This is an optimization exercise on Yosys and OpenROAD, whose aim is a short achievable clock period and few clock cycles, not a production implementation. Where RTL was checked, it was by simulation tests only, not by an equivalence proof against the original. Not every run is shown, and edits may drop behaviour that the tests do not exercise. Only the layout flow was run in runs 2 to 6 and 8; the RTL was not checked for function there. Power figures rest on the tool's default switching activity, not on a simulated workload.

==> flow/config.mk <==
export PLATFORM = sky130hd
export DESIGN_NAME = core_top
export DESIGN_NICKNAME = core_top
export VERILOG_FILES = /design/flow/design.v
export SDC_FILE = /design/flow/constraint.sdc
export NUM_CORES = 4
export LEC_CHECK = 0
export ABC_CLOCK_PERIOD_IN_PS = 3000
export CAP_MARGIN = 20
export CORE_MARGIN = 2
export CORE_UTILIZATION = 40
export PLACE_DENSITY = 0.6
export SETUP_SLACK_MARGIN = 5
export SLEW_MARGIN = 20
==> flow/run.sh <==
#!/bin/bash
# synth_recipe.tcl (not shown) runs the flow's synth.tcl, then flattens the netlist and writes it again
# the make line also repeats each setting of config.mk as NAME=value (left out here)
make -C /OpenROAD-flow-scripts/flow DESIGN_CONFIG=/design/flow/config.mk WORK_HOME=/design/flow/orfs CLKGATE_MAP_FILE= SYNTH_SCRIPT=/design/flow/synth_recipe.tcl finish
==> flow/design.v <==
module Core (
	input clk,
	input clr,
	output rom_req,
	output [17:0] rom_addr,
	input [7:0] rom_data,
	output sram_req,
	output sram_we,
	output [18:0] sram_addr,
	output [7:0] sram_wdata,
	input [7:0] sram_rdata,
	input sram_done,
	output rf_we,
	output [3:0] rf_ridx1,
	output [3:0] rf_ridx2,
	output [3:0] rf_widx,
	output [18:0] rf_wdata,
	input [18:0] rf_rdata1,
	input [18:0] rf_rdata2,
	input rf_rsmall2
	);
	localparam CMP = 5'd2, BLT = 5'd7, BLTE = 5'd8, LOAD = 5'd9, STORE = 5'd10,
	           JR = 5'd11, BE = 5'd12, BNE = 5'd13, CMPI = 5'd18,
	           LOADI = 5'd23, STOREI = 5'd24, JA = 5'd25, BEI = 5'd26, BNEI = 5'd27,
	           BLTI = 5'd28, BLTEI = 5'd29, JS = 5'd30, INC = 5'd31;
	reg [17:0] ra_q;      
	reg        rq_ld;     
	reg [17:0] fa_save;   
	reg        bv;        
	reg [1:0]  pos;       
	assign rom_req = 1'b1;
	assign rom_addr = ra_q;
	reg [4:0] op_q;
	reg [3:0] a_q;        
	reg [3:0] ih_q;       
	reg [7:0] im_q;       
	reg       brt_q;      
	reg       zf, nf;     
	reg        ex_v;
	reg [18:0] opA, opB;
	reg [3:0]  sh;
	reg [3:0]  widx;
	reg        wen, fen;
	reg        f_add, f_sub, f_and, f_or, f_xor, f_mov, f_shl, f_shr;
	reg       ldp;        
	reg       ldp_rom;
	reg [3:0] ldp_dst;
	reg       ldw;        
	reg       ldw_rom;
	reg [3:0] ldw_dst;
	reg       ldw_fwd;    
	reg        sreq_q, swe_q;
	reg [18:0] saddr_q;
	reg [7:0]  swd_q;
	assign sram_req = sreq_q;
	assign sram_we = swe_q;
	assign sram_addr = saddr_q;
	assign sram_wdata = swd_q;
	assign rf_ridx1 = rom_data[7:4];
	assign rf_ridx2 = rom_data[3:0];
	wire fwdA = ldw_fwd && (rom_data[7:4] == ldw_dst);
	wire fwdB = ldw_fwd && (rom_data[3:0] == ldw_dst);
	wire [18:0] rA = fwdA ? {11'd0, sram_rdata} : rf_rdata1;
	wire [18:0] rB = fwdB ? {11'd0, sram_rdata} : rf_rdata2;
	wire smallB = fwdB ? ~|sram_rdata[7:4] : rf_rsmall2;
	wire [18:0] bx = f_sub ? ~opB : opB;
	wire [18:0] sum = opA + bx + {18'd0, f_sub};
	wire [18:0] res = ({19{f_add | f_sub}} & sum)
	                | ({19{f_and}} & (opA & opB))
	                | ({19{f_or}}  & (opA | opB))
	                | ({19{f_xor}} & (opA ^ opB))
	                | ({19{f_mov}} & opB)
	                | ({19{f_shl}} & (opA << sh))
	                | ({19{f_shr}} & (opA >> sh));
	wire [7:0] ld_byte = ldw_rom ? rom_data : sram_rdata;
	assign rf_we = ldw | (ex_v & wen);
	assign rf_widx = ldw ? ldw_dst : widx;
	assign rf_wdata = ldw ? {11'd0, ld_byte} : res;
	wire is2 = ~op_q[4] | (op_q == INC);
	wire alu2 = (op_q <= 5'd6) | (op_q == 5'd14) | (op_q == 5'd15) | (op_q == INC);
	wire alui = op_q[4] & (op_q <= 5'd22);
	wire rbr_taken = (op_q == JR) | ((op_q == BLT) & nf) | ((op_q == BLTE) & (nf | zf))
	               | ((op_q == BE) & zf) | ((op_q == BNE) & ~zf);
	wire ibr_cond = (op_q == BEI) | (op_q == BNEI) | (op_q == BLTI) | (op_q == BLTEI);
	wire ibr_taken = (op_q == JA) | (op_q == JS) | ((op_q == BLTI) & nf) | ((op_q == BLTEI) & (nf | zf))
	               | ((op_q == BEI) & zf) | ((op_q == BNEI) & ~zf);
	wire is_ibr = (op_q >= JA) & (op_q <= JS);
	wire [19:0] imm = {ih_q, im_q, rom_data};
	wire at1 = bv & (pos == 2'd1);
	wire at3 = bv & (pos == 2'd3);
	wire rbr_go   = at1 & is2 & rbr_taken & ((op_q == JR) | (op_q == BLT) | (op_q == BLTE) | (op_q == BE) | (op_q == BNE));
	wire ibr_skip = at1 & ibr_cond & ~ibr_taken;
	wire ibr_go   = at3 & is_ibr & brt_q;
	wire ld2_rom  = at1 & (op_q == LOAD) & ~smallB;
	wire ldi_le15 = (ih_q == 4'd0) & (im_q == 8'd0) & (rom_data[7:4] == 4'd0);
	wire ldi_rom  = at3 & (op_q == LOADI) & ~ldi_le15;
	wire kill = rbr_go | ibr_skip | ibr_go;
	always @(posedge clk or negedge clr) begin
		if (!clr) begin
			ra_q <= 18'd0;
			rq_ld <= 1'b0;
			bv <= 1'b0;
			pos <= 2'd0;
			ex_v <= 1'b0;
			ldp <= 1'b0;
			ldw <= 1'b0;
			ldw_fwd <= 1'b0;
			sreq_q <= 1'b0;
		end else begin
			bv <= ~rq_ld & ~kill;
			rq_ld <= ld2_rom | ldi_rom;
			if (rq_ld)
				ra_q <= fa_save;
			else if (rbr_go)
				ra_q <= rA[17:0];
			else if (ld2_rom)
				ra_q <= rB[17:0];
			else if (ibr_go)
				ra_q <= imm[17:0];
			else if (ldi_rom)
				ra_q <= imm[17:0];
			else if (ibr_skip)
				ra_q <= ra_q + 18'd2;
			else
				ra_q <= ra_q + 18'd1;
			if (ld2_rom | ldi_rom)
				fa_save <= ra_q + 18'd1;
			ex_v <= 1'b0;
			ldp <= 1'b0;
			sreq_q <= 1'b0;
			ldw <= ldp;
			ldw_rom <= ldp_rom;
			ldw_dst <= ldp_dst;
			ldw_fwd <= ldp & ~ldp_rom & (ldp_dst != 4'd0);
			if (bv) begin
				case (pos)
					2'd0: begin
						op_q <= rom_data[7:3];
						pos <= 2'd1;
					end
					2'd1: begin
						a_q <= rom_data[7:4];
						ih_q <= rom_data[3:0];
						opA <= rA;
						brt_q <= ibr_taken;
						pos <= (is2 | ibr_skip) ? 2'd0 : 2'd2;
						if (alu2) begin
							ex_v <= 1'b1;
							opB <= (op_q == INC) ? 19'd1 : rB;
							sh <= rom_data[3:0];
							widx <= rom_data[7:4];
							wen <= (op_q != CMP);
							fen <= 1'b1;
						end
						if (op_q == LOAD) begin
							ldp <= 1'b1;
							ldp_rom <= ~smallB;
							ldp_dst <= rom_data[7:4];
							sreq_q <= smallB;
							swe_q <= 1'b0;
							saddr_q <= rB;
						end
						if (op_q == STORE) begin
							sreq_q <= 1'b1;
							swe_q <= 1'b1;
							saddr_q <= rB;
							swd_q <= rA[7:0];
						end
						f_add <= (op_q == 5'd0) | (op_q == INC);
						f_sub <= (op_q == 5'd1) | (op_q == CMP);
						f_and <= (op_q == 5'd3);
						f_or  <= (op_q == 5'd4);
						f_xor <= (op_q == 5'd5);
						f_mov <= (op_q == 5'd6);
						f_shl <= (op_q == 5'd14);
						f_shr <= (op_q == 5'd15);
					end
					2'd2: begin
						im_q <= rom_data;
						pos <= 2'd3;
					end
					2'd3: begin
						pos <= 2'd0;
						if (alui) begin
							ex_v <= 1'b1;
							opB <= imm[18:0];
							widx <= a_q;
							wen <= (op_q != CMPI);
							fen <= 1'b1;
						end
						if (op_q == JS) begin
							ex_v <= 1'b1;
							opB <= {1'b0, ra_q};
							widx <= 4'd3;
							wen <= 1'b1;
							fen <= 1'b0;
						end
						if (op_q == LOADI) begin
							ldp <= 1'b1;
							ldp_rom <= ~ldi_le15;
							ldp_dst <= a_q;
							sreq_q <= ldi_le15;
							swe_q <= 1'b0;
							saddr_q <= imm[18:0];
						end
						if (op_q == STOREI) begin
							sreq_q <= 1'b1;
							swe_q <= 1'b1;
							saddr_q <= imm[18:0];
							swd_q <= opA[7:0];
						end
						f_add <= (op_q == 5'd16);
						f_sub <= (op_q == 5'd17) | (op_q == CMPI);
						f_and <= (op_q == 5'd19);
						f_or  <= (op_q == 5'd20);
						f_xor <= (op_q == 5'd21);
						f_mov <= (op_q == 5'd22) | (op_q == JS);
						f_shl <= 1'b0;
						f_shr <= 1'b0;
					end
				endcase
			end
			if (ex_v & fen) begin
				zf <= (res == 19'd0);
				nf <= res[18];
			end
		end
	end
endmodule
module Register_File (
	input clk,
	input we,
	input [3:0] read_index_1,
	input [3:0] read_index_2,
	input [3:0] write_index,
	input [18:0] write_data,
	output reg [18:0] read_data_1,
	output reg [18:0] read_data_2,
	output reg read_small_2
	);
	reg [15:0] r1;
	reg [15:0] r2;
	reg [18:0] r3;
	reg [18:0] r4;
	reg [18:0] r5;
	reg [15:0] r6;
	reg [15:0] r7;
	reg [15:0] r8;
	reg [15:0] r9;
	reg [15:0] r10;
	reg [15:0] r11;
	reg [15:0] r12;
	reg [15:0] r13;
	reg [15:0] r14;
	reg [15:0] r15;
	reg [15:1] sml;
	wire small16 = ~|write_data[15:4];
	wire small19 = ~|write_data[18:4];
	always @(*) begin
		case (read_index_1)
			4'd0: read_data_1 = 19'd0;
			4'd1: read_data_1 = {3'd0, r1};
			4'd2: read_data_1 = {3'd0, r2};
			4'd3: read_data_1 = {r3};
			4'd4: read_data_1 = {r4};
			4'd5: read_data_1 = {r5};
			4'd6: read_data_1 = {3'd0, r6};
			4'd7: read_data_1 = {3'd0, r7};
			4'd8: read_data_1 = {3'd0, r8};
			4'd9: read_data_1 = {3'd0, r9};
			4'd10: read_data_1 = {3'd0, r10};
			4'd11: read_data_1 = {3'd0, r11};
			4'd12: read_data_1 = {3'd0, r12};
			4'd13: read_data_1 = {3'd0, r13};
			4'd14: read_data_1 = {3'd0, r14};
			4'd15: read_data_1 = {3'd0, r15};
		endcase
	end
	always @(*) begin
		case (read_index_2)
			4'd0: read_data_2 = 19'd0;
			4'd1: read_data_2 = {3'd0, r1};
			4'd2: read_data_2 = {3'd0, r2};
			4'd3: read_data_2 = {r3};
			4'd4: read_data_2 = {r4};
			4'd5: read_data_2 = {r5};
			4'd6: read_data_2 = {3'd0, r6};
			4'd7: read_data_2 = {3'd0, r7};
			4'd8: read_data_2 = {3'd0, r8};
			4'd9: read_data_2 = {3'd0, r9};
			4'd10: read_data_2 = {3'd0, r10};
			4'd11: read_data_2 = {3'd0, r11};
			4'd12: read_data_2 = {3'd0, r12};
			4'd13: read_data_2 = {3'd0, r13};
			4'd14: read_data_2 = {3'd0, r14};
			4'd15: read_data_2 = {3'd0, r15};
		endcase
		case (read_index_2)
			4'd0: read_small_2 = 1'b1;
			4'd1: read_small_2 = sml[1];
			4'd2: read_small_2 = sml[2];
			4'd3: read_small_2 = sml[3];
			4'd4: read_small_2 = sml[4];
			4'd5: read_small_2 = sml[5];
			4'd6: read_small_2 = sml[6];
			4'd7: read_small_2 = sml[7];
			4'd8: read_small_2 = sml[8];
			4'd9: read_small_2 = sml[9];
			4'd10: read_small_2 = sml[10];
			4'd11: read_small_2 = sml[11];
			4'd12: read_small_2 = sml[12];
			4'd13: read_small_2 = sml[13];
			4'd14: read_small_2 = sml[14];
			4'd15: read_small_2 = sml[15];
		endcase
	end
	always @(posedge clk) begin
		if (we) begin
			case (write_index)
				4'd1: begin r1 <= write_data[15:0]; sml[1] <= small16; end
				4'd2: begin r2 <= write_data[15:0]; sml[2] <= small16; end
				4'd3: begin r3 <= write_data; sml[3] <= small19; end
				4'd4: begin r4 <= write_data; sml[4] <= small19; end
				4'd5: begin r5 <= write_data; sml[5] <= small19; end
				4'd6: begin r6 <= write_data[15:0]; sml[6] <= small16; end
				4'd7: begin r7 <= write_data[15:0]; sml[7] <= small16; end
				4'd8: begin r8 <= write_data[15:0]; sml[8] <= small16; end
				4'd9: begin r9 <= write_data[15:0]; sml[9] <= small16; end
				4'd10: begin r10 <= write_data[15:0]; sml[10] <= small16; end
				4'd11: begin r11 <= write_data[15:0]; sml[11] <= small16; end
				4'd12: begin r12 <= write_data[15:0]; sml[12] <= small16; end
				4'd13: begin r13 <= write_data[15:0]; sml[13] <= small16; end
				4'd14: begin r14 <= write_data[15:0]; sml[14] <= small16; end
				4'd15: begin r15 <= write_data[15:0]; sml[15] <= small16; end
				default: ;
			endcase
		end
	end
endmodule
module core_top (
	input clk,
	input clr,
	output rom_req,
	output [17:0] rom_addr,
	input [7:0] rom_data,
	output sram_req,
	output sram_we,
	output [18:0] sram_addr,
	output [7:0] sram_wdata,
	input [7:0] sram_rdata,
	input sram_done
	);
	wire rf_we, rf_small2;
	wire [3:0] rf_ridx1, rf_ridx2, rf_widx;
	wire [18:0] rf_wdata, rf_rdata1, rf_rdata2;
	Core _Core(.clk(clk), .clr(clr),
		.rom_req(rom_req), .rom_addr(rom_addr), .rom_data(rom_data),
		.sram_req(sram_req), .sram_we(sram_we), .sram_addr(sram_addr),
		.sram_wdata(sram_wdata), .sram_rdata(sram_rdata), .sram_done(sram_done),
		.rf_we(rf_we), .rf_ridx1(rf_ridx1), .rf_ridx2(rf_ridx2), .rf_widx(rf_widx),
		.rf_wdata(rf_wdata), .rf_rdata1(rf_rdata1), .rf_rdata2(rf_rdata2),
		.rf_rsmall2(rf_small2));
	Register_File _RegisterFile(.clk(clk), .we(rf_we),
		.read_index_1(rf_ridx1), .read_index_2(rf_ridx2), .write_index(rf_widx),
		.write_data(rf_wdata), .read_data_1(rf_rdata1), .read_data_2(rf_rdata2),
		.read_small_2(rf_small2));
endmodule
==> flow/constraint.sdc <==
create_clock -name core_clock -period 9.0 [get_ports {clk}]
set_input_delay 1.8000 -clock core_clock [delete_from_list [all_inputs] [get_ports {clk}]]
set_output_delay 1.8000 -clock core_clock [all_outputs]
set_load 0.01 [all_outputs]
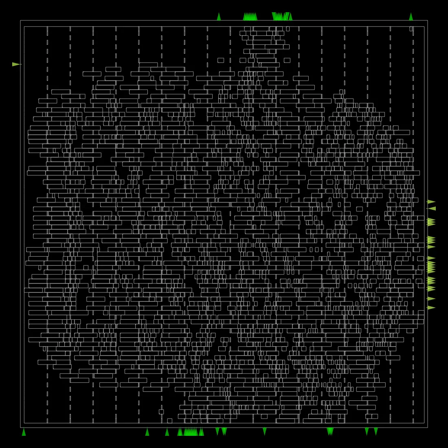
run_1/final_placement.png
# fillers: 5120
post-layout util: 48.0%

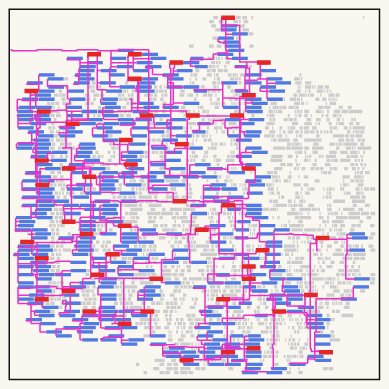
run_1/clock_map.png
Drawn at 1.5 px/um.
legend:
  red:
    item: cells driving clock nets
    count: 48
  blue:
    item: flip-flops
    count: 427
  magenta:
    item: clock wires
    length: 5670 um
flops lie: widely spread
routed clock nets: 49

==> out/results.tsv, run 1 <==
stage	metric	value	unit
critical_path	crit path kind	input pin to flip-flop	
critical_path	Critical Path Sink	_Core.ra_q[11]	
clock_tree	CTS clock-pin slew for the worst setup and hold paths	0.07	ns
pwr	sw frac	36.4	%
logic_synthesis	synth unique cells	88	
logic_synthesis	mapped cell area	0.0234	mm2
pwr	P_clk	1.90	mW
logic_synthesis	sequential share of the synthesized area	54.2	%
pwr	share of power burned in registers	40.6	%
pwr	Max VDD drop	0.000144	V
global_routing	Tot GR Track Use	28.7	%
route	via density per instance	6.64	
cells_and_area	final instance area	0.0277	mm2
placement	post-detail-place hpwl	55.7	mm
timing	tightest hold margin	0.393	ns
floorplanning	# IOs	67	
critical_path	cell-by-cell trace of the critical path	clkdlybuf4s50_1, buf_12, nand2_2, nor2_2, buf_4, a22o_1, a221oi_1, and3_1, a31oi_1, a22oi_1, nor2_1, a221o_1	
logic_synthesis	Ys Warns	2	
clock_tree	total CTS buffers	48	
critical_path	Startpoint Class	input pin	
critical_path	WP buf/inv	3	
logic_synthesis	Yosys top cell area share	51.4	%
route	Final ANT Viol Nets	0	
route	initial drt markers	2956	
route	Routed WL per cell	30.6	um
placement	Port Buf Inserts	64	
pwr	Leakage	9.53	nW
timing	Final TNS setup	0	ns
cells_and_area	share of cells above drive strength 1	16.8	%
critical_path	WP data required	9.47	ns
worst_hold_path	Hold Crit Class	flip-flop to flip-flop	
run_status	status	no timing/DRC/antenna violations	
pwr	clock network fraction of design power	26.4	%
critical_path	reg2reg path depth	13	
timing	Hold Fails Final Rpt	0	
Testbench counts for the RTL of run 1, summed over its fixed seeds: cycles 141,007.
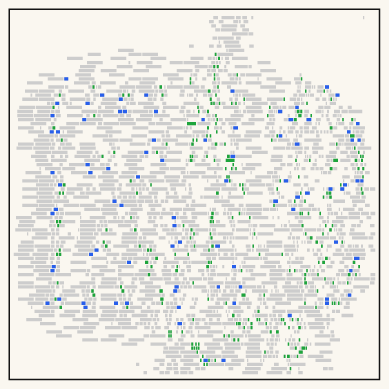
run_1/gate_families.png
Drawn at 1.5 px/um.
legend:
  blue:
    family: AND-OR and OR-AND gates
    cells: 87
    most_used: a22o_1
  green:
    family: NAND gates
    cells: 275
    most_used: nand2_1

[run 1: layout make-up]
| class | instances | area [um2] | share of cell area, % |
|---|---|---|---|
| Timing Repair Buffer | 175 | 1730 | 6.24 |
| Clock buffer | 59 | 1270 | 4.59 |
| Clock inverter | 27 | 208 | 0.749 |
| Inverter | 62 | 236 | 0.852 |
| Multi-Input combinational cell | 1381 | 10600 | 38.4 |
| Sequential cell | 427 | 12700 | 45.7 |
| Tap cell | 765 | 957 | 3.45 |
[run 1: placed cells by master, fill, tap and decap left out, drive strengths merged, types with 52 or more instances in the layout]
master	count
edfxtp	400
nand2	164
nor2	147
a22oi	127
buf	108
a21oi	74
nand3	66
o21ai	66
clkbuf	64
inv	63
mux2i	62
clkdlybuf4s50	57
ha	57
a22o	53
a221oi	52
[run 1: cell families (layout without fill, tap and decap cells)]
kind of cell    count (synthesis)  after routing  synth area share, %
other cells                     1              1               0.0160
simple gates                  592            592                 12.7
fa+ha+maj                      58             58                 3.13
mux                           103            103                 5.78
xor+xnor                       73             73                 2.73
flops                         427            427                 54.2
buf+inv                       219            323                 3.76
compound gates                554            554                 17.6
run_1/port_nets.png
Drawn at 2 px/um.
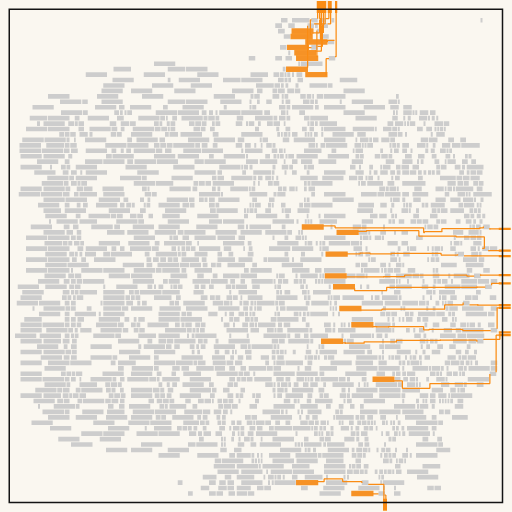

==> run 2: changes to the inputs <==
--- a/flow/design.v
+++ b/flow/design.v
@@ -19,3 +19,6 @@
 	input [18:0] rf_rdata2,
-	input rf_rsmall2
+	input rf_rsmall2,
+	output rf_swe,
+	output [3:0] rf_sidx,
+	output rf_sdata
 	);
@@ -37,3 +40,5 @@
 	reg       brt_q;      
-	reg       zf, nf;     
+	reg [18:0] fres;      
+	wire zf = ~|fres;
+	wire nf = fres[18];
 	reg        ex_v;
@@ -64,5 +69,12 @@
 	wire [18:0] rB = fwdB ? {11'd0, sram_rdata} : rf_rdata2;
-	wire smallB = fwdB ? ~|sram_rdata[7:4] : rf_rsmall2;
-	wire [18:0] bx = f_sub ? ~opB : opB;
-	wire [18:0] sum = opA + bx + {18'd0, f_sub};
+	reg        wp_q;
+	reg [3:0]  wi_q;
+	reg [18:0] wv_q;
+	wire wsmall = ~|wv_q[15:4] & (~|wv_q[18:16] | ~((wi_q == 4'd3) | (wi_q == 4'd4) | (wi_q == 4'd5)));
+	assign rf_swe = wp_q;
+	assign rf_sidx = wi_q;
+	assign rf_sdata = wsmall;
+	wire smallB = fwdB ? ~|sram_rdata[7:4]
+	            : (wp_q && (wi_q == rom_data[3:0])) ? wsmall : rf_rsmall2;
+	wire [18:0] sum = opA + opB + {18'd0, f_sub};
 	wire [18:0] res = ({19{f_add | f_sub}} & sum)
@@ -108,3 +120,7 @@
 			sreq_q <= 1'b0;
+			wp_q <= 1'b0;
 		end else begin
+			wp_q <= rf_we & (rf_widx != 4'd0);
+			wi_q <= rf_widx;
+			wv_q <= rf_wdata;
 			bv <= ~rq_ld & ~kill;
@@ -148,3 +164,3 @@
 							ex_v <= 1'b1;
-							opB <= (op_q == INC) ? 19'd1 : rB;
+							opB <= (op_q == INC) ? 19'd1 : ((op_q == 5'd1) | (op_q == CMP)) ? ~rB : rB;
 							sh <= rom_data[3:0];
@@ -185,3 +201,3 @@
 							ex_v <= 1'b1;
-							opB <= imm[18:0];
+							opB <= ((op_q == 5'd17) | (op_q == CMPI)) ? ~imm[18:0] : imm[18:0];
 							widx <= a_q;
@@ -222,6 +238,4 @@
 			end
-			if (ex_v & fen) begin
-				zf <= (res == 19'd0);
-				nf <= res[18];
-			end
+			if (ex_v & fen)
+				fres <= res;
 		end
@@ -238,3 +252,6 @@
 	output reg [18:0] read_data_2,
-	output reg read_small_2
+	output reg read_small_2,
+	input small_we,
+	input [3:0] small_index,
+	input small_data
 	);
@@ -256,4 +273,2 @@
 	reg [15:1] sml;
-	wire small16 = ~|write_data[15:4];
-	wire small19 = ~|write_data[18:4];
 	always @(*) begin
@@ -319,17 +334,17 @@
 			case (write_index)
-				4'd1: begin r1 <= write_data[15:0]; sml[1] <= small16; end
-				4'd2: begin r2 <= write_data[15:0]; sml[2] <= small16; end
-				4'd3: begin r3 <= write_data; sml[3] <= small19; end
-				4'd4: begin r4 <= write_data; sml[4] <= small19; end
-				4'd5: begin r5 <= write_data; sml[5] <= small19; end
-				4'd6: begin r6 <= write_data[15:0]; sml[6] <= small16; end
-				4'd7: begin r7 <= write_data[15:0]; sml[7] <= small16; end
-				4'd8: begin r8 <= write_data[15:0]; sml[8] <= small16; end
-				4'd9: begin r9 <= write_data[15:0]; sml[9] <= small16; end
-				4'd10: begin r10 <= write_data[15:0]; sml[10] <= small16; end
-				4'd11: begin r11 <= write_data[15:0]; sml[11] <= small16; end
-				4'd12: begin r12 <= write_data[15:0]; sml[12] <= small16; end
-				4'd13: begin r13 <= write_data[15:0]; sml[13] <= small16; end
-				4'd14: begin r14 <= write_data[15:0]; sml[14] <= small16; end
-				4'd15: begin r15 <= write_data[15:0]; sml[15] <= small16; end
+				4'd1: r1 <= write_data[15:0];
+				4'd2: r2 <= write_data[15:0];
+				4'd3: r3 <= write_data;
+				4'd4: r4 <= write_data;
+				4'd5: r5 <= write_data;
+				4'd6: r6 <= write_data[15:0];
+				4'd7: r7 <= write_data[15:0];
+				4'd8: r8 <= write_data[15:0];
+				4'd9: r9 <= write_data[15:0];
+				4'd10: r10 <= write_data[15:0];
+				4'd11: r11 <= write_data[15:0];
+				4'd12: r12 <= write_data[15:0];
+				4'd13: r13 <= write_data[15:0];
+				4'd14: r14 <= write_data[15:0];
+				4'd15: r15 <= write_data[15:0];
 				default: ;
@@ -337,2 +352,4 @@
 		end
+		if (small_we && small_index != 4'd0)
+			sml[small_index] <= small_data;
 	end
@@ -352,3 +369,4 @@
 	);
-	wire rf_we, rf_small2;
+	wire rf_we, rf_small2, rf_swe, rf_sdata;
+	wire [3:0] rf_sidx;
 	wire [3:0] rf_ridx1, rf_ridx2, rf_widx;
@@ -361,3 +379,3 @@
 		.rf_wdata(rf_wdata), .rf_rdata1(rf_rdata1), .rf_rdata2(rf_rdata2),
-		.rf_rsmall2(rf_small2));
+		.rf_rsmall2(rf_small2), .rf_swe(rf_swe), .rf_sidx(rf_sidx), .rf_sdata(rf_sdata));
 	Register_File _RegisterFile(.clk(clk), .we(rf_we),
@@ -365,3 +383,3 @@
 		.write_data(rf_wdata), .read_data_1(rf_rdata1), .read_data_2(rf_rdata2),
-		.read_small_2(rf_small2));
+		.read_small_2(rf_small2), .small_we(rf_swe), .small_index(rf_sidx), .small_data(rf_sdata));
 endmodule
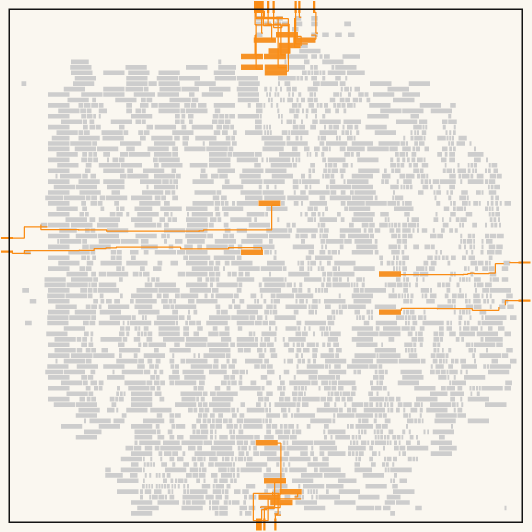
run_2/port_nets.png
Drawn at 2 px/um.
legend:
  orange:
    port: sram_addr
    bits: 19
    direction: output
    edge: 10 top, 5 bottom, 2 left, 2 right
    end_cells: 19
    buffers: 19
    wire: 918 um

==> out/results.tsv, run 2 <==
stage	metric	value	unit	change
critical_path	reg2reg path depth	13		unchanged
critical_path	Startpoint Class	input pin		unchanged
logic_synthesis	Adder-Cell Fraction of Synth Area	2.72	%	was 3.13%
cells_and_area	Layout clock area frac	5.49	%	was 5.34%
critical_path	Critical Path Sink	_Core.opB[1]		was _Core.ra_q[11]
logic_synthesis	Compound-Gate Fraction of Synth Area	18.3	%	was 17.6%
timing	Hold Fails Final Rpt	0		unchanged
logic_synthesis	Ys Warns	2		unchanged
logic_synthesis	multiplexer area fraction after synthesis	3.47	%	was 5.78%
pwr	Leakage	10.1	nW	was 9.53 nW
cells_and_area	seq_cells	464		was 427
run_status	status	no timing/DRC/antenna violations		unchanged
timing	RSZ-0062 raised after global routing	yes		unchanged
placement	post-detail-place hpwl	62.2	mm	was 55.7 mm
route	Routed WL per cell	30.2	um	was 30.6 um
cells_and_area	multi-input logic area	0.0111	mm2	was 0.0106 mm2
cells_and_area	#MultiIn Comb	1568		was 1381
route	Final ANT Viol Nets	0		unchanged
timing	Final TNS setup	0	ns	unchanged
cells_and_area	sequential portion of the cell area	46.9	%	was 45.7%
floorplanning	Core Rows	92		was 88
cells_and_area	multi-input combinational area share	37.6	%	was 38.4%
pwr	sw frac	36.1	%	was 36.4%
pwr	share of power burned in registers	42.5	%	was 40.6%
cells_and_area	share of cells above drive strength 1	13.8	%	was 16.8%
floorplanning	Tap Count	846		was 765
cells_and_area	non-clk buf share	5.45	%	was 6.24%
floorplanning	# IOs	67		unchanged
cells_and_area	commonest non-fill, non-tap cell in the layout	edfxtp_1		unchanged
global_routing	Tot GR Track Use	28.0	%	was 28.7%
pwr	Max VDD drop	0.000175	V	was 0.000144 V
timing	tightest hold margin	0.402	ns	was 0.393 ns
cells_and_area	Area Growth Syn to Fin	16.1	%	was 18.6%
logic_synthesis	Synth Area in XOR/XNOR	3.04	%	was 2.73%
placement	Port Buf Inserts	64		unchanged
logic_synthesis	synth unique cells	97		was 88
worst_hold_path	hold path start	_Core.ldp		unchanged
logic_synthesis	Synth Area in Simple Gates	14.2	%	was 12.7%
pwr	P_clk	2.08	mW	was 1.90 mW
logic_synthesis	Yosys top cell area share	51.6	%	was 51.4%
logic_synthesis	main combinational cell family by area after synthesis	compound AO/OA/AOI/OAI gates		unchanged
cells_and_area	inverter count	74		was 62
cells_and_area	Sequential Area	0.0138	mm2	was 0.0127 mm2
cells_and_area	most frequent cells in the layout	436 x edfxtp_1, 205 x nand2_1, 160 x nor2_1		was 400 x edfxtp_1, 158 x nand2_1, 127 x a22oi_1
cells_and_area	# nets final	2398		was 2172
logic_synthesis	sequential share of the synthesized area	54.4	%	was 54.2%
cells_and_area	clock buffer count	62		was 59
critical_path	WP data required	9.42	ns	was 9.47 ns
logic_synthesis	mapped cell area	0.0254	mm2	was 0.0234 mm2
route	via density per instance	6.60		was 6.64
floorplanning	Die Y	256	um	was 246 um
cells_and_area	Plain + repair buffers	167		was 175
clock_tree	CTS clock-pin slew for the worst setup and hold paths	0.06	ns	was 0.07 ns
cells_and_area	dominant kind of cell by area	registers		unchanged
pwr	clock network fraction of design power	26.9	%	was 26.4%
critical_path	crit path kind	input pin to flip-flop		unchanged
cells_and_area	# fillers	5745		was 5120
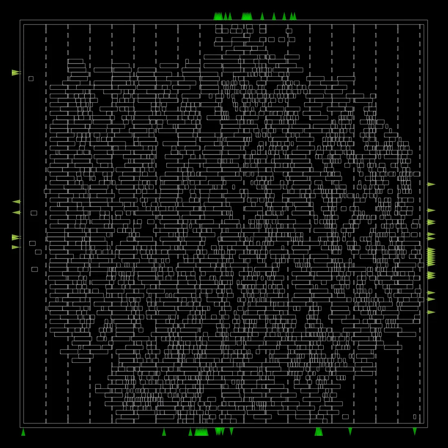
run_2/final_placement.png
post-layout util: 46.8%
core area: 0.0629 mm2

==> run 2: worst max-delay path, stage by stage <==
cell      delay [ns]
buf_6           0.15
buf_12          0.15
buf_4           0.18
and4bb_2        0.45
a22o_1          0.29
a221oi_1        0.20
and3_1          0.19
nand4_1         0.23
a22o_1          0.34
xnor2_1         0.14
o22ai_1         0.27
==> run 2: logic make-up (layout without fill, tap and decap cells) <==
kind of cell               count (synthesis)  in the layout
and+or+nand+nor                          707            707
AOI/OAI and AO/OA                        639            640
DFF                                      464            464
buffers and inverters                    239            331
xor gates and xnor gates                  88             88
muxes                                     78             78
adders and majority gates                 54             54
other                                      1              2
==> run 2: per-layer routing <==
metal	global-route usage [%]	vias to the layer above
li1	-	8934
met1	35.6	10300
met2	44.4	1591
met3	6.46	400
met4	15.4	2
met5	0	-
==> run 2: stage by stage <==
step | setup WS, ns | power [mW] | cells | instance area (um2)
2_1_floorplan | 5.04 | 4.60 | 2270 | 25400
3_3_place_gp | 3.66 | 5.49 | 3073 | 27000
3_5_place_dp | 3.65 | 5.54 | 3073 | 27000
4_1_cts | 5.01 | 7.62 | 3181 | 28900
5_1_grt | 4.96 | 8.02 | 3210 | 29400
6_report | 5.01 | 7.72 | 3210 | 29400
run_2/gate_families.png
Drawn at 1.5 px/um.
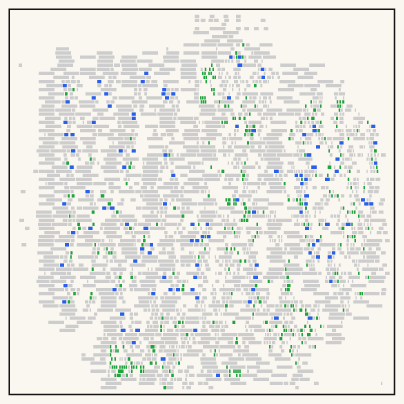

## Run 3: files that changed since run 2, shown whole
==> flow/design.v <==
module Core (
	input clk,
	input clr,
	output rom_req,
	output [17:0] rom_addr,
	input [7:0] rom_data,
	output sram_req,
	output sram_we,
	output [18:0] sram_addr,
	output [7:0] sram_wdata,
	input [7:0] sram_rdata,
	input sram_done,
	output [15:1] rf_we,
	output [18:0] rf_wdata,
	output [15:1] rf_rsel1,
	output [15:1] rf_rsel2,
	input [18:0] rf_rdata1,
	input [18:0] rf_rdata2,
	input rf_rsmall2,
	output [15:1] rf_swe,
	output rf_small16,
	output rf_small19
	);
	localparam CMP = 5'd2, BLT = 5'd7, BLTE = 5'd8, LOAD = 5'd9, STORE = 5'd10,
	           JR = 5'd11, BE = 5'd12, BNE = 5'd13, SUBI = 5'd17, CMPI = 5'd18,
	           LOADI = 5'd23, STOREI = 5'd24, JA = 5'd25, BEI = 5'd26, BNEI = 5'd27,
	           BLTI = 5'd28, BLTEI = 5'd29, JS = 5'd30, INC = 5'd31;
	function [15:1] onehot(input [3:0] x);
		integer k;
		for (k = 1; k < 16; k = k + 1)
			onehot[k] = (x == k);
	endfunction
	reg [17:0] ra_q;      
	reg        rq_ld;     
	reg [17:0] fa_save;   
	assign rom_req = 1'b1;
	assign rom_addr = ra_q;
	reg       av_q;       
	reg [1:0] apos;       
	reg       a4_q;       
	reg [7:0]  bq;
	reg        bv_q;
	reg [1:0]  bpos;
	reg [15:1] rsA_q, rsB_q;    
	reg        fwdA_q, fwdB_q;  
	reg        smf_q;           
	reg [4:0]  op_q;
	reg [3:0]  ih_q;      
	reg [15:1] a_oh;      
	reg        brt_q;     
	reg [18:0] fres;      
	wire zf = ~|fres;
	wire nf = fres[18];
	reg [18:0] opA, opB;  
	reg [3:0]  sh;
	reg [15:1] wsel;      
	reg        fen;       
	reg        f_add, f_sub, f_and, f_or, f_xor, f_mov, f_shl, f_shr;
	reg        ldp;       
	reg        ldp_rom;
	reg [15:1] ldp_oh;
	reg        ldw;       
	reg        ldw_rom;
	reg [15:1] ldw_oh;
	reg        sreq_q, swe_q;
	reg [18:0] saddr_q;
	reg [7:0]  swd_q;
	assign sram_req = sreq_q;
	assign sram_we = swe_q;
	assign sram_addr = saddr_q;
	assign sram_wdata = swd_q;
	wire [7:0] ld_byte = ldw_rom ? rom_data : sram_rdata;
	assign rf_rsel1 = rsA_q;
	assign rf_rsel2 = rsB_q;
	wire [18:0] rA = fwdA_q ? {11'd0, ld_byte} : rf_rdata1;
	wire [18:0] rB = fwdB_q ? {11'd0, ld_byte} : rf_rdata2;
	reg [15:1] wp_oh;
	reg [18:0] wv_q;
	assign rf_swe = wp_oh;
	assign rf_small16 = ~|wv_q[15:4];
	assign rf_small19 = ~|wv_q[18:4];
	wire wv_smallB = (rsB_q[3] | rsB_q[4] | rsB_q[5]) ? rf_small19 : rf_small16;
	wire smallB = fwdB_q ? ~|ld_byte[7:4] : smf_q ? wv_smallB : rf_rsmall2;
	wire [18:0] sum = opA + opB + {18'd0, f_sub};
	wire [18:0] res = ({19{f_add | f_sub}} & sum)
	                | ({19{f_and}} & (opA & opB))
	                | ({19{f_or}}  & (opA | opB))
	                | ({19{f_xor}} & (opA ^ opB))
	                | ({19{f_mov}} & opB)
	                | ({19{f_shl}} & (opA << sh))
	                | ({19{f_shr}} & (opA >> sh));
	assign rf_we = wsel | ldw_oh;
	assign rf_wdata = ldw ? {11'd0, ld_byte} : res;
	wire alu2 = (op_q <= 5'd6) | (op_q == 5'd14) | (op_q == 5'd15) | (op_q == INC);
	wire alui = op_q[4] & (op_q <= 5'd22);
	wire is_rbr = (op_q == JR) | (op_q == BLT) | (op_q == BLTE) | (op_q == BE) | (op_q == BNE);
	wire rbr_taken = (op_q == JR) | ((op_q == BLT) & nf) | ((op_q == BLTE) & (nf | zf))
	               | ((op_q == BE) & zf) | ((op_q == BNE) & ~zf);
	wire ibr_taken = (op_q == JA) | (op_q == JS) | ((op_q == BLTI) & nf) | ((op_q == BLTEI) & (nf | zf))
	               | ((op_q == BEI) & zf) | ((op_q == BNEI) & ~zf);
	wire is_ibr = (op_q >= JA) & (op_q <= JS);
	wire d1 = bv_q & (bpos == 2'd1);            
	wire b3 = av_q & (apos == 2'd3);            
	wire [19:0] imm = {ih_q, bq, rom_data};
	wire rbr_go  = d1 & is_rbr & rbr_taken;
	wire ld2_rom = d1 & (op_q == LOAD) & ~smallB;
	wire ibr_go  = b3 & is_ibr & brt_q;
	wire ldi_le15 = (ih_q == 4'd0) & (bq == 8'd0) & (rom_data[7:4] == 4'd0);
	wire ldi_rom = b3 & (op_q == LOADI) & ~ldi_le15;
	always @(posedge clk or negedge clr) begin
		if (!clr) begin
			ra_q <= 18'd0;
			rq_ld <= 1'b0;
			av_q <= 1'b0;
			apos <= 2'd0;
			bv_q <= 1'b0;
			wsel <= 15'd0;
			fen <= 1'b0;
			ldp <= 1'b0;
			ldw <= 1'b0;
			ldw_oh <= 15'd0;
			sreq_q <= 1'b0;
			wp_oh <= 15'd0;
		end else begin
			rq_ld <= ld2_rom | ldi_rom;
			if (rq_ld)
				ra_q <= fa_save;
			else if (rbr_go)
				ra_q <= rA[17:0];
			else if (ld2_rom)
				ra_q <= rB[17:0];
			else if (ibr_go | ldi_rom)
				ra_q <= imm[17:0];
			else
				ra_q <= ra_q + 18'd1;
			if (ld2_rom | ldi_rom)
				fa_save <= ra_q + 18'd1;
			av_q <= ~rq_ld & ~rbr_go & ~ibr_go;
			if (rbr_go) begin
				apos <= 2'd0;
			end else if (av_q) begin
				case (apos)
					2'd0: begin
						apos <= 2'd1;
						a4_q <= rom_data[7] & ~&rom_data[6:3];
					end
					2'd1: apos <= a4_q ? 2'd2 : 2'd0;
					2'd2: apos <= 2'd3;
					2'd3: apos <= 2'd0;
				endcase
			end
			bq <= rom_data;
			bv_q <= av_q & ~rbr_go;
			bpos <= apos;
			rsA_q <= onehot(rom_data[7:4]);
			rsB_q <= onehot(rom_data[3:0]);
			fwdA_q <= ldp & |(ldp_oh & onehot(rom_data[7:4]));
			fwdB_q <= ldp & |(ldp_oh & onehot(rom_data[3:0]));
			smf_q <= |(rf_we & onehot(rom_data[3:0]));
			wp_oh <= rf_we;
			wv_q <= rf_wdata;
			wsel <= 15'd0;
			fen <= 1'b0;
			ldp <= 1'b0;
			sreq_q <= 1'b0;
			ldw <= ldp;
			ldw_rom <= ldp_rom;
			ldw_oh <= ldp ? ldp_oh : 15'd0;
			if (fen)
				fres <= res;
			if (bv_q && bpos == 2'd0)
				op_q <= bq[7:3];
			if (d1) begin
				ih_q <= bq[3:0];
				a_oh <= rsA_q;
				opA <= rA;
				brt_q <= ibr_taken;
				if (alu2) begin
					opB <= (op_q == INC) ? 19'd1 : ((op_q == 5'd1) | (op_q == CMP)) ? ~rB : rB;
					sh <= bq[3:0];
					wsel <= (op_q == CMP) ? 15'd0 : rsA_q;
					fen <= 1'b1;
				end
				if (op_q == LOAD) begin
					ldp <= 1'b1;
					ldp_rom <= ~smallB;
					ldp_oh <= rsA_q;
					sreq_q <= smallB;
					swe_q <= 1'b0;
					saddr_q <= rB;
				end
				if (op_q == STORE) begin
					sreq_q <= 1'b1;
					swe_q <= 1'b1;
					saddr_q <= rB;
					swd_q <= rA[7:0];
				end
				f_add <= (op_q == 5'd0) | (op_q == INC);
				f_sub <= (op_q == 5'd1) | (op_q == CMP);
				f_and <= (op_q == 5'd3);
				f_or  <= (op_q == 5'd4);
				f_xor <= (op_q == 5'd5);
				f_mov <= (op_q == 5'd6);
				f_shl <= (op_q == 5'd14);
				f_shr <= (op_q == 5'd15);
			end
			if (b3) begin
				if (alui) begin
					opB <= ((op_q == SUBI) | (op_q == CMPI)) ? ~imm[18:0] : imm[18:0];
					wsel <= (op_q == CMPI) ? 15'd0 : a_oh;
					fen <= 1'b1;
				end
				if (op_q == JS) begin
					opB <= {1'b0, ra_q};
					wsel <= onehot(4'd3);
				end
				if (op_q == LOADI) begin
					ldp <= 1'b1;
					ldp_rom <= ~ldi_le15;
					ldp_oh <= a_oh;
					sreq_q <= ldi_le15;
					swe_q <= 1'b0;
					saddr_q <= imm[18:0];
				end
				if (op_q == STOREI) begin
					sreq_q <= 1'b1;
					swe_q <= 1'b1;
					saddr_q <= imm[18:0];
					swd_q <= opA[7:0];
				end
				f_add <= (op_q == 5'd16);
				f_sub <= (op_q == SUBI) | (op_q == CMPI);
				f_and <= (op_q == 5'd19);
				f_or  <= (op_q == 5'd20);
				f_xor <= (op_q == 5'd21);
				f_mov <= (op_q == 5'd22) | (op_q == JS);
				f_shl <= 1'b0;
				f_shr <= 1'b0;
			end
		end
	end
endmodule
module Register_File (
	input clk,
	input [15:1] we,
	input [18:0] write_data,
	input [15:1] rsel_1,
	input [15:1] rsel_2,
	output [18:0] read_data_1,
	output [18:0] read_data_2,
	output read_small_2,
	input [15:1] small_we,
	input small16,
	input small19
	);
	reg [18:0] r [1:15];
	reg [15:1] sml;
	integer i;
	always @(posedge clk) begin
		for (i = 1; i < 16; i = i + 1) begin
			if (we[i]) begin
				r[i][15:0] <= write_data[15:0];
				if (i >= 3 && i <= 5)
					r[i][18:16] <= write_data[18:16];
			end
			if (small_we[i])
				sml[i] <= (i >= 3 && i <= 5) ? small19 : small16;
		end
	end
	reg [18:0] d1, d2;
	reg s2;
	always @(*) begin
		d1 = 19'd0;
		d2 = 19'd0;
		s2 = 1'b0;
		for (i = 1; i < 16; i = i + 1) begin
			d1 = d1 | ({19{rsel_1[i]}} & ((i >= 3 && i <= 5) ? r[i] : {3'd0, r[i][15:0]}));
			d2 = d2 | ({19{rsel_2[i]}} & ((i >= 3 && i <= 5) ? r[i] : {3'd0, r[i][15:0]}));
			s2 = s2 | (rsel_2[i] & sml[i]);
		end
	end
	assign read_data_1 = d1;
	assign read_data_2 = d2;
	assign read_small_2 = s2 | ~|rsel_2;
endmodule
module core_top (
	input clk,
	input clr,
	output rom_req,
	output [17:0] rom_addr,
	input [7:0] rom_data,
	output sram_req,
	output sram_we,
	output [18:0] sram_addr,
	output [7:0] sram_wdata,
	input [7:0] sram_rdata,
	input sram_done
	);
	wire [15:1] rf_we, rf_rsel1, rf_rsel2, rf_swe;
	wire [18:0] rf_wdata, rf_rdata1, rf_rdata2;
	wire rf_rsmall2, rf_small16, rf_small19;
	Core _Core(.clk(clk), .clr(clr),
		.rom_req(rom_req), .rom_addr(rom_addr), .rom_data(rom_data),
		.sram_req(sram_req), .sram_we(sram_we), .sram_addr(sram_addr),
		.sram_wdata(sram_wdata), .sram_rdata(sram_rdata), .sram_done(sram_done),
		.rf_we(rf_we), .rf_wdata(rf_wdata), .rf_rsel1(rf_rsel1), .rf_rsel2(rf_rsel2),
		.rf_rdata1(rf_rdata1), .rf_rdata2(rf_rdata2), .rf_rsmall2(rf_rsmall2),
		.rf_swe(rf_swe), .rf_small16(rf_small16), .rf_small19(rf_small19));
	Register_File _RegisterFile(.clk(clk), .we(rf_we), .write_data(rf_wdata),
		.rsel_1(rf_rsel1), .rsel_2(rf_rsel2),
		.read_data_1(rf_rdata1), .read_data_2(rf_rdata2), .read_small_2(rf_rsmall2),
		.small_we(rf_swe), .small16(rf_small16), .small19(rf_small19));
endmodule
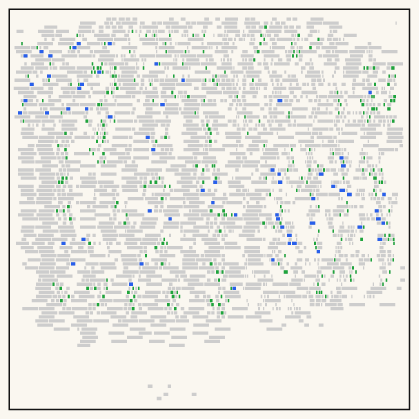
run_3/gate_families.png
Drawn at 1.5 px/um.
multi-input combinational area share: 33.1%
final non-filler cell total: 3226
commonest non-fill, non-tap cell in the layout: edfxtp_1

==> out/results.tsv, run 3 <==
stage	metric	value	unit	change
cells_and_area	non-clk buf share	3.95	%	was 5.45%
critical_path	Startpoint Class	input pin		unchanged
cells_and_area	most frequent cells in the layout	480 x edfxtp_1, 232 x a22oi_1, 156 x nand2_1		was 436 x edfxtp_1, 205 x nand2_1, 160 x nor2_1
timing	tightest hold margin	0.447	ns	was 0.402 ns
floorplanning	Core Rows	95		was 92
placement	Port Buf Inserts	64		unchanged
global_routing	met3 usage	6.34	%	was 6.46%
cells_and_area	# nets final	2363		was 2398
critical_path	Crit path max-delay family	compound AO/OA/AOI/OAI gates		unchanged
route	Final ANT Viol Nets	0		unchanged
cells_and_area	Layout clock area frac	6.15	%	was 5.49%
pwr	Leakage	10.9	nW	was 10.1 nW
cells_and_area	Plain + repair buffers	137		was 167
cells_and_area	inverter count	71		was 74
logic_synthesis	Ys Warns	3		was 2
route	initial drt markers	3326		was 3071
cells_and_area	# fillers	6141		was 5745
cells_and_area	multi-input logic area	0.0102	mm2	was 0.0111 mm2
logic_synthesis	mapped cell area	0.0274	mm2	was 0.0254 mm2
critical_path	WP buf/inv	1		was 3
route	Routed WL per cell	31.9	um	was 30.2 um
logic_synthesis	sequential share of the synthesized area	59.1	%	was 54.4%
floorplanning	Die Y	266	um	was 256 um
timing	Final TNS setup	0	ns	unchanged
cells_and_area	final instance area	0.0310	mm2	was 0.0294 mm2
placement	DP Area	0.0290	mm2	was 0.0270 mm2
run_status	status	no timing/DRC/antenna violations		unchanged
critical_path	WP depth	7		was 11
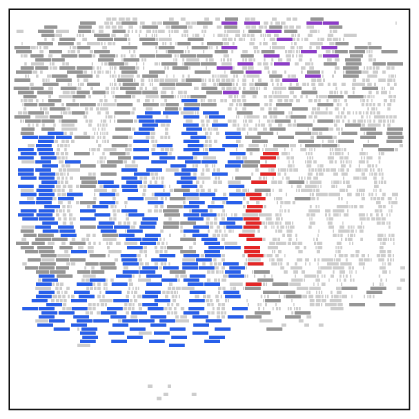
run_3/registers.png
Drawn at 1.5 px/um.
legend:
  blue:
    name_in_the_netlist: _RegisterFile.r
    flops: 249
  red:
    name_in_the_netlist: _Core.fres
    flops: 19
    where: middle
  purple:
    name_in_the_netlist: _Core.fa_save
    flops: 18

## run 3: timing repair
action	CTS	global route
setup buffers	2	0
setup endpoints to repair	18	53
pin swaps	1	0
gates resized for setup	1	4
gates cloned	0	0
## run 3: power by group
group,switching [mW],internal [mW],total (mW)
registers,0.298,3.25,3.55
logic,1.05,0.591,1.64
clock network,1.05,1.35,2.40
## run 3: stage by stage
step           utilization [%]  power (mW)  instances  setup slack, ns
6_report                  45.8        7.59       3226             5.00
5_1_grt                   45.8        7.84       3224             5.00
4_1_cts                   45.8        7.56       3222             5.07
3_5_place_dp              42.9        5.19       3113             3.76
3_3_place_gp              42.9        5.16       3112             3.74
2_1_floorplan                -        4.45       2274             5.03
## run 3: kinds of logic (layout without fill, tap and decap cells)
| logic type | after synthesis | after routing | share of synthesized area (%) |
|---|---|---|---|
| flip-flops | 552 | 552 | 59.1 |
| AO/OA/AOI/OAI | 673 | 673 | 17.0 |
| adder cells (fa/ha/maj) | 41 | 41 | 1.93 |
| other | 1 | 3 | 0.0137 |
| multiplexers | 135 | 135 | 6.07 |
| AND/OR/NAND/NOR | 571 | 571 | 10.2 |
| XOR/XNOR | 63 | 63 | 2.01 |
| buffers and inverters | 238 | 315 | 3.68 |
run_3/clock_map.png
Drawn at 1.5 px/um.
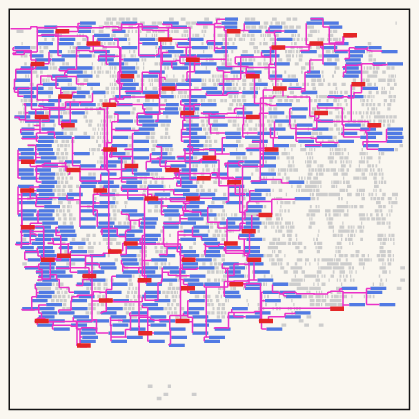

==> run 4: changes to the inputs <==
==> flow/flow/run.sh (new file) <==
#!/bin/bash
# The standard layout (bash standard.sh), with timing repair aiming for a
# setup slack of MARGIN ns at the design's clock period, so that the
# layout is pushed below the period. Each tool's output goes to its own
# log under orfs/logs; make's own output goes to make.log here.
set -euo pipefail
MARGIN=6.0
bash standard.sh SETUP_SLACK_MARGIN=$MARGIN finish > make.log 2>&1
==> flow/standard.sh (new file) <==
#!/bin/bash
# synth_recipe.tcl (not shown) runs the flow's synth.tcl, then flattens the netlist and writes it again
# the make line also repeats each setting of config.mk as NAME=value (left out here)
make -C /OpenROAD-flow-scripts/flow DESIGN_CONFIG=/design/flow/config.mk WORK_HOME=/design/flow/orfs CLKGATE_MAP_FILE= SYNTH_SCRIPT=/design/flow/synth_recipe.tcl "${@:-finish}"
--- a/flow/config.mk
+++ b/flow/config.mk
@@ -7,3 +7,3 @@
 export LEC_CHECK = 0
-export ABC_CLOCK_PERIOD_IN_PS = 3000
+export ABC_CLOCK_PERIOD_IN_PS = 2500
 export CAP_MARGIN = 20
@@ -12,3 +12,2 @@
 export PLACE_DENSITY = 0.6
-export SETUP_SLACK_MARGIN = 5
 export SLEW_MARGIN = 20
removed: flow/run.sh
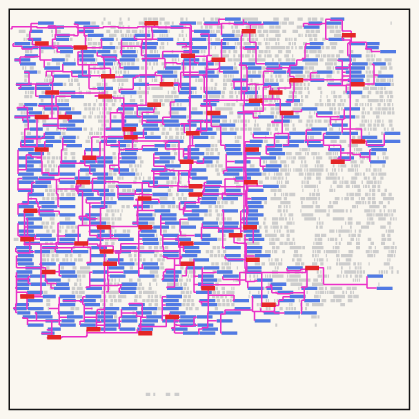
run_4/clock_map.png
Drawn at 1.5 px/um.
legend:
  blue:
    item: flip-flops
    count: 552
  magenta:
    item: clock wires
    length: 6650 um
  red:
    item: cells driving clock nets
    count: 55
flops lie: widely spread
routed clock nets: 56

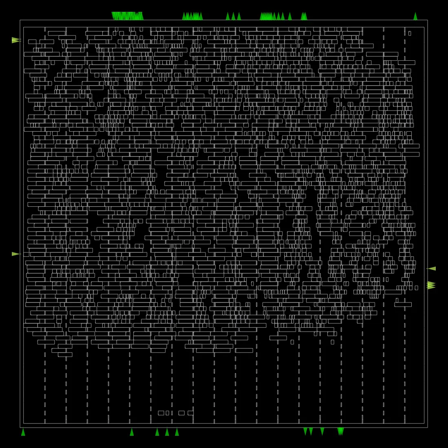
run_4/final_placement.png
post-layout util: 47.9%
seq_cells: 552
# fillers: 5971
sequential portion of the cell area: 50.2%

==> out/results.tsv, run 4 <==
stage	metric	value	unit	change
placement	post-detail-place hpwl	64.9	mm	was 65.1 mm
critical_path	Critical Path Sink	_RegisterFile.r[6][6]		was _Core.swd_q[2]
critical_path	WP data required	9.38	ns	was 9.31 ns
clock_tree	CTS clock-pin slew for the worst setup and hold paths	0.06	ns	about the same
floorplanning	core area	0.0675	mm2	unchanged
cells_and_area	most frequent cells in the layout	480 x edfxtp_1, 232 x a22oi_1, 151 x nand2_1		was 480 x edfxtp_1, 232 x a22oi_1, 156 x nand2_1
logic_synthesis	Synth Area in XOR/XNOR	2.01	%	unchanged
timing	RSZ-0062 raised after global routing	yes		was no
global_routing	Tot GR Track Use	29.1	%	was 28.8%
cells_and_area	commonest non-fill, non-tap cell in the layout	edfxtp_1		unchanged
floorplanning	Core Rows	95		unchanged
timing	tightest hold margin	0.447	ns	about the same
pwr	Leakage	11.6	nW	was 10.9 nW
logic_synthesis	main combinational cell family by area after synthesis	compound AO/OA/AOI/OAI gates		unchanged
timing	worst setup slack after layout	5.76	ns	was 5.00 ns
pwr	NetSw	2.48	mW	was 2.40 mW
pwr	internal power	5.31	mW	was 5.19 mW
route	initial drt markers	3042		was 3326
critical_path	Startpoint Class	flip-flop		was input pin
run_status	status	no timing/DRC/antenna violations		unchanged
clock_tree	total CTS buffers	55		was 57
logic_synthesis	Ys Warns	3		unchanged
cells_and_area	final non-filler cell total	3321		was 3226
global_routing	gr busiest metal	met2		unchanged
critical_path	crit path kind	flip-flop to flip-flop		was input pin to flip-flop
cells_and_area	Sequential Area	0.0162	mm2	about the same
floorplanning	Die Y	266	um	unchanged
pwr	sw frac	31.8	%	was 31.7%
timing	Hold Fails Final Rpt	0		unchanged
critical_path	CP max-delay cell	a2111o_1		was clkdlybuf4s50_1
global_routing	routing usage on met1	38.6	%	was 38.3%
pwr	combinational share of power	25.6	%	was 21.6%
cells_and_area	# nets final	2461		was 2363
logic_synthesis	Yosys top cell area share	52.6	%	unchanged
pwr	total power draw	7.79	mW	was 7.59 mW
logic_synthesis	Synth Area in Simple Gates	10.2	%	unchanged
critical_path	crit-path max cell delay	0.60	ns	was 0.85 ns
logic_synthesis	Adder-Cell Fraction of Synth Area	1.93	%	unchanged
placement	DP Worst Slack	4.26	ns	was 3.76 ns
route	via density per instance	6.67		was 6.63
critical_path	reg2reg path depth	9		was 10
critical_path	cell-by-cell trace of the critical path	fa_2, inv_2, fa_2, nor2b_2, o31a_1, o22ai_4, xnor2_2, a2111o_1, o21a_4		was clkdlybuf4s50_1, mux2i_1, nand2_1, o21ai_1, nor2_1, a21oi_1, a21oi_1
route	Routed WL per cell	31.9	um	about the same
## run 4: power groups by stage
stage / registers, mW / logic [mW] / clock network (mW)
after global placement: 3.59 / 1.56 / 0
after floorplan: 3.46 / 0.998 / 0
final: 3.51 / 1.99 / 2.28
after global routing: 3.53 / 2.09 / 2.39
after CTS: 3.50 / 1.83 / 2.29
after detailed placement: 3.60 / 1.59 / 0
## run 4: repair_timing
action / in CTS / in global routing
endpoints found under the setup margin: 518 / 441
cloned: 6 / 3
gates resized for setup: 356 / 76
hold buffers: 0 / 0
endpoints found under the hold margin: 0 / 0
buffers inserted: 70 / 25
pin swaps: 23 / 21
## run 4: critical path: cells and delay by family, from the launching register on
family                   cells  cell delay [ns]
AND/OR/NAND/NOR              1             0.15
buffers and inverters        1             0.05
XOR/XNOR                     1             0.17
flip-flops                   1             0.54
adder cells (fa/ha/maj)      2             0.66
AO/OA/AOI/OAI                4             1.39
## run 4: area by class of cell
type                            count  area share [%]
Clock inverter                     16           0.445
Sequential cell                   552            50.2
Antenna cell                        1         0.00774
Multi-Input combinational cell   1489            33.7
Tap cell                          873            3.38
Inverter                           71           0.840
Timing Repair Buffer              232            6.38
Clock buffer                       87            5.07
run_4/gate_families.png
Drawn at 1.5 px/um.
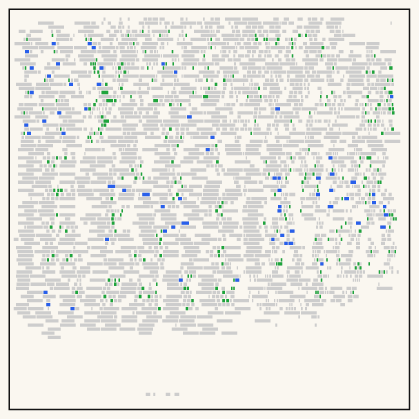

==> run 5: changes to the inputs <==
--- a/flow/design.v
+++ b/flow/design.v
@@ -83,3 +83,4 @@
 	wire smallB = fwdB_q ? ~|ld_byte[7:4] : smf_q ? wv_smallB : rf_rsmall2;
-	wire [18:0] sum = opA + opB + {18'd0, f_sub};
+	wire [18:0] sum;
+	Adder19 _add(.a(opA), .b(opB), .cin(f_sub), .s(sum));
 	wire [18:0] res = ({19{f_add | f_sub}} & sum)
@@ -170,2 +171,5 @@
 				fres <= res;
+			saddr_q <= b3 ? imm[18:0] : rB;
+			swd_q <= b3 ? opA[7:0] : rA[7:0];
+			swe_q <= b3 ? (op_q == STOREI) : (op_q == STORE);
 			if (bv_q && bpos == 2'd0)
@@ -188,11 +192,5 @@
 					sreq_q <= smallB;
-					swe_q <= 1'b0;
-					saddr_q <= rB;
 				end
-				if (op_q == STORE) begin
+				if (op_q == STORE)
 					sreq_q <= 1'b1;
-					swe_q <= 1'b1;
-					saddr_q <= rB;
-					swd_q <= rA[7:0];
-				end
 				f_add <= (op_q == 5'd0) | (op_q == INC);
@@ -221,11 +219,5 @@
 					sreq_q <= ldi_le15;
-					swe_q <= 1'b0;
-					saddr_q <= imm[18:0];
 				end
-				if (op_q == STOREI) begin
+				if (op_q == STOREI)
 					sreq_q <= 1'b1;
-					swe_q <= 1'b1;
-					saddr_q <= imm[18:0];
-					swd_q <= opA[7:0];
-				end
 				f_add <= (op_q == 5'd16);
@@ -242,2 +234,53 @@
 endmodule
+module Adder19 (
+	input [18:0] a,
+	input [18:0] b,
+	input cin,
+	output [18:0] s
+	);
+	wire [18:0] p0 = a ^ b;
+	wire [18:0] g0 = (a & b) | {18'd0, p0[0] & cin};
+	wire [18:0] g1, p1, g2, p2, g3, p3, g4, p4, g5, p5;
+	genvar i;
+	generate
+		for (i = 0; i < 19; i = i + 1) begin : pre
+			if (i >= 1) begin
+				assign g1[i] = g0[i] | (p0[i] & g0[i-1]);
+				assign p1[i] = p0[i] & p0[i-1];
+			end else begin
+				assign g1[i] = g0[i];
+				assign p1[i] = p0[i];
+			end
+			if (i >= 2) begin
+				assign g2[i] = g1[i] | (p1[i] & g1[i-2]);
+				assign p2[i] = p1[i] & p1[i-2];
+			end else begin
+				assign g2[i] = g1[i];
+				assign p2[i] = p1[i];
+			end
+			if (i >= 4) begin
+				assign g3[i] = g2[i] | (p2[i] & g2[i-4]);
+				assign p3[i] = p2[i] & p2[i-4];
+			end else begin
+				assign g3[i] = g2[i];
+				assign p3[i] = p2[i];
+			end
+			if (i >= 8) begin
+				assign g4[i] = g3[i] | (p3[i] & g3[i-8]);
+				assign p4[i] = p3[i] & p3[i-8];
+			end else begin
+				assign g4[i] = g3[i];
+				assign p4[i] = p3[i];
+			end
+			if (i >= 16) begin
+				assign g5[i] = g4[i] | (p4[i] & g4[i-16]);
+				assign p5[i] = p4[i] & p4[i-16];
+			end else begin
+				assign g5[i] = g4[i];
+				assign p5[i] = p4[i];
+			end
+		end
+	endgenerate
+	assign s = p0 ^ {g5[17:0], cin};
+endmodule
 module Register_File (
--- a/flow/flow/run.sh
+++ b/flow/flow/run.sh
@@ -6,3 +6,3 @@
 set -euo pipefail
-MARGIN=6.0
+MARGIN=6.5
 bash standard.sh SETUP_SLACK_MARGIN=$MARGIN finish > make.log 2>&1
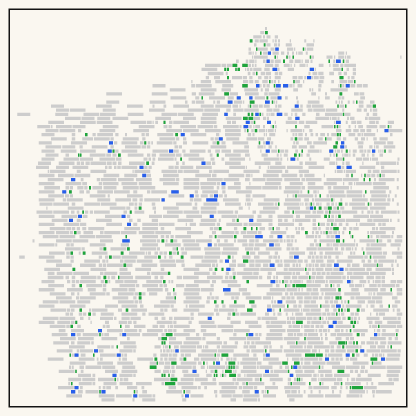
run_5/gate_families.png
Drawn at 1.5 px/um.
final non-filler cell total: 3363
multi-input combinational area share: 33.5%

==> out/results.tsv, run 5 <==
stage	metric	value	unit	change
logic_synthesis	synth unique cells	75		was 85
critical_path	Startpoint Class	flip-flop		unchanged
cells_and_area	multi-input logic area	0.0116	mm2	was 0.0109 mm2
pwr	Leakage	12.5	nW	was 11.6 nW
pwr	internal power	5.72	mW	was 5.31 mW
route	Routed WL per cell	32.8	um	was 31.9 um
cells_and_area	clock buffer count	79		was 87
clock_tree	number of gates resized after CTS	493		was 356
cells_and_area	non-clk buf share	9.64	%	was 6.38%
timing	RSZ-0062 raised after global routing	yes		unchanged
logic_synthesis	Adder-Cell Fraction of Synth Area	1.95	%	was 1.93%
timing	Final TNS setup	0	ns	unchanged
cells_and_area	n_diodes	2		was 1
cells_and_area	most frequent cells in the layout	480 x edfxtp_1, 190 x a22oi_1, 168 x buf_4		was 480 x edfxtp_1, 232 x a22oi_1, 151 x nand2_1
floorplanning	# IOs	67		unchanged
cells_and_area	post-layout util	51.4	%	was 47.9%
timing	tightest hold margin	0.443	ns	was 0.447 ns
logic_synthesis	Ys Warns	3		unchanged
worst_hold_path	hold path start	_Core.wp_oh[4]		was _Core.wp_oh[11]
cells_and_area	inverter count	62		was 71
floorplanning	core area	0.0670	mm2	was 0.0675 mm2
worst_hold_path	Hold Crit Class	flip-flop to flip-flop		unchanged
pwr	sequential group power	3.50	mW	was 3.51 mW
clock_tree	Post CTS Setup Buffer Count	132		was 70
pwr	Pwr top	sequential cells		unchanged
logic_synthesis	mapped cell area	0.0270	mm2	was 0.0274 mm2
cells_and_area	Area Growth Syn to Fin	27.5	%	was 17.9%
floorplanning	Core Rows	95		unchanged
placement	DP Worst Slack	4.15	ns	was 4.26 ns
floorplanning	Tap Count	873		unchanged
pwr	Comb group	2.41	mW	was 1.99 mW
pwr	Max VDD drop	0.000142	V	was 0.000169 V
cells_and_area	final instance area	0.0345	mm2	was 0.0323 mm2
cells_and_area	Plain + repair buffers	329		was 232
cells_and_area	share of cells above drive strength 1	29.1	%	was 21.0%
critical_path	crit path kind	flip-flop to flip-flop		unchanged
logic_synthesis	Synth Area in Simple Gates	10.1	%	was 10.2%
run_status	status	no timing/DRC/antenna violations		unchanged
pwr	combinational share of power	28.5	%	was 25.6%
pwr	sw frac	32.2	%	was 31.8%
placement	Port Buf Inserts	64		unchanged
route	initial drt markers	3532		was 3042
placement	DP Area	0.0290	mm2	was 0.0291 mm2
timing	worst setup slack after layout	5.85	ns	was 5.76 ns
route	Final ANT Viol Nets	0		unchanged
cells_and_area	Sequential Area	0.0162	mm2	about the same
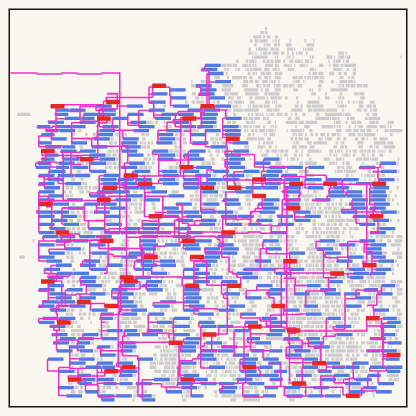
run_5/clock_map.png
Drawn at 1.5 px/um.
clock network fraction of design power: 30.0%
clock insertion delay at the later pin of the skew report: 0.65 ns
clock skew: 0.0649 ns

-- run 5: changes by cell type in the layout (fill, tap and decap cells not counted), moves of 23 or more --
cell,before,now
nor2_1,145,81
a21oi_1,103,51
a22oi_1,232,190
buf_6,34,73
buf_4,141,168
a22o_1,28,52
o21ai_0,103,80
-- run 5: worst max-delay path: stages (launching register included) --
cell and delay [ns]:
edfxtp_1 0.42, buf_12 0.16, fa_2 0.36, inv_2 0.06, fa_2 0.21, nor2b_2 0.05
o31a_1 0.34, o21ai_1 0.19, and2_1 0.16, xnor2_1 0.08, a2111o_1 0.51, o21a_4 0.30
-- run 5: worst max path at each step --
stage,from,to,slack (ns),cells past startpoint
2_1_floorplan,rom_data[5],_Core.ra_q[10],5.58,8
3_3_place_gp,rom_data[6],_Core.ra_q[9],4.20,7
3_5_place_dp,rom_data[6],_Core.ra_q[8],4.15,7
4_1_cts,_Core.opB[0],_RegisterFile.r[4][6],5.87,11
5_1_grt,_Core.opB[0],_RegisterFile.r[9][12],5.77,12
6_report,_Core.opB[0],_RegisterFile.r[13][6],5.85,11
-- run 5: metal layers --
metal	GRT usage [%]	up-vias
met5	0	-
met4	15.8	0
met3	7.49	427
met2	46.7	1755
met1	40.4	11300
li1	-	9146
run_5/final_placement.png
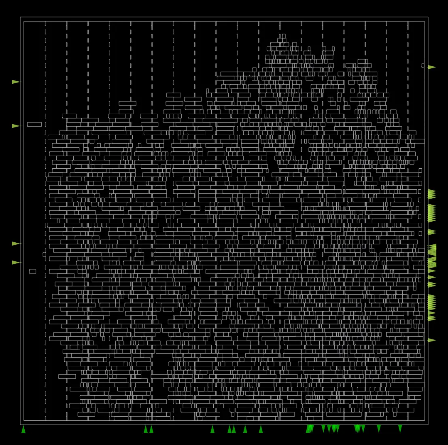

--- run 6 (changed files replaced; the others as in run 5) ---
==> flow/design.v <==
module Core (
	input clk,
	input clr,
	output rom_req,
	output [17:0] rom_addr,
	input [7:0] rom_data,
	output sram_req,
	output sram_we,
	output [18:0] sram_addr,
	output [7:0] sram_wdata,
	input [7:0] sram_rdata,
	input sram_done,
	output [15:1] rf_we,
	output [18:0] rf_wdata,
	output [15:1] rf_rsel1,
	output [15:1] rf_rsel2,
	input [18:0] rf_rdata1,
	input [18:0] rf_rdata2,
	input rf_rsmall2
	);
	localparam CMP = 5'd2, BLT = 5'd7, BLTE = 5'd8, LOAD = 5'd9, STORE = 5'd10,
	           JR = 5'd11, BE = 5'd12, BNE = 5'd13, SUBI = 5'd17, CMPI = 5'd18,
	           LOADI = 5'd23, STOREI = 5'd24, JA = 5'd25, BEI = 5'd26, BNEI = 5'd27,
	           BLTI = 5'd28, BLTEI = 5'd29, JS = 5'd30, INC = 5'd31;
	function [15:1] onehot(input [3:0] x);
		integer k;
		for (k = 1; k < 16; k = k + 1)
			onehot[k] = (x == k);
	endfunction
	reg [17:0] ra_q;      
	reg        rq_ld;     
	reg [17:0] fa_save;   
	assign rom_req = 1'b1;
	assign rom_addr = ra_q;
	reg       av_q;       
	reg [1:0] apos;       
	reg       a4_q;       
	reg [7:0]  bq;
	reg        bv_q;
	reg [1:0]  bpos;
	reg [15:1] rsA_q, rsB_q;      
	reg        flA_q, flB_q;      
	reg        frA_q, frB_q;      
	reg [4:0]  op_q;
	reg [3:0]  ih_q;      
	reg [15:1] a_oh;      
	reg        brt_q;     
	reg [18:0] opA, opB;  
	reg [18:0] lres;      
	reg [3:0]  sh;
	reg [15:1] wsel;      
	reg        fen;       
	reg        f_ar, f_sub, f_shl, f_shr, f_log;
	reg [18:0] res_q;     
	reg [15:1] wsel_d;    
	reg        fen_d;     
	reg [18:0] fres;      
	wire [18:0] fsrc = fen_d ? res_q : fres;
	wire zf = ~|fsrc;
	wire nf = fsrc[18];
	reg        ldp;       
	reg        ldp_rom;
	reg [15:1] ldp_oh;
	reg        ldw;       
	reg        ldw_rom;
	reg [15:1] ldw_oh;
	reg        sreq_q, swe_q;
	reg [18:0] saddr_q;
	reg [7:0]  swd_q;
	assign sram_req = sreq_q;
	assign sram_we = swe_q;
	assign sram_addr = saddr_q;
	assign sram_wdata = swd_q;
	wire [7:0] ld_byte = ldw_rom ? rom_data : sram_rdata;
	assign rf_rsel1 = rsA_q;
	assign rf_rsel2 = rsB_q;
	wire [18:0] resA = {res_q[18:16] & {3{rsA_q[3] | rsA_q[4] | rsA_q[5]}}, res_q[15:0]};
	wire [18:0] resB = {res_q[18:16] & {3{rsB_q[3] | rsB_q[4] | rsB_q[5]}}, res_q[15:0]};
	wire [18:0] rA = flA_q ? {11'd0, ld_byte} : frA_q ? resA : rf_rdata1;
	wire [18:0] rB = flB_q ? {11'd0, ld_byte} : frB_q ? resB : rf_rdata2;
	wire res_smallB = ~|res_q[15:4] & (~|res_q[18:16] | ~(rsB_q[3] | rsB_q[4] | rsB_q[5]));
	wire smallB = flB_q ? ~|ld_byte[7:4] : frB_q ? res_smallB : rf_rsmall2;
	wire [18:0] sum;
	Adder19 _add(.a(opA), .b(opB), .cin(f_sub), .s(sum));
	wire [18:0] res = ({19{f_ar}}  & sum)
	                | ({19{f_shl}} & (opA << sh))
	                | ({19{f_shr}} & (opA >> sh))
	                | ({19{f_log}} & lres);
	assign rf_we = wsel_d | ldw_oh;
	assign rf_wdata = ldw ? {11'd0, ld_byte} : res_q;
	wire alu2 = (op_q <= 5'd6) | (op_q == 5'd14) | (op_q == 5'd15) | (op_q == INC);
	wire alui = op_q[4] & (op_q <= 5'd22);
	wire is_rbr = (op_q == JR) | (op_q == BLT) | (op_q == BLTE) | (op_q == BE) | (op_q == BNE);
	wire rbr_taken = (op_q == JR) | ((op_q == BLT) & nf) | ((op_q == BLTE) & (nf | zf))
	               | ((op_q == BE) & zf) | ((op_q == BNE) & ~zf);
	wire ibr_taken = (op_q == JA) | (op_q == JS) | ((op_q == BLTI) & nf) | ((op_q == BLTEI) & (nf | zf))
	               | ((op_q == BEI) & zf) | ((op_q == BNEI) & ~zf);
	wire is_ibr = (op_q >= JA) & (op_q <= JS);
	wire d1 = bv_q & (bpos == 2'd1);            
	wire b3 = av_q & (apos == 2'd3);            
	wire [19:0] imm = {ih_q, bq, rom_data};
	wire rbr_go  = d1 & is_rbr & rbr_taken;
	wire ld2_rom = d1 & (op_q == LOAD) & ~smallB;
	wire ldi_le15 = (ih_q == 4'd0) & (bq == 8'd0) & (rom_data[7:4] == 4'd0);
	wire ldi_rom = b3 & (op_q == LOADI) & ~ldi_le15;
	wire sel_imm = b3 & ((is_ibr & brt_q) | ((op_q == LOADI) & ~ldi_le15));
	wire ibr_go  = b3 & is_ibr & brt_q;
	wire [17:0] ra_base = rq_ld ? fa_save
	                    : rbr_go ? rA[17:0]
	                    : ld2_rom ? rB[17:0]
	                    : ra_q + 18'd1;
	always @(posedge clk or negedge clr) begin
		if (!clr) begin
			ra_q <= 18'd0;
			rq_ld <= 1'b0;
			av_q <= 1'b0;
			apos <= 2'd0;
			bv_q <= 1'b0;
			sreq_q <= 1'b0;
		end else begin
			rq_ld <= ld2_rom | ldi_rom;
			ra_q <= sel_imm ? imm[17:0] : ra_base;
			av_q <= ~rq_ld & ~rbr_go & ~ibr_go;
			if (rbr_go) begin
				apos <= 2'd0;
			end else if (av_q) begin
				case (apos)
					2'd0: apos <= 2'd1;
					2'd1: apos <= a4_q ? 2'd2 : 2'd0;
					2'd2: apos <= 2'd3;
					2'd3: apos <= 2'd0;
				endcase
			end
			bv_q <= av_q & ~rbr_go;
			sreq_q <= (d1 & (((op_q == LOAD) & smallB) | (op_q == STORE)))
			        | (b3 & (((op_q == LOADI) & ldi_le15) | (op_q == STOREI)));
		end
	end
	always @(posedge clk) begin
		if (ld2_rom | ldi_rom)
			fa_save <= ra_q + 18'd1;
		if (av_q && apos == 2'd0)
			a4_q <= rom_data[7] & ~&rom_data[6:3];
		bq <= rom_data;
		bpos <= apos;
		rsA_q <= onehot(rom_data[7:4]);
		rsB_q <= onehot(rom_data[3:0]);
		flA_q <= ldp & |(ldp_oh & onehot(rom_data[7:4]));
		flB_q <= ldp & |(ldp_oh & onehot(rom_data[3:0]));
		frA_q <= |(wsel & onehot(rom_data[7:4]));
		frB_q <= |(wsel & onehot(rom_data[3:0]));
		saddr_q <= b3 ? imm[18:0] : rB;
		swd_q <= b3 ? opA[7:0] : rA[7:0];
		swe_q <= b3 ? (op_q == STOREI) : (op_q == STORE);
		res_q <= res;
		wsel_d <= wsel;
		fen_d <= fen;
		if (fen_d)
			fres <= res_q;
		ldp <= 1'b0;
		ldw <= ldp;
		ldw_rom <= ldp_rom;
		ldw_oh <= ldp ? ldp_oh : 15'd0;
		wsel <= 15'd0;
		fen <= 1'b0;
		if (bv_q && bpos == 2'd0)
			op_q <= bq[7:3];
		if (d1) begin
			ih_q <= bq[3:0];
			a_oh <= rsA_q;
			opA <= rA;
			brt_q <= ibr_taken;
			if (alu2) begin
				opB <= (op_q == INC) ? 19'd1 : ((op_q == 5'd1) | (op_q == CMP)) ? ~rB : rB;
				lres <= (op_q == 5'd3) ? (rA & rB)
				      : (op_q == 5'd4) ? (rA | rB)
				      : (op_q == 5'd5) ? (rA ^ rB)
				      : rB;
				sh <= bq[3:0];
				wsel <= (op_q == CMP) ? 15'd0 : rsA_q;
				fen <= 1'b1;
			end
			if (op_q == LOAD) begin
				ldp <= 1'b1;
				ldp_rom <= ~smallB;
				ldp_oh <= rsA_q;
			end
			f_ar  <= (op_q <= 5'd2) | (op_q == INC);
			f_sub <= (op_q == 5'd1) | (op_q == CMP);
			f_shl <= (op_q == 5'd14);
			f_shr <= (op_q == 5'd15);
			f_log <= (op_q >= 5'd3) & (op_q <= 5'd6);
		end
		if (b3) begin
			if (alui) begin
				opB <= ((op_q == SUBI) | (op_q == CMPI)) ? ~imm[18:0] : imm[18:0];
				lres <= (op_q == 5'd19) ? (opA & imm[18:0])
				      : (op_q == 5'd20) ? (opA | imm[18:0])
				      : (op_q == 5'd21) ? (opA ^ imm[18:0])
				      : imm[18:0];
				wsel <= (op_q == CMPI) ? 15'd0 : a_oh;
				fen <= 1'b1;
			end
			if (op_q == JS) begin
				lres <= {1'b0, ra_q};
				wsel <= onehot(4'd3);
			end
			if (op_q == LOADI) begin
				ldp <= 1'b1;
				ldp_rom <= ~ldi_le15;
				ldp_oh <= a_oh;
			end
			f_ar  <= op_q <= 5'd18;
			f_sub <= (op_q == SUBI) | (op_q == CMPI);
			f_shl <= 1'b0;
			f_shr <= 1'b0;
			f_log <= ~(op_q <= 5'd18);
		end
	end
endmodule
module Adder19 (
	input [18:0] a,
	input [18:0] b,
	input cin,
	output [18:0] s
	);
	wire [18:0] p0 = a ^ b;
	wire [18:0] g0 = (a & b) | {18'd0, p0[0] & cin};
	wire [18:0] g1, p1, g2, p2, g3, p3, g4, p4, g5, p5;
	genvar i;
	generate
		for (i = 0; i < 19; i = i + 1) begin : pre
			if (i >= 1) begin
				assign g1[i] = g0[i] | (p0[i] & g0[i-1]);
				assign p1[i] = p0[i] & p0[i-1];
			end else begin
				assign g1[i] = g0[i];
				assign p1[i] = p0[i];
			end
			if (i >= 2) begin
				assign g2[i] = g1[i] | (p1[i] & g1[i-2]);
				assign p2[i] = p1[i] & p1[i-2];
			end else begin
				assign g2[i] = g1[i];
				assign p2[i] = p1[i];
			end
			if (i >= 4) begin
				assign g3[i] = g2[i] | (p2[i] & g2[i-4]);
				assign p3[i] = p2[i] & p2[i-4];
			end else begin
				assign g3[i] = g2[i];
				assign p3[i] = p2[i];
			end
			if (i >= 8) begin
				assign g4[i] = g3[i] | (p3[i] & g3[i-8]);
				assign p4[i] = p3[i] & p3[i-8];
			end else begin
				assign g4[i] = g3[i];
				assign p4[i] = p3[i];
			end
			if (i >= 16) begin
				assign g5[i] = g4[i] | (p4[i] & g4[i-16]);
				assign p5[i] = p4[i] & p4[i-16];
			end else begin
				assign g5[i] = g4[i];
				assign p5[i] = p4[i];
			end
		end
	endgenerate
	assign s = p0 ^ {g5[17:0], cin};
endmodule
module Register_File (
	input clk,
	input [15:1] we,
	input [18:0] write_data,
	input [15:1] rsel_1,
	input [15:1] rsel_2,
	output [18:0] read_data_1,
	output [18:0] read_data_2,
	output read_small_2
	);
	reg [18:0] r [1:15];
	reg [15:1] sml;
	wire small16 = ~|write_data[15:4];
	wire small19 = ~|write_data[18:4];
	integer i;
	always @(posedge clk) begin
		for (i = 1; i < 16; i = i + 1) begin
			if (we[i]) begin
				r[i][15:0] <= write_data[15:0];
				if (i >= 3 && i <= 5) begin
					r[i][18:16] <= write_data[18:16];
					sml[i] <= small19;
				end else begin
					sml[i] <= small16;
				end
			end
		end
	end
	reg [18:0] d1, d2;
	reg s2;
	always @(*) begin
		d1 = 19'd0;
		d2 = 19'd0;
		s2 = 1'b0;
		for (i = 1; i < 16; i = i + 1) begin
			d1 = d1 | ({19{rsel_1[i]}} & ((i >= 3 && i <= 5) ? r[i] : {3'd0, r[i][15:0]}));
			d2 = d2 | ({19{rsel_2[i]}} & ((i >= 3 && i <= 5) ? r[i] : {3'd0, r[i][15:0]}));
			s2 = s2 | (rsel_2[i] & sml[i]);
		end
	end
	assign read_data_1 = d1;
	assign read_data_2 = d2;
	assign read_small_2 = s2 | ~|rsel_2;
endmodule
module core_top (
	input clk,
	input clr,
	output rom_req,
	output [17:0] rom_addr,
	input [7:0] rom_data,
	output sram_req,
	output sram_we,
	output [18:0] sram_addr,
	output [7:0] sram_wdata,
	input [7:0] sram_rdata,
	input sram_done
	);
	wire [15:1] rf_we, rf_rsel1, rf_rsel2;
	wire [18:0] rf_wdata, rf_rdata1, rf_rdata2;
	wire rf_rsmall2;
	Core _Core(.clk(clk), .clr(clr),
		.rom_req(rom_req), .rom_addr(rom_addr), .rom_data(rom_data),
		.sram_req(sram_req), .sram_we(sram_we), .sram_addr(sram_addr),
		.sram_wdata(sram_wdata), .sram_rdata(sram_rdata), .sram_done(sram_done),
		.rf_we(rf_we), .rf_wdata(rf_wdata), .rf_rsel1(rf_rsel1), .rf_rsel2(rf_rsel2),
		.rf_rdata1(rf_rdata1), .rf_rdata2(rf_rdata2), .rf_rsmall2(rf_rsmall2));
	Register_File _RegisterFile(.clk(clk), .we(rf_we), .write_data(rf_wdata),
		.rsel_1(rf_rsel1), .rsel_2(rf_rsel2),
		.read_data_1(rf_rdata1), .read_data_2(rf_rdata2), .read_small_2(rf_rsmall2));
endmodule
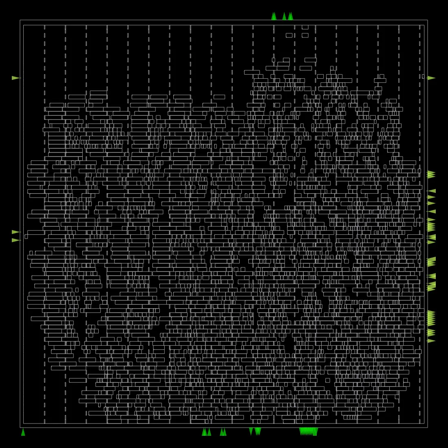
run_6/final_placement.png
seq_cells: 574
post-layout util: 50.6%

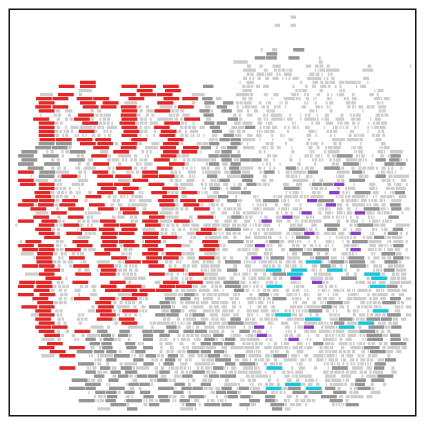
run_6/registers.png
Drawn at 1.5 px/um.
sequential portion of the cell area: 42.4%
Sequential Area: 0.0150 mm2
sequential group power: 4.24 mW

==> out/results.tsv, run 6 <==
stage	metric	value	unit	change
critical_path	Crit path max-delay family	simple AND/OR/NAND/NOR gates		was compound AO/OA/AOI/OAI gates
cells_and_area	commonest non-fill, non-tap cell in the layout	edfxtp_1		unchanged
logic_synthesis	synth unique cells	93		was 75
route	via density per instance	6.60		was 6.72
clock_tree	Post CTS Setup Buffer Count	131		was 132
route	initial drt markers	3555		was 3532
floorplanning	Core Rows	97		was 95
worst_hold_path	Hold Crit Class	flip-flop to flip-flop		unchanged
logic_synthesis	Synth Area in Simple Gates	11.4	%	was 10.1%
logic_synthesis	main combinational cell family by area after synthesis	compound AO/OA/AOI/OAI gates		unchanged
cells_and_area	final non-filler cell total	3783		was 3363
critical_path	crit-path max cell delay	0.59	ns	was 0.51 ns
clock_tree	number of gates resized after CTS	528		was 493
cells_and_area	most frequent cells in the layout	334 x edfxtp_1, 230 x a22oi_1, 192 x dfxtp_1		was 480 x edfxtp_1, 190 x a22oi_1, 168 x buf_4
logic_synthesis	Compound-Gate Fraction of Synth Area	19.5	%	was 17.4%
logic_synthesis	sequential share of the synthesized area	52.9	%	was 60.0%
pwr	total power draw	11.5	mW	was 8.44 mW
logic_synthesis	Yosys top cell area share	35.5	%	was 53.3%
floorplanning	core area	0.0700	mm2	was 0.0670 mm2
critical_path	critical path's most frequent cell	mux2_4		was fa_2
cells_and_area	share of cells above drive strength 1	27.8	%	was 29.1%
timing	RSZ-0062 raised after global routing	yes		unchanged
floorplanning	# IOs	67		unchanged
critical_path	WP data required	9.51	ns	was 9.37 ns
run_status	status	no timing/DRC/antenna violations		unchanged
global_routing	Tot GR Track Use	31.4	%	was 30.5%
==> run 6: changes by cell type in the layout (fill, tap and decap cells not counted), sizes merged, moves of 42 or more <==
| cell | delta |
|---|---|
| dfxtp | +216 |
| edfxtp | -146 |
| a21oi | +89 |
| ha | +55 |
| dfrtp | -48 |
| mux2 | +43 |
| inv | +42 |
==> run 6: layout make-up <==
class / count / area [um2]
well taps: 940 / 1180
repair buffers: 314 / 3120
fillers: 6062 / 34600
clock buffers: 77 / 1720
diodes: 3 / 7.51
inverters: 104 / 437
multi-input cells: 1738 / 13600
flip-flops and latches: 574 / 15000
clock inverters: 33 / 365
==> run 6: metal layers <==
metal | share of wire [%] | GRT usage (%) | routed length (um) | up-vias
li1 | - | - | - | 10300
met1 | 37 | 39.8 | 43400 | 12200
met3 | 12 | 8.18 | 14500 | 512
met2 | 44 | 48.8 | 52300 | 1919
met5 | 0.033 | 0 | 39 | -
met4 | 7.2 | 17.8 | 8560 | 6
==> run 6: power by group <==
part	internal [mW]	switching (mW)
clock	1.52	1.11
sequential	3.59	0.644
combinational	1.84	2.75
total	6.95	4.50
run_6/gate_families.png
Drawn at 1.5 px/um.
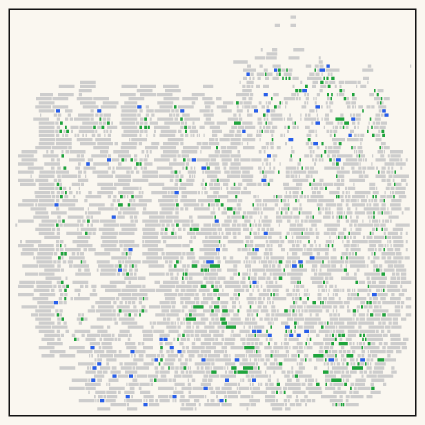

==> run 7: changes to the inputs <==
--- a/flow/design.v
+++ b/flow/design.v
@@ -44,11 +44,12 @@
 	reg [4:0]  op_q;
+	reg [3:0]  a_q;       
 	reg [3:0]  ih_q;      
-	reg [15:1] a_oh;      
+	reg [7:0]  im_q;      
 	reg        brt_q;     
 	reg [18:0] opA, opB;  
-	reg [18:0] lres;      
 	reg [3:0]  sh;
-	reg [15:1] wsel;      
+	reg [3:0]  widx;      
+	reg        wen;
 	reg        fen;       
-	reg        f_ar, f_sub, f_shl, f_shr, f_log;
+	reg        f_ar, f_sub, f_and, f_or, f_xor, f_mov, f_shl, f_shr;
 	reg [18:0] res_q;     
@@ -61,6 +62,6 @@
 	reg        ldp;       
-	reg        ldp_rom;
-	reg [15:1] ldp_oh;
+	reg        ldp_sm;    
+	reg [3:0]  ldp_idx;
 	reg        ldw;       
-	reg        ldw_rom;
+	reg        ldw_sm;
 	reg [15:1] ldw_oh;
@@ -73,3 +74,3 @@
 	assign sram_wdata = swd_q;
-	wire [7:0] ld_byte = ldw_rom ? rom_data : sram_rdata;
+	wire [7:0] ld_byte = ldw_sm ? sram_rdata : rom_data;
 	assign rf_rsel1 = rsA_q;
@@ -81,3 +82,3 @@
 	wire res_smallB = ~|res_q[15:4] & (~|res_q[18:16] | ~(rsB_q[3] | rsB_q[4] | rsB_q[5]));
-	wire smallB = flB_q ? ~|ld_byte[7:4] : frB_q ? res_smallB : rf_rsmall2;
+	wire smallB_r = frB_q ? res_smallB : rf_rsmall2;
 	wire [18:0] sum;
@@ -85,5 +86,8 @@
 	wire [18:0] res = ({19{f_ar}}  & sum)
+	                | ({19{f_and}} & (opA & opB))
+	                | ({19{f_or}}  & (opA | opB))
+	                | ({19{f_xor}} & (opA ^ opB))
+	                | ({19{f_mov}} & opB)
 	                | ({19{f_shl}} & (opA << sh))
-	                | ({19{f_shr}} & (opA >> sh))
-	                | ({19{f_log}} & lres);
+	                | ({19{f_shr}} & (opA >> sh));
 	assign rf_we = wsel_d | ldw_oh;
@@ -99,9 +103,10 @@
 	wire d1 = bv_q & (bpos == 2'd1);            
+	wire d3 = bv_q & (bpos == 2'd3);            
 	wire b3 = av_q & (apos == 2'd3);            
-	wire [19:0] imm = {ih_q, bq, rom_data};
+	wire [19:0] imm_b = {ih_q, bq, rom_data};   
+	wire [19:0] imm_d = {ih_q, im_q, bq};       
+	wire ldi_sm = (ih_q == 4'd0) & (im_q == 8'd0) & (bq[7:4] == 4'd0);
 	wire rbr_go  = d1 & is_rbr & rbr_taken;
-	wire ld2_rom = d1 & (op_q == LOAD) & ~smallB;
-	wire ldi_le15 = (ih_q == 4'd0) & (bq == 8'd0) & (rom_data[7:4] == 4'd0);
-	wire ldi_rom = b3 & (op_q == LOADI) & ~ldi_le15;
-	wire sel_imm = b3 & ((is_ibr & brt_q) | ((op_q == LOADI) & ~ldi_le15));
+	wire ld2_rom = d1 & (op_q == LOAD) & (flB_q | ~smallB_r);
+	wire ldi_rom = d3 & (op_q == LOADI) & ~ldi_sm;
 	wire ibr_go  = b3 & is_ibr & brt_q;
@@ -110,2 +115,3 @@
 	                    : ld2_rom ? rB[17:0]
+	                    : ldi_rom ? imm_d[17:0]
 	                    : ra_q + 18'd1;
@@ -121,3 +127,3 @@
 			rq_ld <= ld2_rom | ldi_rom;
-			ra_q <= sel_imm ? imm[17:0] : ra_base;
+			ra_q <= ibr_go ? imm_b[17:0] : ra_base;
 			av_q <= ~rq_ld & ~rbr_go & ~ibr_go;
@@ -134,4 +140,5 @@
 			bv_q <= av_q & ~rbr_go;
-			sreq_q <= (d1 & (((op_q == LOAD) & smallB) | (op_q == STORE)))
-			        | (b3 & (((op_q == LOADI) & ldi_le15) | (op_q == STOREI)));
+			sreq_q <= (d1 & ((op_q == LOAD) | (op_q == STORE)))
+			        | (d3 & (op_q == LOADI) & ldi_sm)
+			        | (b3 & (op_q == STOREI));
 		end
@@ -147,11 +154,11 @@
 		rsB_q <= onehot(rom_data[3:0]);
-		flA_q <= ldp & |(ldp_oh & onehot(rom_data[7:4]));
-		flB_q <= ldp & |(ldp_oh & onehot(rom_data[3:0]));
-		frA_q <= |(wsel & onehot(rom_data[7:4]));
-		frB_q <= |(wsel & onehot(rom_data[3:0]));
-		saddr_q <= b3 ? imm[18:0] : rB;
+		flA_q <= ldp & (rom_data[7:4] == ldp_idx) & (ldp_idx != 4'd0);
+		flB_q <= ldp & (rom_data[3:0] == ldp_idx) & (ldp_idx != 4'd0);
+		frA_q <= wen & (rom_data[7:4] == widx);
+		frB_q <= wen & (rom_data[3:0] == widx);
+		saddr_q <= b3 ? imm_b[18:0] : d3 ? imm_d[18:0] : rB;
 		swd_q <= b3 ? opA[7:0] : rA[7:0];
-		swe_q <= b3 ? (op_q == STOREI) : (op_q == STORE);
+		swe_q <= b3 | (op_q == STORE);
 		res_q <= res;
-		wsel_d <= wsel;
+		wsel_d <= wen ? onehot(widx) : 15'd0;
 		fen_d <= fen;
@@ -161,5 +168,5 @@
 		ldw <= ldp;
-		ldw_rom <= ldp_rom;
-		ldw_oh <= ldp ? ldp_oh : 15'd0;
-		wsel <= 15'd0;
+		ldw_sm <= ldp_sm;
+		ldw_oh <= ldp ? onehot(ldp_idx) : 15'd0;
+		wen <= 1'b0;
 		fen <= 1'b0;
@@ -167,5 +174,7 @@
 			op_q <= bq[7:3];
+		if (bv_q && bpos == 2'd2)
+			im_q <= bq;
 		if (d1) begin
+			a_q <= bq[7:4];
 			ih_q <= bq[3:0];
-			a_oh <= rsA_q;
 			opA <= rA;
@@ -174,8 +183,5 @@
 				opB <= (op_q == INC) ? 19'd1 : ((op_q == 5'd1) | (op_q == CMP)) ? ~rB : rB;
-				lres <= (op_q == 5'd3) ? (rA & rB)
-				      : (op_q == 5'd4) ? (rA | rB)
-				      : (op_q == 5'd5) ? (rA ^ rB)
-				      : rB;
 				sh <= bq[3:0];
-				wsel <= (op_q == CMP) ? 15'd0 : rsA_q;
+				widx <= bq[7:4];
+				wen <= (op_q != CMP) & (bq[7:4] != 4'd0);
 				fen <= 1'b1;
@@ -184,4 +190,4 @@
 				ldp <= 1'b1;
-				ldp_rom <= ~smallB;
-				ldp_oh <= rsA_q;
+				ldp_sm <= flB_q ? ~|ld_byte[7:4] : smallB_r;
+				ldp_idx <= bq[7:4];
 			end
@@ -189,24 +195,20 @@
 			f_sub <= (op_q == 5'd1) | (op_q == CMP);
+			f_and <= (op_q == 5'd3);
+			f_or  <= (op_q == 5'd4);
+			f_xor <= (op_q == 5'd5);
+			f_mov <= (op_q == 5'd6);
 			f_shl <= (op_q == 5'd14);
 			f_shr <= (op_q == 5'd15);
-			f_log <= (op_q >= 5'd3) & (op_q <= 5'd6);
 		end
-		if (b3) begin
+		if (d3) begin
 			if (alui) begin
-				opB <= ((op_q == SUBI) | (op_q == CMPI)) ? ~imm[18:0] : imm[18:0];
-				lres <= (op_q == 5'd19) ? (opA & imm[18:0])
-				      : (op_q == 5'd20) ? (opA | imm[18:0])
-				      : (op_q == 5'd21) ? (opA ^ imm[18:0])
-				      : imm[18:0];
-				wsel <= (op_q == CMPI) ? 15'd0 : a_oh;
+				opB <= ((op_q == SUBI) | (op_q == CMPI)) ? ~imm_d[18:0] : imm_d[18:0];
+				widx <= a_q;
+				wen <= (op_q != CMPI) & (a_q != 4'd0);
 				fen <= 1'b1;
 			end
-			if (op_q == JS) begin
-				lres <= {1'b0, ra_q};
-				wsel <= onehot(4'd3);
-			end
 			if (op_q == LOADI) begin
 				ldp <= 1'b1;
-				ldp_rom <= ~ldi_le15;
-				ldp_oh <= a_oh;
+				ldp_sm <= ldi_sm;
+				ldp_idx <= a_q;
 			end
@@ -214,5 +216,20 @@
 			f_sub <= (op_q == SUBI) | (op_q == CMPI);
+			f_and <= (op_q == 5'd19);
+			f_or  <= (op_q == 5'd20);
+			f_xor <= (op_q == 5'd21);
+			f_mov <= (op_q == 5'd22);
+			f_shl <= 1'b0;
+			f_shr <= 1'b0;
+		end
+		if (b3 && op_q == JS) begin
+			opB <= {1'b0, ra_q};
+			widx <= 4'd3;
+			wen <= 1'b1;
+			f_ar  <= 1'b0;
+			f_and <= 1'b0;
+			f_or  <= 1'b0;
+			f_xor <= 1'b0;
+			f_mov <= 1'b1;
 			f_shl <= 1'b0;
 			f_shr <= 1'b0;
-			f_log <= ~(op_q <= 5'd18);
 		end
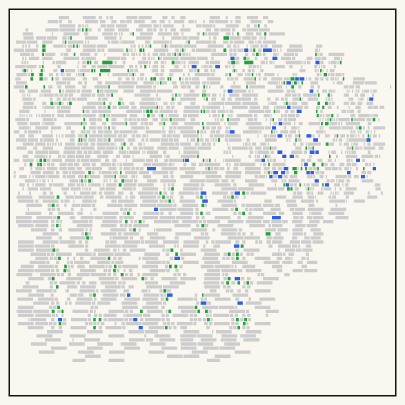
run_7/gate_families.png
Drawn at 1.5 px/um.
legend:
  green:
    family: NAND gates
    cells: 254
    most_used: nand2_1
  blue:
    family: AND-OR and OR-AND gates
    cells: 61
    most_used: a221o_1

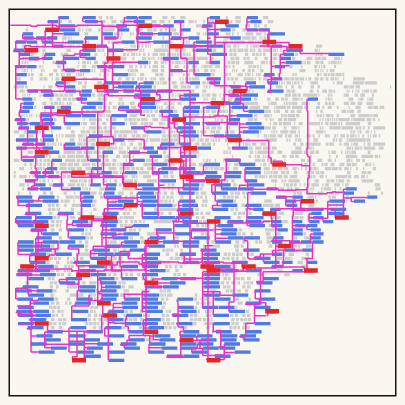
run_7/clock_map.png
Drawn at 1.5 px/um.
legend:
  blue:
    item: flip-flops
    count: 534
  magenta:
    item: clock wires
    length: 6560 um
  red:
    item: cells driving clock nets
    count: 55
flops lie: widely spread

==> out/results.tsv, run 7 <==
stage	metric	value	unit	change
logic_synthesis	Ys Warns	3		unchanged
floorplanning	# IOs	67		unchanged
floorplanning	core area	0.0631	mm2	was 0.0700 mm2
cells_and_area	non-clk buf share	7.56	%	was 8.81%
cells_and_area	#MultiIn Comb	1501		was 1738
cells_and_area	n_diodes	1		was 3
pwr	combinational share of power	37.8	%	was 40.0%
critical_path	crit path kind	flip-flop to output port		was input pin to flip-flop
pwr	internal power	6.26	mW	was 6.95 mW
run_status	status	no timing/DRC/antenna violations		unchanged
route	Routed WL per cell	30.3	um	was 31.4 um
pwr	Leakage	11.3	nW	was 13.2 nW
critical_path	Startpoint Class	flip-flop		was input pin
critical_path	WP data required	7.20	ns	was 9.51 ns
cells_and_area	final non-filler cell total	3294		was 3783
pwr	Comb group	3.80	mW	was 4.59 mW
pwr	P_clk	2.38	mW	was 2.63 mW
placement	Port Buf Inserts	64		unchanged
logic_synthesis	mapped cell area	0.0255	mm2	was 0.0283 mm2
route	met3 WL	13.6	mm	was 14.5 mm
cells_and_area	share of cells above drive strength 1	25.0	%	was 27.8%
timing	RSZ-0062 raised after global routing	yes		unchanged
cells_and_area	Area Growth Syn to Fin	21.3	%	was 25.3%
cells_and_area	multi-input combinational area share	36.3	%	was 38.3%
pwr	Pwr top	sequential cells		was combinational logic
floorplanning	Core Rows	92		was 97
timing	tightest hold margin	0.364	ns	was 0.332 ns
cells_and_area	Plain + repair buffers	241		was 314
placement	DP Worst Slack	4.47	ns	was 3.81 ns
Testbench counts for the RTL of run 7, summed over its fixed seeds: cycles 143,602.
## run 7: changes by cell type after synthesis, moves of 35 or more
cell | previous run | this run
a21oi_1 | 158 | 121
clkbuf_1 | 91 | 130
dfxtp_1 | 216 | 181
ha_1 | 94 | 39
inv_1 | 101 | 62
nand2_1 | 168 | 116
nor2_1 | 137 | 195
o21ai_0 | 123 | 54
## run 7: timing repair
action,CTS,global route
gates resized for setup,456,88
setup endpoints to repair,318,107
hold buffers,0,0
pin swaps,38,42
gates cloned,6,1
setup buffers,69,45
## run 7: worst paths after layout
path	end	from	slack, ns	cells after the start
worst min register to register	_Core.fen_d	_Core.fen	0.36	0
worst max-delay path	rom_addr[2]	_Core.ra_q[2]	5.96	1
worst max register to register	_Core.res_q[14]	_Core.f_sub	6.31	11
max in group asynchronous	_Core.ra_q[0]	clr	7.08	2
worst min-delay path	_Core.fen_d	_Core.fen	0.36	0
min in group asynchronous	_Core.ra_q[13]	clr	1.58	2
## run 7: per-layer routing
layer  vias up  GRT usage [%]
met5         -              0
li1       8998              -
met4         0           13.1
met2      1647           43.4
met3       373           8.82
met1     10500           40.1
run_7/final_placement.png
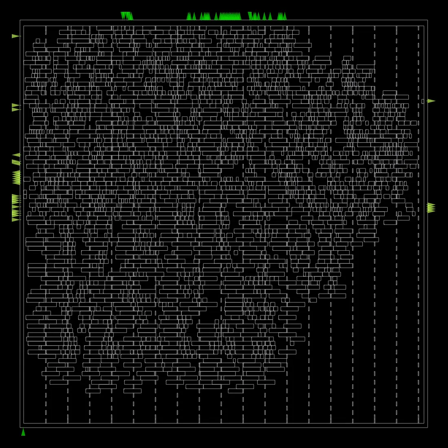

==> run 8: changes to the inputs <==
--- a/flow/design.v
+++ b/flow/design.v
@@ -18,3 +18,5 @@
 	input [18:0] rf_rdata2,
-	input rf_rsmall2
+	input rf_rsmall2,
+	output rf_small16,
+	output rf_small19
 	);
@@ -30,2 +32,3 @@
 	reg [17:0] ra_q;      
+	reg [17:0] ra_o;      
 	reg        rq_ld;     
@@ -33,3 +36,3 @@
 	assign rom_req = 1'b1;
-	assign rom_addr = ra_q;
+	assign rom_addr = ra_o;
 	reg       av_q;       
@@ -94,2 +97,5 @@
 	assign rf_wdata = ldw ? {11'd0, ld_byte} : res_q;
+	wire ld_small = ldw_sm ? ~|sram_rdata[7:4] : ~|rom_data[7:4];
+	assign rf_small16 = ldw ? ld_small : ~|res_q[15:4];
+	assign rf_small19 = ldw ? ld_small : ~|res_q[18:4];
 	wire alu2 = (op_q <= 5'd6) | (op_q == 5'd14) | (op_q == 5'd15) | (op_q == INC);
@@ -120,2 +126,3 @@
 			ra_q <= 18'd0;
+			ra_o <= 18'd0;
 			rq_ld <= 1'b0;
@@ -128,2 +135,8 @@
 			ra_q <= ibr_go ? imm_b[17:0] : ra_base;
+			ra_o <= ({18{ibr_go}} & imm_b[17:0])
+			      | ({18{rq_ld}} & fa_save)
+			      | ({18{rbr_go}} & rA[17:0])
+			      | ({18{ld2_rom}} & rB[17:0])
+			      | ({18{ldi_rom}} & imm_d[17:0])
+			      | ({18{~(ibr_go | rq_ld | rbr_go | ld2_rom | ldi_rom)}} & (ra_q + 18'd1));
 			av_q <= ~rq_ld & ~rbr_go & ~ibr_go;
@@ -296,3 +309,5 @@
 	output [18:0] read_data_2,
-	output read_small_2
+	output read_small_2,
+	input small16,
+	input small19
 	);
@@ -300,4 +315,2 @@
 	reg [15:1] sml;
-	wire small16 = ~|write_data[15:4];
-	wire small19 = ~|write_data[18:4];
 	integer i;
@@ -347,3 +360,3 @@
 	wire [18:0] rf_wdata, rf_rdata1, rf_rdata2;
-	wire rf_rsmall2;
+	wire rf_rsmall2, rf_small16, rf_small19;
 	Core _Core(.clk(clk), .clr(clr),
@@ -353,6 +366,8 @@
 		.rf_we(rf_we), .rf_wdata(rf_wdata), .rf_rsel1(rf_rsel1), .rf_rsel2(rf_rsel2),
-		.rf_rdata1(rf_rdata1), .rf_rdata2(rf_rdata2), .rf_rsmall2(rf_rsmall2));
+		.rf_rdata1(rf_rdata1), .rf_rdata2(rf_rdata2), .rf_rsmall2(rf_rsmall2),
+		.rf_small16(rf_small16), .rf_small19(rf_small19));
 	Register_File _RegisterFile(.clk(clk), .we(rf_we), .write_data(rf_wdata),
 		.rsel_1(rf_rsel1), .rsel_2(rf_rsel2),
-		.read_data_1(rf_rdata1), .read_data_2(rf_rdata2), .read_small_2(rf_rsmall2));
+		.read_data_1(rf_rdata1), .read_data_2(rf_rdata2), .read_small_2(rf_rsmall2),
+		.small16(rf_small16), .small19(rf_small19));
 endmodule
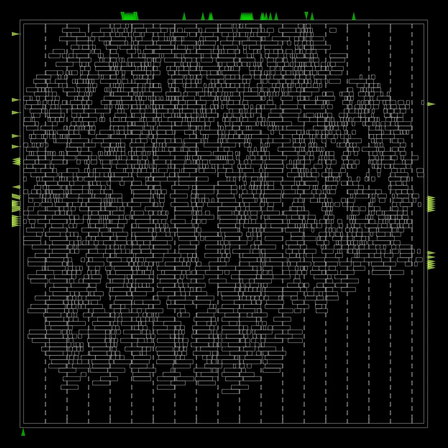
run_8/final_placement.png
sequential portion of the cell area: 45.7%
# fillers: 5707
Core Rows: 94
seq_cells: 552

==> out/results.tsv, run 8 <==
stage	metric	value	unit	change
critical_path	crit-path max cell delay	0.44	ns	was 0.46 ns
floorplanning	core area	0.0655	mm2	was 0.0631 mm2
global_routing	routing usage on met1	39.8	%	was 40.1%
logic_synthesis	synth unique cells	81		was 88
logic_synthesis	Ys Warns	3		unchanged
timing	RSZ-0062 raised after global routing	yes		unchanged
timing	clock skew	0.0527	ns	was 0.0300 ns
pwr	total power draw	10.4	mW	was 10.1 mW
critical_path	cell-by-cell trace of the critical path	buf_6		unchanged
route	Highest Signal Layer	met4		unchanged
timing	Final TNS setup	0	ns	unchanged
critical_path	CP startpoint	_Core.ra_o[14]		was _Core.ra_q[2]
cells_and_area	Area Growth Syn to Fin	21.3	%	about the same
route	initial drt markers	3564		was 3107
route	Final ANT Viol Nets	0		unchanged
critical_path	WP data required	7.20	ns	about the same
pwr	NetSw	3.99	mW	was 3.79 mW
cells_and_area	# nets final	2565		was 2460
clock_tree	Post-CTS Hold Buffers	0		unchanged
logic_synthesis	sequential share of the synthesized area	55.1	%	was 55.2%
floorplanning	# IOs	67		unchanged
pwr	internal power	6.37	mW	was 6.26 mW
pwr	clock network fraction of design power	23.8	%	was 23.6%
logic_synthesis	Synth Area in Simple Gates	11.6	%	was 11.4%
pwr	combinational share of power	37.1	%	was 37.8%
cells_and_area	final instance area	0.0320	mm2	was 0.0310 mm2
run_status	status	no timing/DRC/antenna violations		unchanged
clock_tree	total CTS buffers	58		was 55
placement	placed insts	3198		was 3067
pwr	sw frac	38.5	%	was 37.7%
cells_and_area	share of cells above drive strength 1	23.5	%	was 25.0%
logic_synthesis	multiplexer area fraction after synthesis	6.00	%	was 6.90%
floorplanning	Die Y	261	um	was 257 um
placement	Port Buf Inserts	64		unchanged
timing	tightest hold margin	0.356	ns	was 0.364 ns
global_routing	gr busiest metal	met2		unchanged
critical_path	Critical Path Sink	rom_addr[14]		was rom_addr[2]
logic_synthesis	Yosys top cell area share	37.4	%	was 38.7%
critical_path	Startpoint Class	flip-flop		unchanged
timing	worst setup slack after layout	5.95	ns	was 5.96 ns
clock_tree	number of gates resized after CTS	423		was 456
route	met1 wire length	39.2	mm	was 38.1 mm
pwr	Leakage	11.7	nW	was 11.3 nW
global_routing	met2 Usage GRT	44.0	%	was 43.4%
clock_tree	CTS clock-pin slew for the worst setup and hold paths	0.07	ns	was 0.08 ns
route	met3 WL	14.4	mm	was 13.6 mm
logic_synthesis	mapped cell area	0.0264	mm2	was 0.0255 mm2
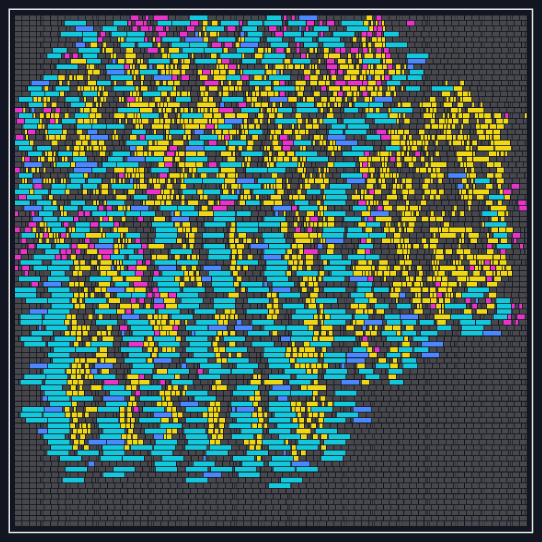
run_8/cell_classes.png
Drawn at 2 px/um. Fill, decap, tap and diode cells in grey.
legend:
  yellow:
    class: all other logic
    cells: 1674
  blue:
    class: clock drivers and dummy loads
    cells: 110
  cyan:
    class: flops
    cells: 552
  magenta:
    class: other buffers and delay cells
    cells: 219

==> run 8: cell types whose count changed after synthesis, sizes merged, moves of 9 or more <==
cell     before  now
nand2       117  166
nor2        196  161
clkbuf      130  164
o21ai        70  103
buf          47   25
dfrtp        24   42
nand2b       19   35
inv          63   76
mux2         56   45
nor3         34   44
a31oi         6   15
nand3        32   41
o2111ai       6   15
==> run 8: final cells by class <==
class,instances,area (um2),area share (%)
Antenna cell,1,2.50,0.00781
Clock buffer,75,1650,5.14
Clock inverter,35,332,1.04
Inverter,78,308,0.961
Multi-Input combinational cell,1596,12000,37.5
Sequential cell,552,14600,45.7
Tap cell,864,1080,3.38
Timing Repair Buffer,219,2010,6.26
==> run 8: power groups by stage <==
| stage | Sequential [mW] | Clock (mW) | Combinational, mW |
|---|---|---|---|
| after floorplan | 3.72 | 0 | 2.26 |
| after global placement | 4.08 | 0 | 3.19 |
| after detailed placement | 4.09 | 0 | 3.24 |
| after CTS | 4.02 | 2.48 | 3.52 |
| after global routing | 4.08 | 2.58 | 4.10 |
| final | 4.05 | 2.47 | 3.85 |
run_8/registers.png
Drawn at 1.5 px/um.
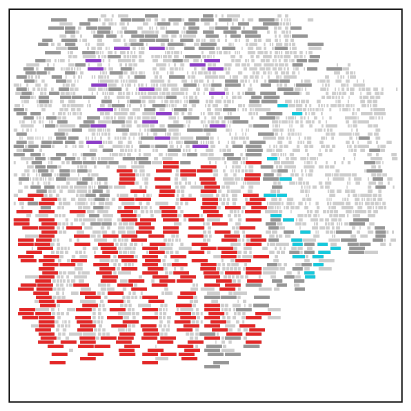

==> run 9: changes to the inputs <==
--- a/flow/design.v
+++ b/flow/design.v
@@ -47,2 +47,4 @@
 	reg [4:0]  op_q;
+	reg        is_load, is_store, is_rbr, is_alu2;
+	reg        c_jr, c_lt, c_le, c_eq, c_ne;    
 	reg [3:0]  a_q;       
@@ -100,7 +102,5 @@
 	assign rf_small19 = ldw ? ld_small : ~|res_q[18:4];
-	wire alu2 = (op_q <= 5'd6) | (op_q == 5'd14) | (op_q == 5'd15) | (op_q == INC);
+	wire alu2 = is_alu2;
 	wire alui = op_q[4] & (op_q <= 5'd22);
-	wire is_rbr = (op_q == JR) | (op_q == BLT) | (op_q == BLTE) | (op_q == BE) | (op_q == BNE);
-	wire rbr_taken = (op_q == JR) | ((op_q == BLT) & nf) | ((op_q == BLTE) & (nf | zf))
-	               | ((op_q == BE) & zf) | ((op_q == BNE) & ~zf);
+	wire rbr_taken = c_jr | (c_lt & nf) | (c_le & (nf | zf)) | (c_eq & zf) | (c_ne & ~zf);
 	wire ibr_taken = (op_q == JA) | (op_q == JS) | ((op_q == BLTI) & nf) | ((op_q == BLTEI) & (nf | zf))
@@ -115,10 +115,9 @@
 	wire rbr_go  = d1 & is_rbr & rbr_taken;
-	wire ld2_rom = d1 & (op_q == LOAD) & (flB_q | ~smallB_r);
+	wire ld2_rom = d1 & is_load & (flB_q | ~smallB_r);
 	wire ldi_rom = d3 & (op_q == LOADI) & ~ldi_sm;
 	wire ibr_go  = b3 & is_ibr & brt_q;
-	wire [17:0] ra_base = rq_ld ? fa_save
-	                    : rbr_go ? rA[17:0]
-	                    : ld2_rom ? rB[17:0]
-	                    : ldi_rom ? imm_d[17:0]
-	                    : ra_q + 18'd1;
+	wire [17:0] ra_early = rq_ld ? fa_save : ldi_rom ? imm_d[17:0] : ra_q + 18'd1;
+	wire [17:0] ra_next = rbr_go ? rA[17:0] : ld2_rom ? rB[17:0] : ibr_go ? imm_b[17:0] : ra_early;
+	wire [17:0] ra_early_o = ldi_rom ? imm_d[17:0] : rq_ld ? fa_save : ra_q + 18'd1;
+	wire [17:0] ra_next_o = ld2_rom ? rB[17:0] : rbr_go ? rA[17:0] : ibr_go ? imm_b[17:0] : ra_early_o;
 	always @(posedge clk or negedge clr) begin
@@ -134,9 +133,4 @@
 			rq_ld <= ld2_rom | ldi_rom;
-			ra_q <= ibr_go ? imm_b[17:0] : ra_base;
-			ra_o <= ({18{ibr_go}} & imm_b[17:0])
-			      | ({18{rq_ld}} & fa_save)
-			      | ({18{rbr_go}} & rA[17:0])
-			      | ({18{ld2_rom}} & rB[17:0])
-			      | ({18{ldi_rom}} & imm_d[17:0])
-			      | ({18{~(ibr_go | rq_ld | rbr_go | ld2_rom | ldi_rom)}} & (ra_q + 18'd1));
+			ra_q <= ra_next;
+			ra_o <= ra_next_o;
 			av_q <= ~rq_ld & ~rbr_go & ~ibr_go;
@@ -153,3 +147,3 @@
 			bv_q <= av_q & ~rbr_go;
-			sreq_q <= (d1 & ((op_q == LOAD) | (op_q == STORE)))
+			sreq_q <= (d1 & (is_load | is_store))
 			        | (d3 & (op_q == LOADI) & ldi_sm)
@@ -185,4 +179,14 @@
 		fen <= 1'b0;
-		if (bv_q && bpos == 2'd0)
+		if (bv_q && bpos == 2'd0) begin
 			op_q <= bq[7:3];
+			is_load <= bq[7:3] == LOAD;
+			is_store <= bq[7:3] == STORE;
+			is_alu2 <= (bq[7:3] <= 5'd6) | (bq[7:3] == 5'd14) | (bq[7:3] == 5'd15) | (bq[7:3] == INC);
+			is_rbr <= (bq[7:3] == JR) | (bq[7:3] == BLT) | (bq[7:3] == BLTE) | (bq[7:3] == BE) | (bq[7:3] == BNE);
+			c_jr <= bq[7:3] == JR;
+			c_lt <= bq[7:3] == BLT;
+			c_le <= bq[7:3] == BLTE;
+			c_eq <= bq[7:3] == BE;
+			c_ne <= bq[7:3] == BNE;
+		end
 		if (bv_q && bpos == 2'd2)
@@ -201,3 +205,3 @@
 			end
-			if (op_q == LOAD) begin
+			if (is_load) begin
 				ldp <= 1'b1;
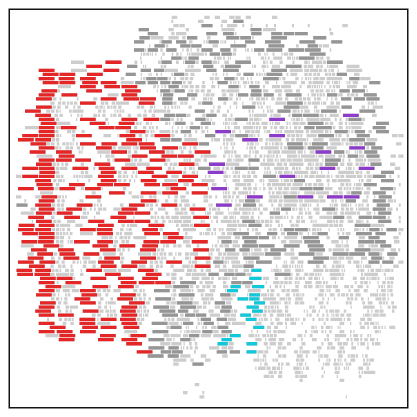
run_9/registers.png
Drawn at 1.5 px/um.
legend:
  purple:
    name_in_the_netlist: _Core.fa_save
    flops: 18
  red:
    name_in_the_netlist: _RegisterFile.r
    flops: 249
  cyan:
    name_in_the_netlist: _Core.res_q
    flops: 19
    where: bottom middle
not coloured: 275

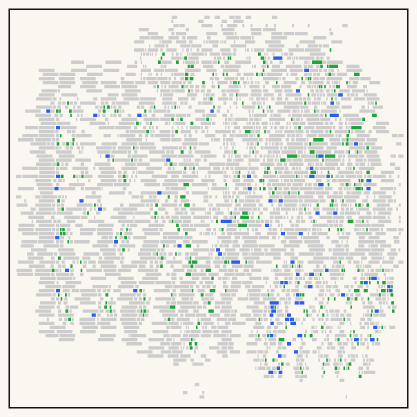
run_9/gate_families.png
Drawn at 1.5 px/um.
multi-input combinational area share: 37.6%
final non-filler cell total: 3617

==> out/results.tsv, run 9 <==
stage	metric	value	unit	change
route	Highest Signal Layer	met5		was met4
timing	tightest hold margin	0.357	ns	was 0.356 ns
critical_path	crit path kind	flip-flop to output port		unchanged
critical_path	Startpoint Class	flip-flop		unchanged
pwr	P_clk	2.52	mW	was 2.47 mW
run_status	status	no timing/DRC/antenna violations		unchanged
floorplanning	core area	0.0673	mm2	was 0.0655 mm2
placement	placed insts	3352		was 3198
clock_tree	CTS clock-pin slew for the worst setup and hold paths	0.06	ns	was 0.07 ns
placement	post-detail-place hpwl	66.5	mm	was 63.7 mm
floorplanning	Die Y	265	um	was 261 um
route	met1 wire length	41.0	mm	was 39.2 mm
pwr	Pwr top	combinational logic		was sequential cells
pwr	Max VDD drop	0.000166	V	was 0.000192 V
logic_synthesis	synth unique cells	90		was 81
floorplanning	# IOs	67		unchanged
timing	worst setup slack after layout	6.03	ns	was 5.95 ns
pwr	sw frac	39.1	%	was 38.5%
clock_tree	number of gates resized after CTS	491		was 423
floorplanning	Core Rows	95		was 94
pwr	clock network fraction of design power	22.3	%	was 23.8%
critical_path	FF-to-FF Start	_Core.f_sub		was _Core.flB_q
pwr	share of power burned in registers	37.4	%	was 39.1%
logic_synthesis	Ys Warns	3		unchanged
critical_path	WP data required	7.20	ns	about the same
clock_tree	Post-CTS Hold Buffers	0		unchanged
cells_and_area	final instance area	0.0340	mm2	was 0.0320 mm2
pwr	Comb group	4.55	mW	was 3.85 mW
cells_and_area	share of cells above drive strength 1	25.6	%	was 23.5%
worst_hold_path	hold path start	_Core.ldp_sm		unchanged
pwr	internal power	6.88	mW	was 6.37 mW
global_routing	met2 Usage GRT	46.9	%	was 44.0%
Testbench counts for the RTL of run 9, summed over its fixed seeds: cycles 143,602.
[run 9: changes by cell type in the layout (fill, tap and decap cells not counted), sizes merged, moves of 30 or more]
cell   change
nor2      +36
a21oi     +46
nand2     +30
buf       +60
nand4     -32
o21ai     +52
[run 9: final cells by class]
type | count | area (um2)
flip-flops and latches | 561 | 14900
multi-input cells | 1720 | 12800
fillers | 5930 | 33300
clock buffers | 78 | 1620
inverters | 77 | 308
diodes | 3 | 7.51
clock inverters | 30 | 364
repair buffers | 275 | 2900
well taps | 873 | 1090
[run 9: cells by family (layout without fill, tap and decap cells)]
kind of cell	after synthesis	in the layout	share of synthesized area [%]
AO/OA/AOI/OAI	794	795	19.7
adder cells (fa/ha/maj)	41	41	1.94
flip-flops	561	561	54.5
buffers and inverters	273	460	4.12
AND/OR/NAND/NOR	667	672	11.8
multiplexers	127	127	5.13
XOR/XNOR	84	84	2.71
other	1	4	0.0138
[run 9: final timing paths]
kind | to | slack (ns)
max in group asynchronous | _Core.ra_o[0] | 7.28
worst max-delay path | rom_addr[15] | 6.03
worst max register to register | _Core.res_q[18] | 6.17
min in group asynchronous | _Core.ra_o[15] | 1.26
worst min-delay path | _Core.ldw_sm | 0.36
worst min register to register | _Core.ldw_sm | 0.36
run_9/clock_map.png
Drawn at 1.5 px/um.
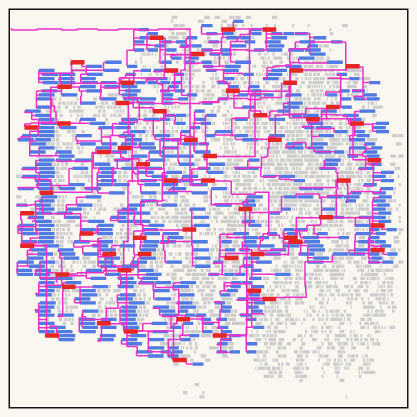

==> run 10: changes to the inputs <==
==> flow/flow/run.sh (replaced) <==
#!/bin/bash
# The standard layout (bash standard.sh), with timing repair aiming for a
# setup slack of MARGIN ns at the design's clock period (and sizing cells
# freely, not only within a footprint), so that the
# layout is pushed below the period. Each tool's output goes to its own
# log under orfs/logs; make's own output goes to make.log here.
set -euo pipefail
MARGIN=6.5
bash standard.sh SETUP_SLACK_MARGIN=$MARGIN MATCH_CELL_FOOTPRINT=0 finish > make.log 2>&1
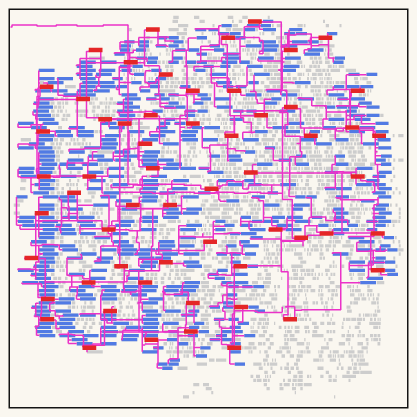
run_10/clock_map.png
Drawn at 1.5 px/um.
legend:
  blue:
    item: flip-flops
    count: 561
  red:
    item: cells driving clock nets
    count: 58
  magenta:
    item: clock wires
    length: 7060 um
flops lie: widely spread
routed clock nets: 59

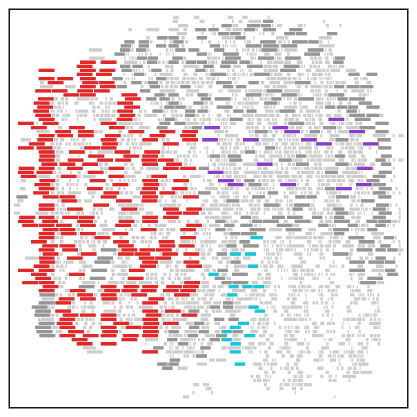
run_10/registers.png
Drawn at 1.5 px/um.
sequential portion of the cell area: 44.2%
post-layout util: 50.0%
Sequential Area: 0.0149 mm2
sequential group power: 4.19 mW

==> out/results.tsv, run 10 <==
stage	metric	value	unit	change
run_status	status	no timing/DRC/antenna violations		unchanged
cells_and_area	# nets final	2755		was 2752
timing	RSZ-0062 raised after global routing	yes		unchanged
cells_and_area	Area Growth Syn to Fin	23.9	%	was 25.0%
cells_and_area	share of cells above drive strength 1	24.8	%	was 25.6%
cells_and_area	n_diodes	0		was 3
logic_synthesis	synth unique cells	90		unchanged
timing	worst setup slack after layout	6.05	ns	was 6.03 ns
pwr	P_clk	2.58	mW	was 2.52 mW
logic_synthesis	mapped cell area	0.0272	mm2	unchanged
route	Final ANT Viol Nets	0		unchanged
critical_path	reg2reg path depth	11		was 12
pwr	Max VDD drop	0.000166	V	about the same
clock_tree	CTS clock-pin slew for the worst setup and hold paths	0.07	ns	was 0.06 ns
pwr	Leakage	12.6	nW	about the same
placement	placed insts	3352		unchanged
critical_path	Worst R2R End	_Core.res_q[18]		unchanged
timing	Hold Fails Final Rpt	0		unchanged
pwr	sw frac	39.2	%	was 39.1%
pwr	combinational share of power	39.5	%	was 40.3%
floorplanning	Die Y	265	um	unchanged
cells_and_area	final instance area	0.0337	mm2	was 0.0340 mm2
clock_tree	number of gates resized after CTS	407		was 491
critical_path	Critical Path Sink	sram_addr[4]		was rom_addr[15]
critical_path	Startpoint Class	flip-flop		unchanged
global_routing	gr busiest metal	met2		unchanged
pwr	total power draw	11.2	mW	was 11.3 mW
critical_path	WP data required	7.20	ns	about the same
critical_path	crit path kind	flip-flop to output port		unchanged
route	initial drt markers	3654		was 3506
placement	DP Worst Slack	4.80	ns	was 4.83 ns
global_routing	met2 Usage GRT	48.1	%	was 46.9%
logic_synthesis	sequential share of the synthesized area	54.5	%	unchanged
worst_hold_path	hold worst-path end	_Core.ldw_sm		unchanged
pwr	Comb group	4.43	mW	was 4.55 mW
worst_hold_path	hold path depth	0		unchanged
placement	DP Area	0.0288	mm2	unchanged
floorplanning	core area	0.0673	mm2	unchanged
critical_path	Crit path max-delay family	flip-flops		unchanged
critical_path	crit-path max cell delay	0.40	ns	was 0.39 ns
pwr	share of power burned in registers	37.4	%	about the same
timing	Final TNS setup	0	ns	unchanged
floorplanning	Core Rows	95		unchanged
critical_path	CP max-delay cell	dfxtp_4		was dfrtp_1
logic_synthesis	Ys Warns	3		unchanged
global_routing	routing usage on met1	39.9	%	was 39.7%
global_routing	met3 usage	7.62	%	was 8.19%
timing	tightest hold margin	0.367	ns	was 0.357 ns
worst_hold_path	hold path start	_Core.ldp_sm		unchanged
timing	clock skew	0.0474	ns	was 0.0345 ns
pwr	clock network fraction of design power	23.1	%	was 22.3%
global_routing	Tot GR Track Use	31.0	%	about the same
critical_path	CP startpoint	_Core.saddr_q[4]		was _Core.ra_o[15]
clock_tree	total CTS buffers	58		was 57
placement	Port Buf Inserts	64		unchanged
placement	post-detail-place hpwl	66.1	mm	was 66.5 mm
cells_and_area	commonest non-fill, non-tap cell in the layout	edfxtp_1		unchanged
clock_tree	Post-CTS Hold Buffers	0		unchanged
critical_path	cell-by-cell trace of the critical path	buf_6		was buf_2
run 10: cell counts after synthesis:
Identical to the previous run, type by type.
run 10: cells by family (layout without fill, tap and decap cells):
group / Yosys count / in the layout / share of synthesized area, %
DFF: 561 / 561 / 54.5
muxes: 127 / 127 / 5.13
buffers and inverters: 273 / 467 / 4.12
and+or+nand+nor: 667 / 670 / 11.8
AOI/OAI and AO/OA: 794 / 794 / 19.7
xor gates and xnor gates: 84 / 84 / 2.71
adders and majority gates: 41 / 41 / 1.94
other: 1 / 1 / 0.0138
run 10: cell type report:
| class | instances | share of cell area, % |
|---|---|---|
| flip-flops and latches | 561 | 44.2 |
| multi-input cells | 1717 | 37.3 |
| repair buffers | 279 | 8.35 |
| clock buffers | 70 | 4.54 |
| well taps | 873 | 3.24 |
| clock inverters | 40 | 1.50 |
| inverters | 77 | 0.899 |
| repair inverters | 1 | 0.0149 |
run 10: routing by layer:
metal  routed length (um)  share of wire (%)  up-vias
li1                     -                  -     9931
met1                41000                 36    11600
met2                49900                 44     1957
met3                14300                 13      502
met4                 7760                6.9        2
met5                   18              0.016        -

==> layout pictures side by side <==
Placement by cell class.
Drawn at 2 px/um. Fill, decap, tap and diode cells in grey.
image #1
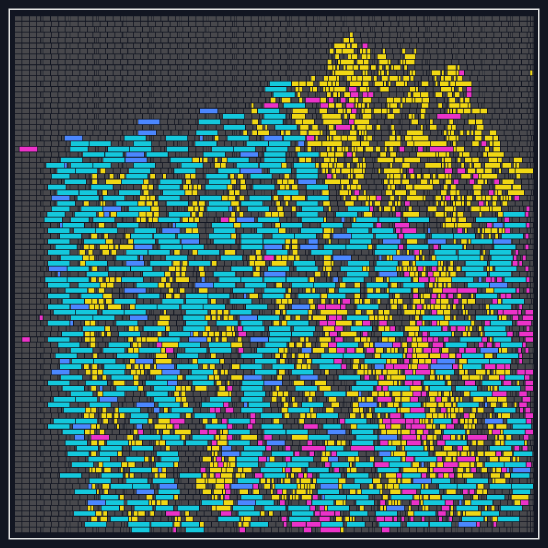
image #2
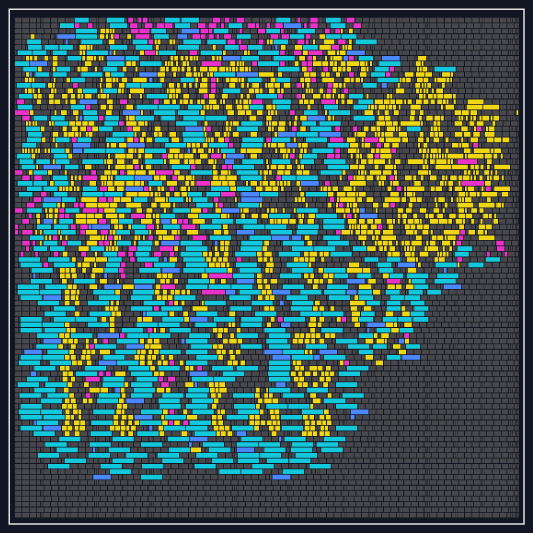
image #3
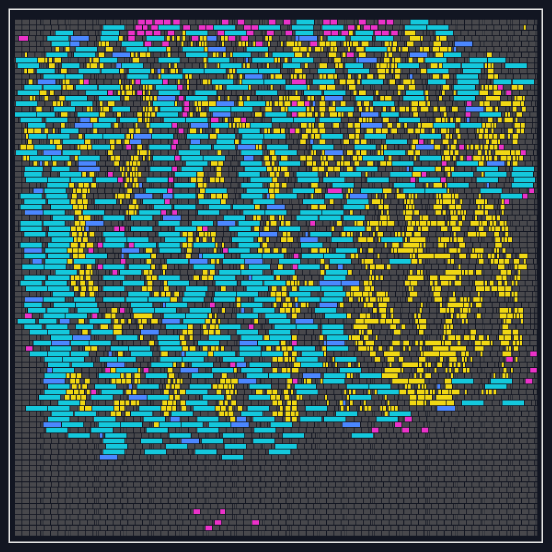
image #4
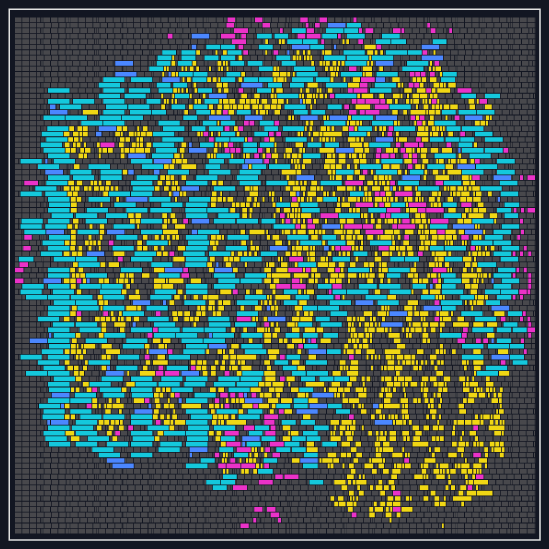
image #5
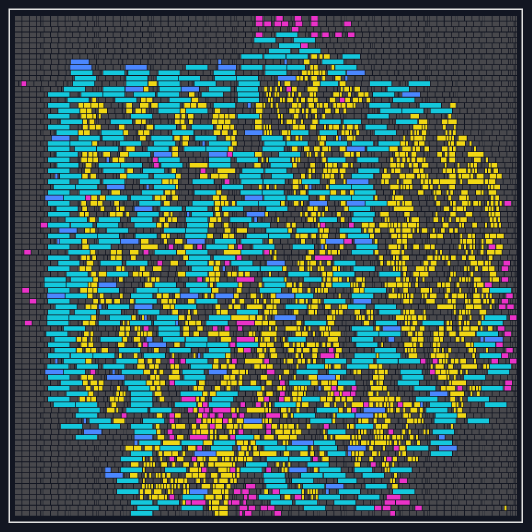
image #6
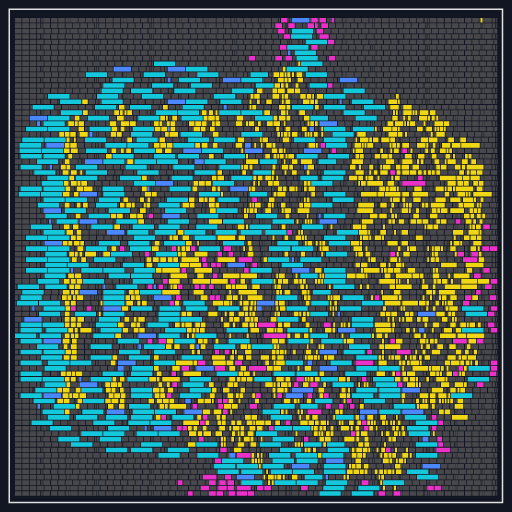
Image #4 is run 10.
Image #5 is run 2.
Image #2 is run 7.
Image #6 is run 1.
Image #1 is run 5.
Image #3 is run 3.

Key to image #1:
legend:
  blue:
    class: clock drivers and dummy loads
    cells: 108
  magenta:
    class: other buffers and delay cells
    cells: 329
  cyan:
    class: flops
    cells: 552
  yellow:
    class: all other logic
    cells: 1499


==> layout pictures side by side <==
Clock distribution.
Drawn at 1.5 px/um.
(a)
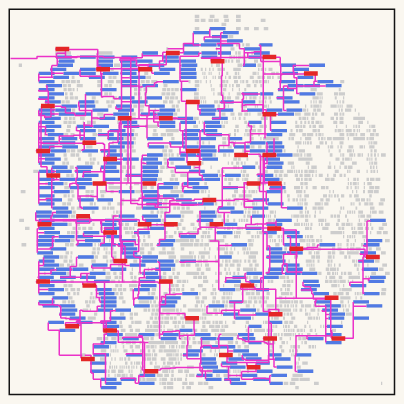
(b)
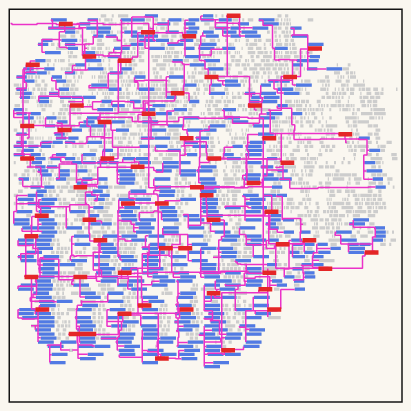
(c)
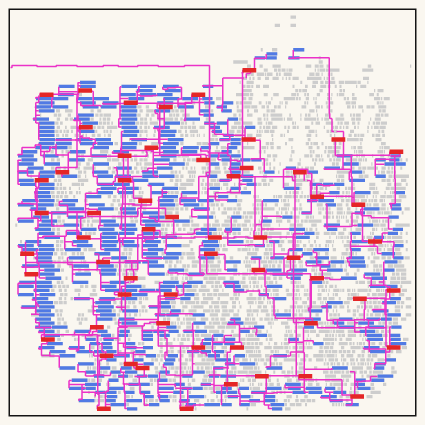
- run 8 = (b)
- run 2 = (a)
- run 6 = (c)

[static timing again, ports no longer ideal]
The results above use ideal ports. As a check the final layouts listed here were re-extracted and re-timed, cells and wires unchanged. Step 1: set_driving_cell puts a clkbuf_16 on clk and a buf_2 on each other input, an assumption about the parent block. Step 2, shift: input delay + t, output delay - t, t = (earliest + latest rising clock arrival at the registers) / 2. This alone moves slack from input paths to output paths. a / b / c = ideal / step 1 / step 2; a / b = the first two.
run | shift t [ns] | setup slack, ns | clock arrival spread, ns | pins driven straight from the clock port
run 1 | 0.649 | 5.016 / 5.025 / 4.402 | 0.025 / 0.025 | 1
run 2 | 0.666 | 5.007 / 5.024 / 4.357 | 0.079 / 0.079 | 1
run 3 | 0.696 | 5.000 / 5.035 / 4.339 | 0.078 / 0.077 | 1
run 4 | 0.682 | 5.761 / 5.761 / 5.266 | 0.077 / 0.076 | 1
run 5 | 0.677 | 5.849 / 5.849 / 5.202 | 0.065 / 0.065 | 1
run 6 | 0.700 | 5.818 / 5.839 / 5.139 | 0.043 / 0.044 | 1
run 7 | 0.673 | 5.961 / 5.902 / 5.404 | 0.030 / 0.031 | 1
run 8 | 0.712 | 5.949 / 5.889 / 5.572 | 0.054 / 0.054 | 1
run 9 | 0.699 | 6.031 / 5.973 / 5.752 | 0.035 / 0.035 | 1
run 10 | 0.714 | 6.048 / 5.985 / 5.715 | 0.048 / 0.047 | 1
After both steps every run listed still meets setup and hold. For run 6, which loses most, drivers alone change the setup slack by +0.021 ns; drivers and shift together by -0.679 ns.
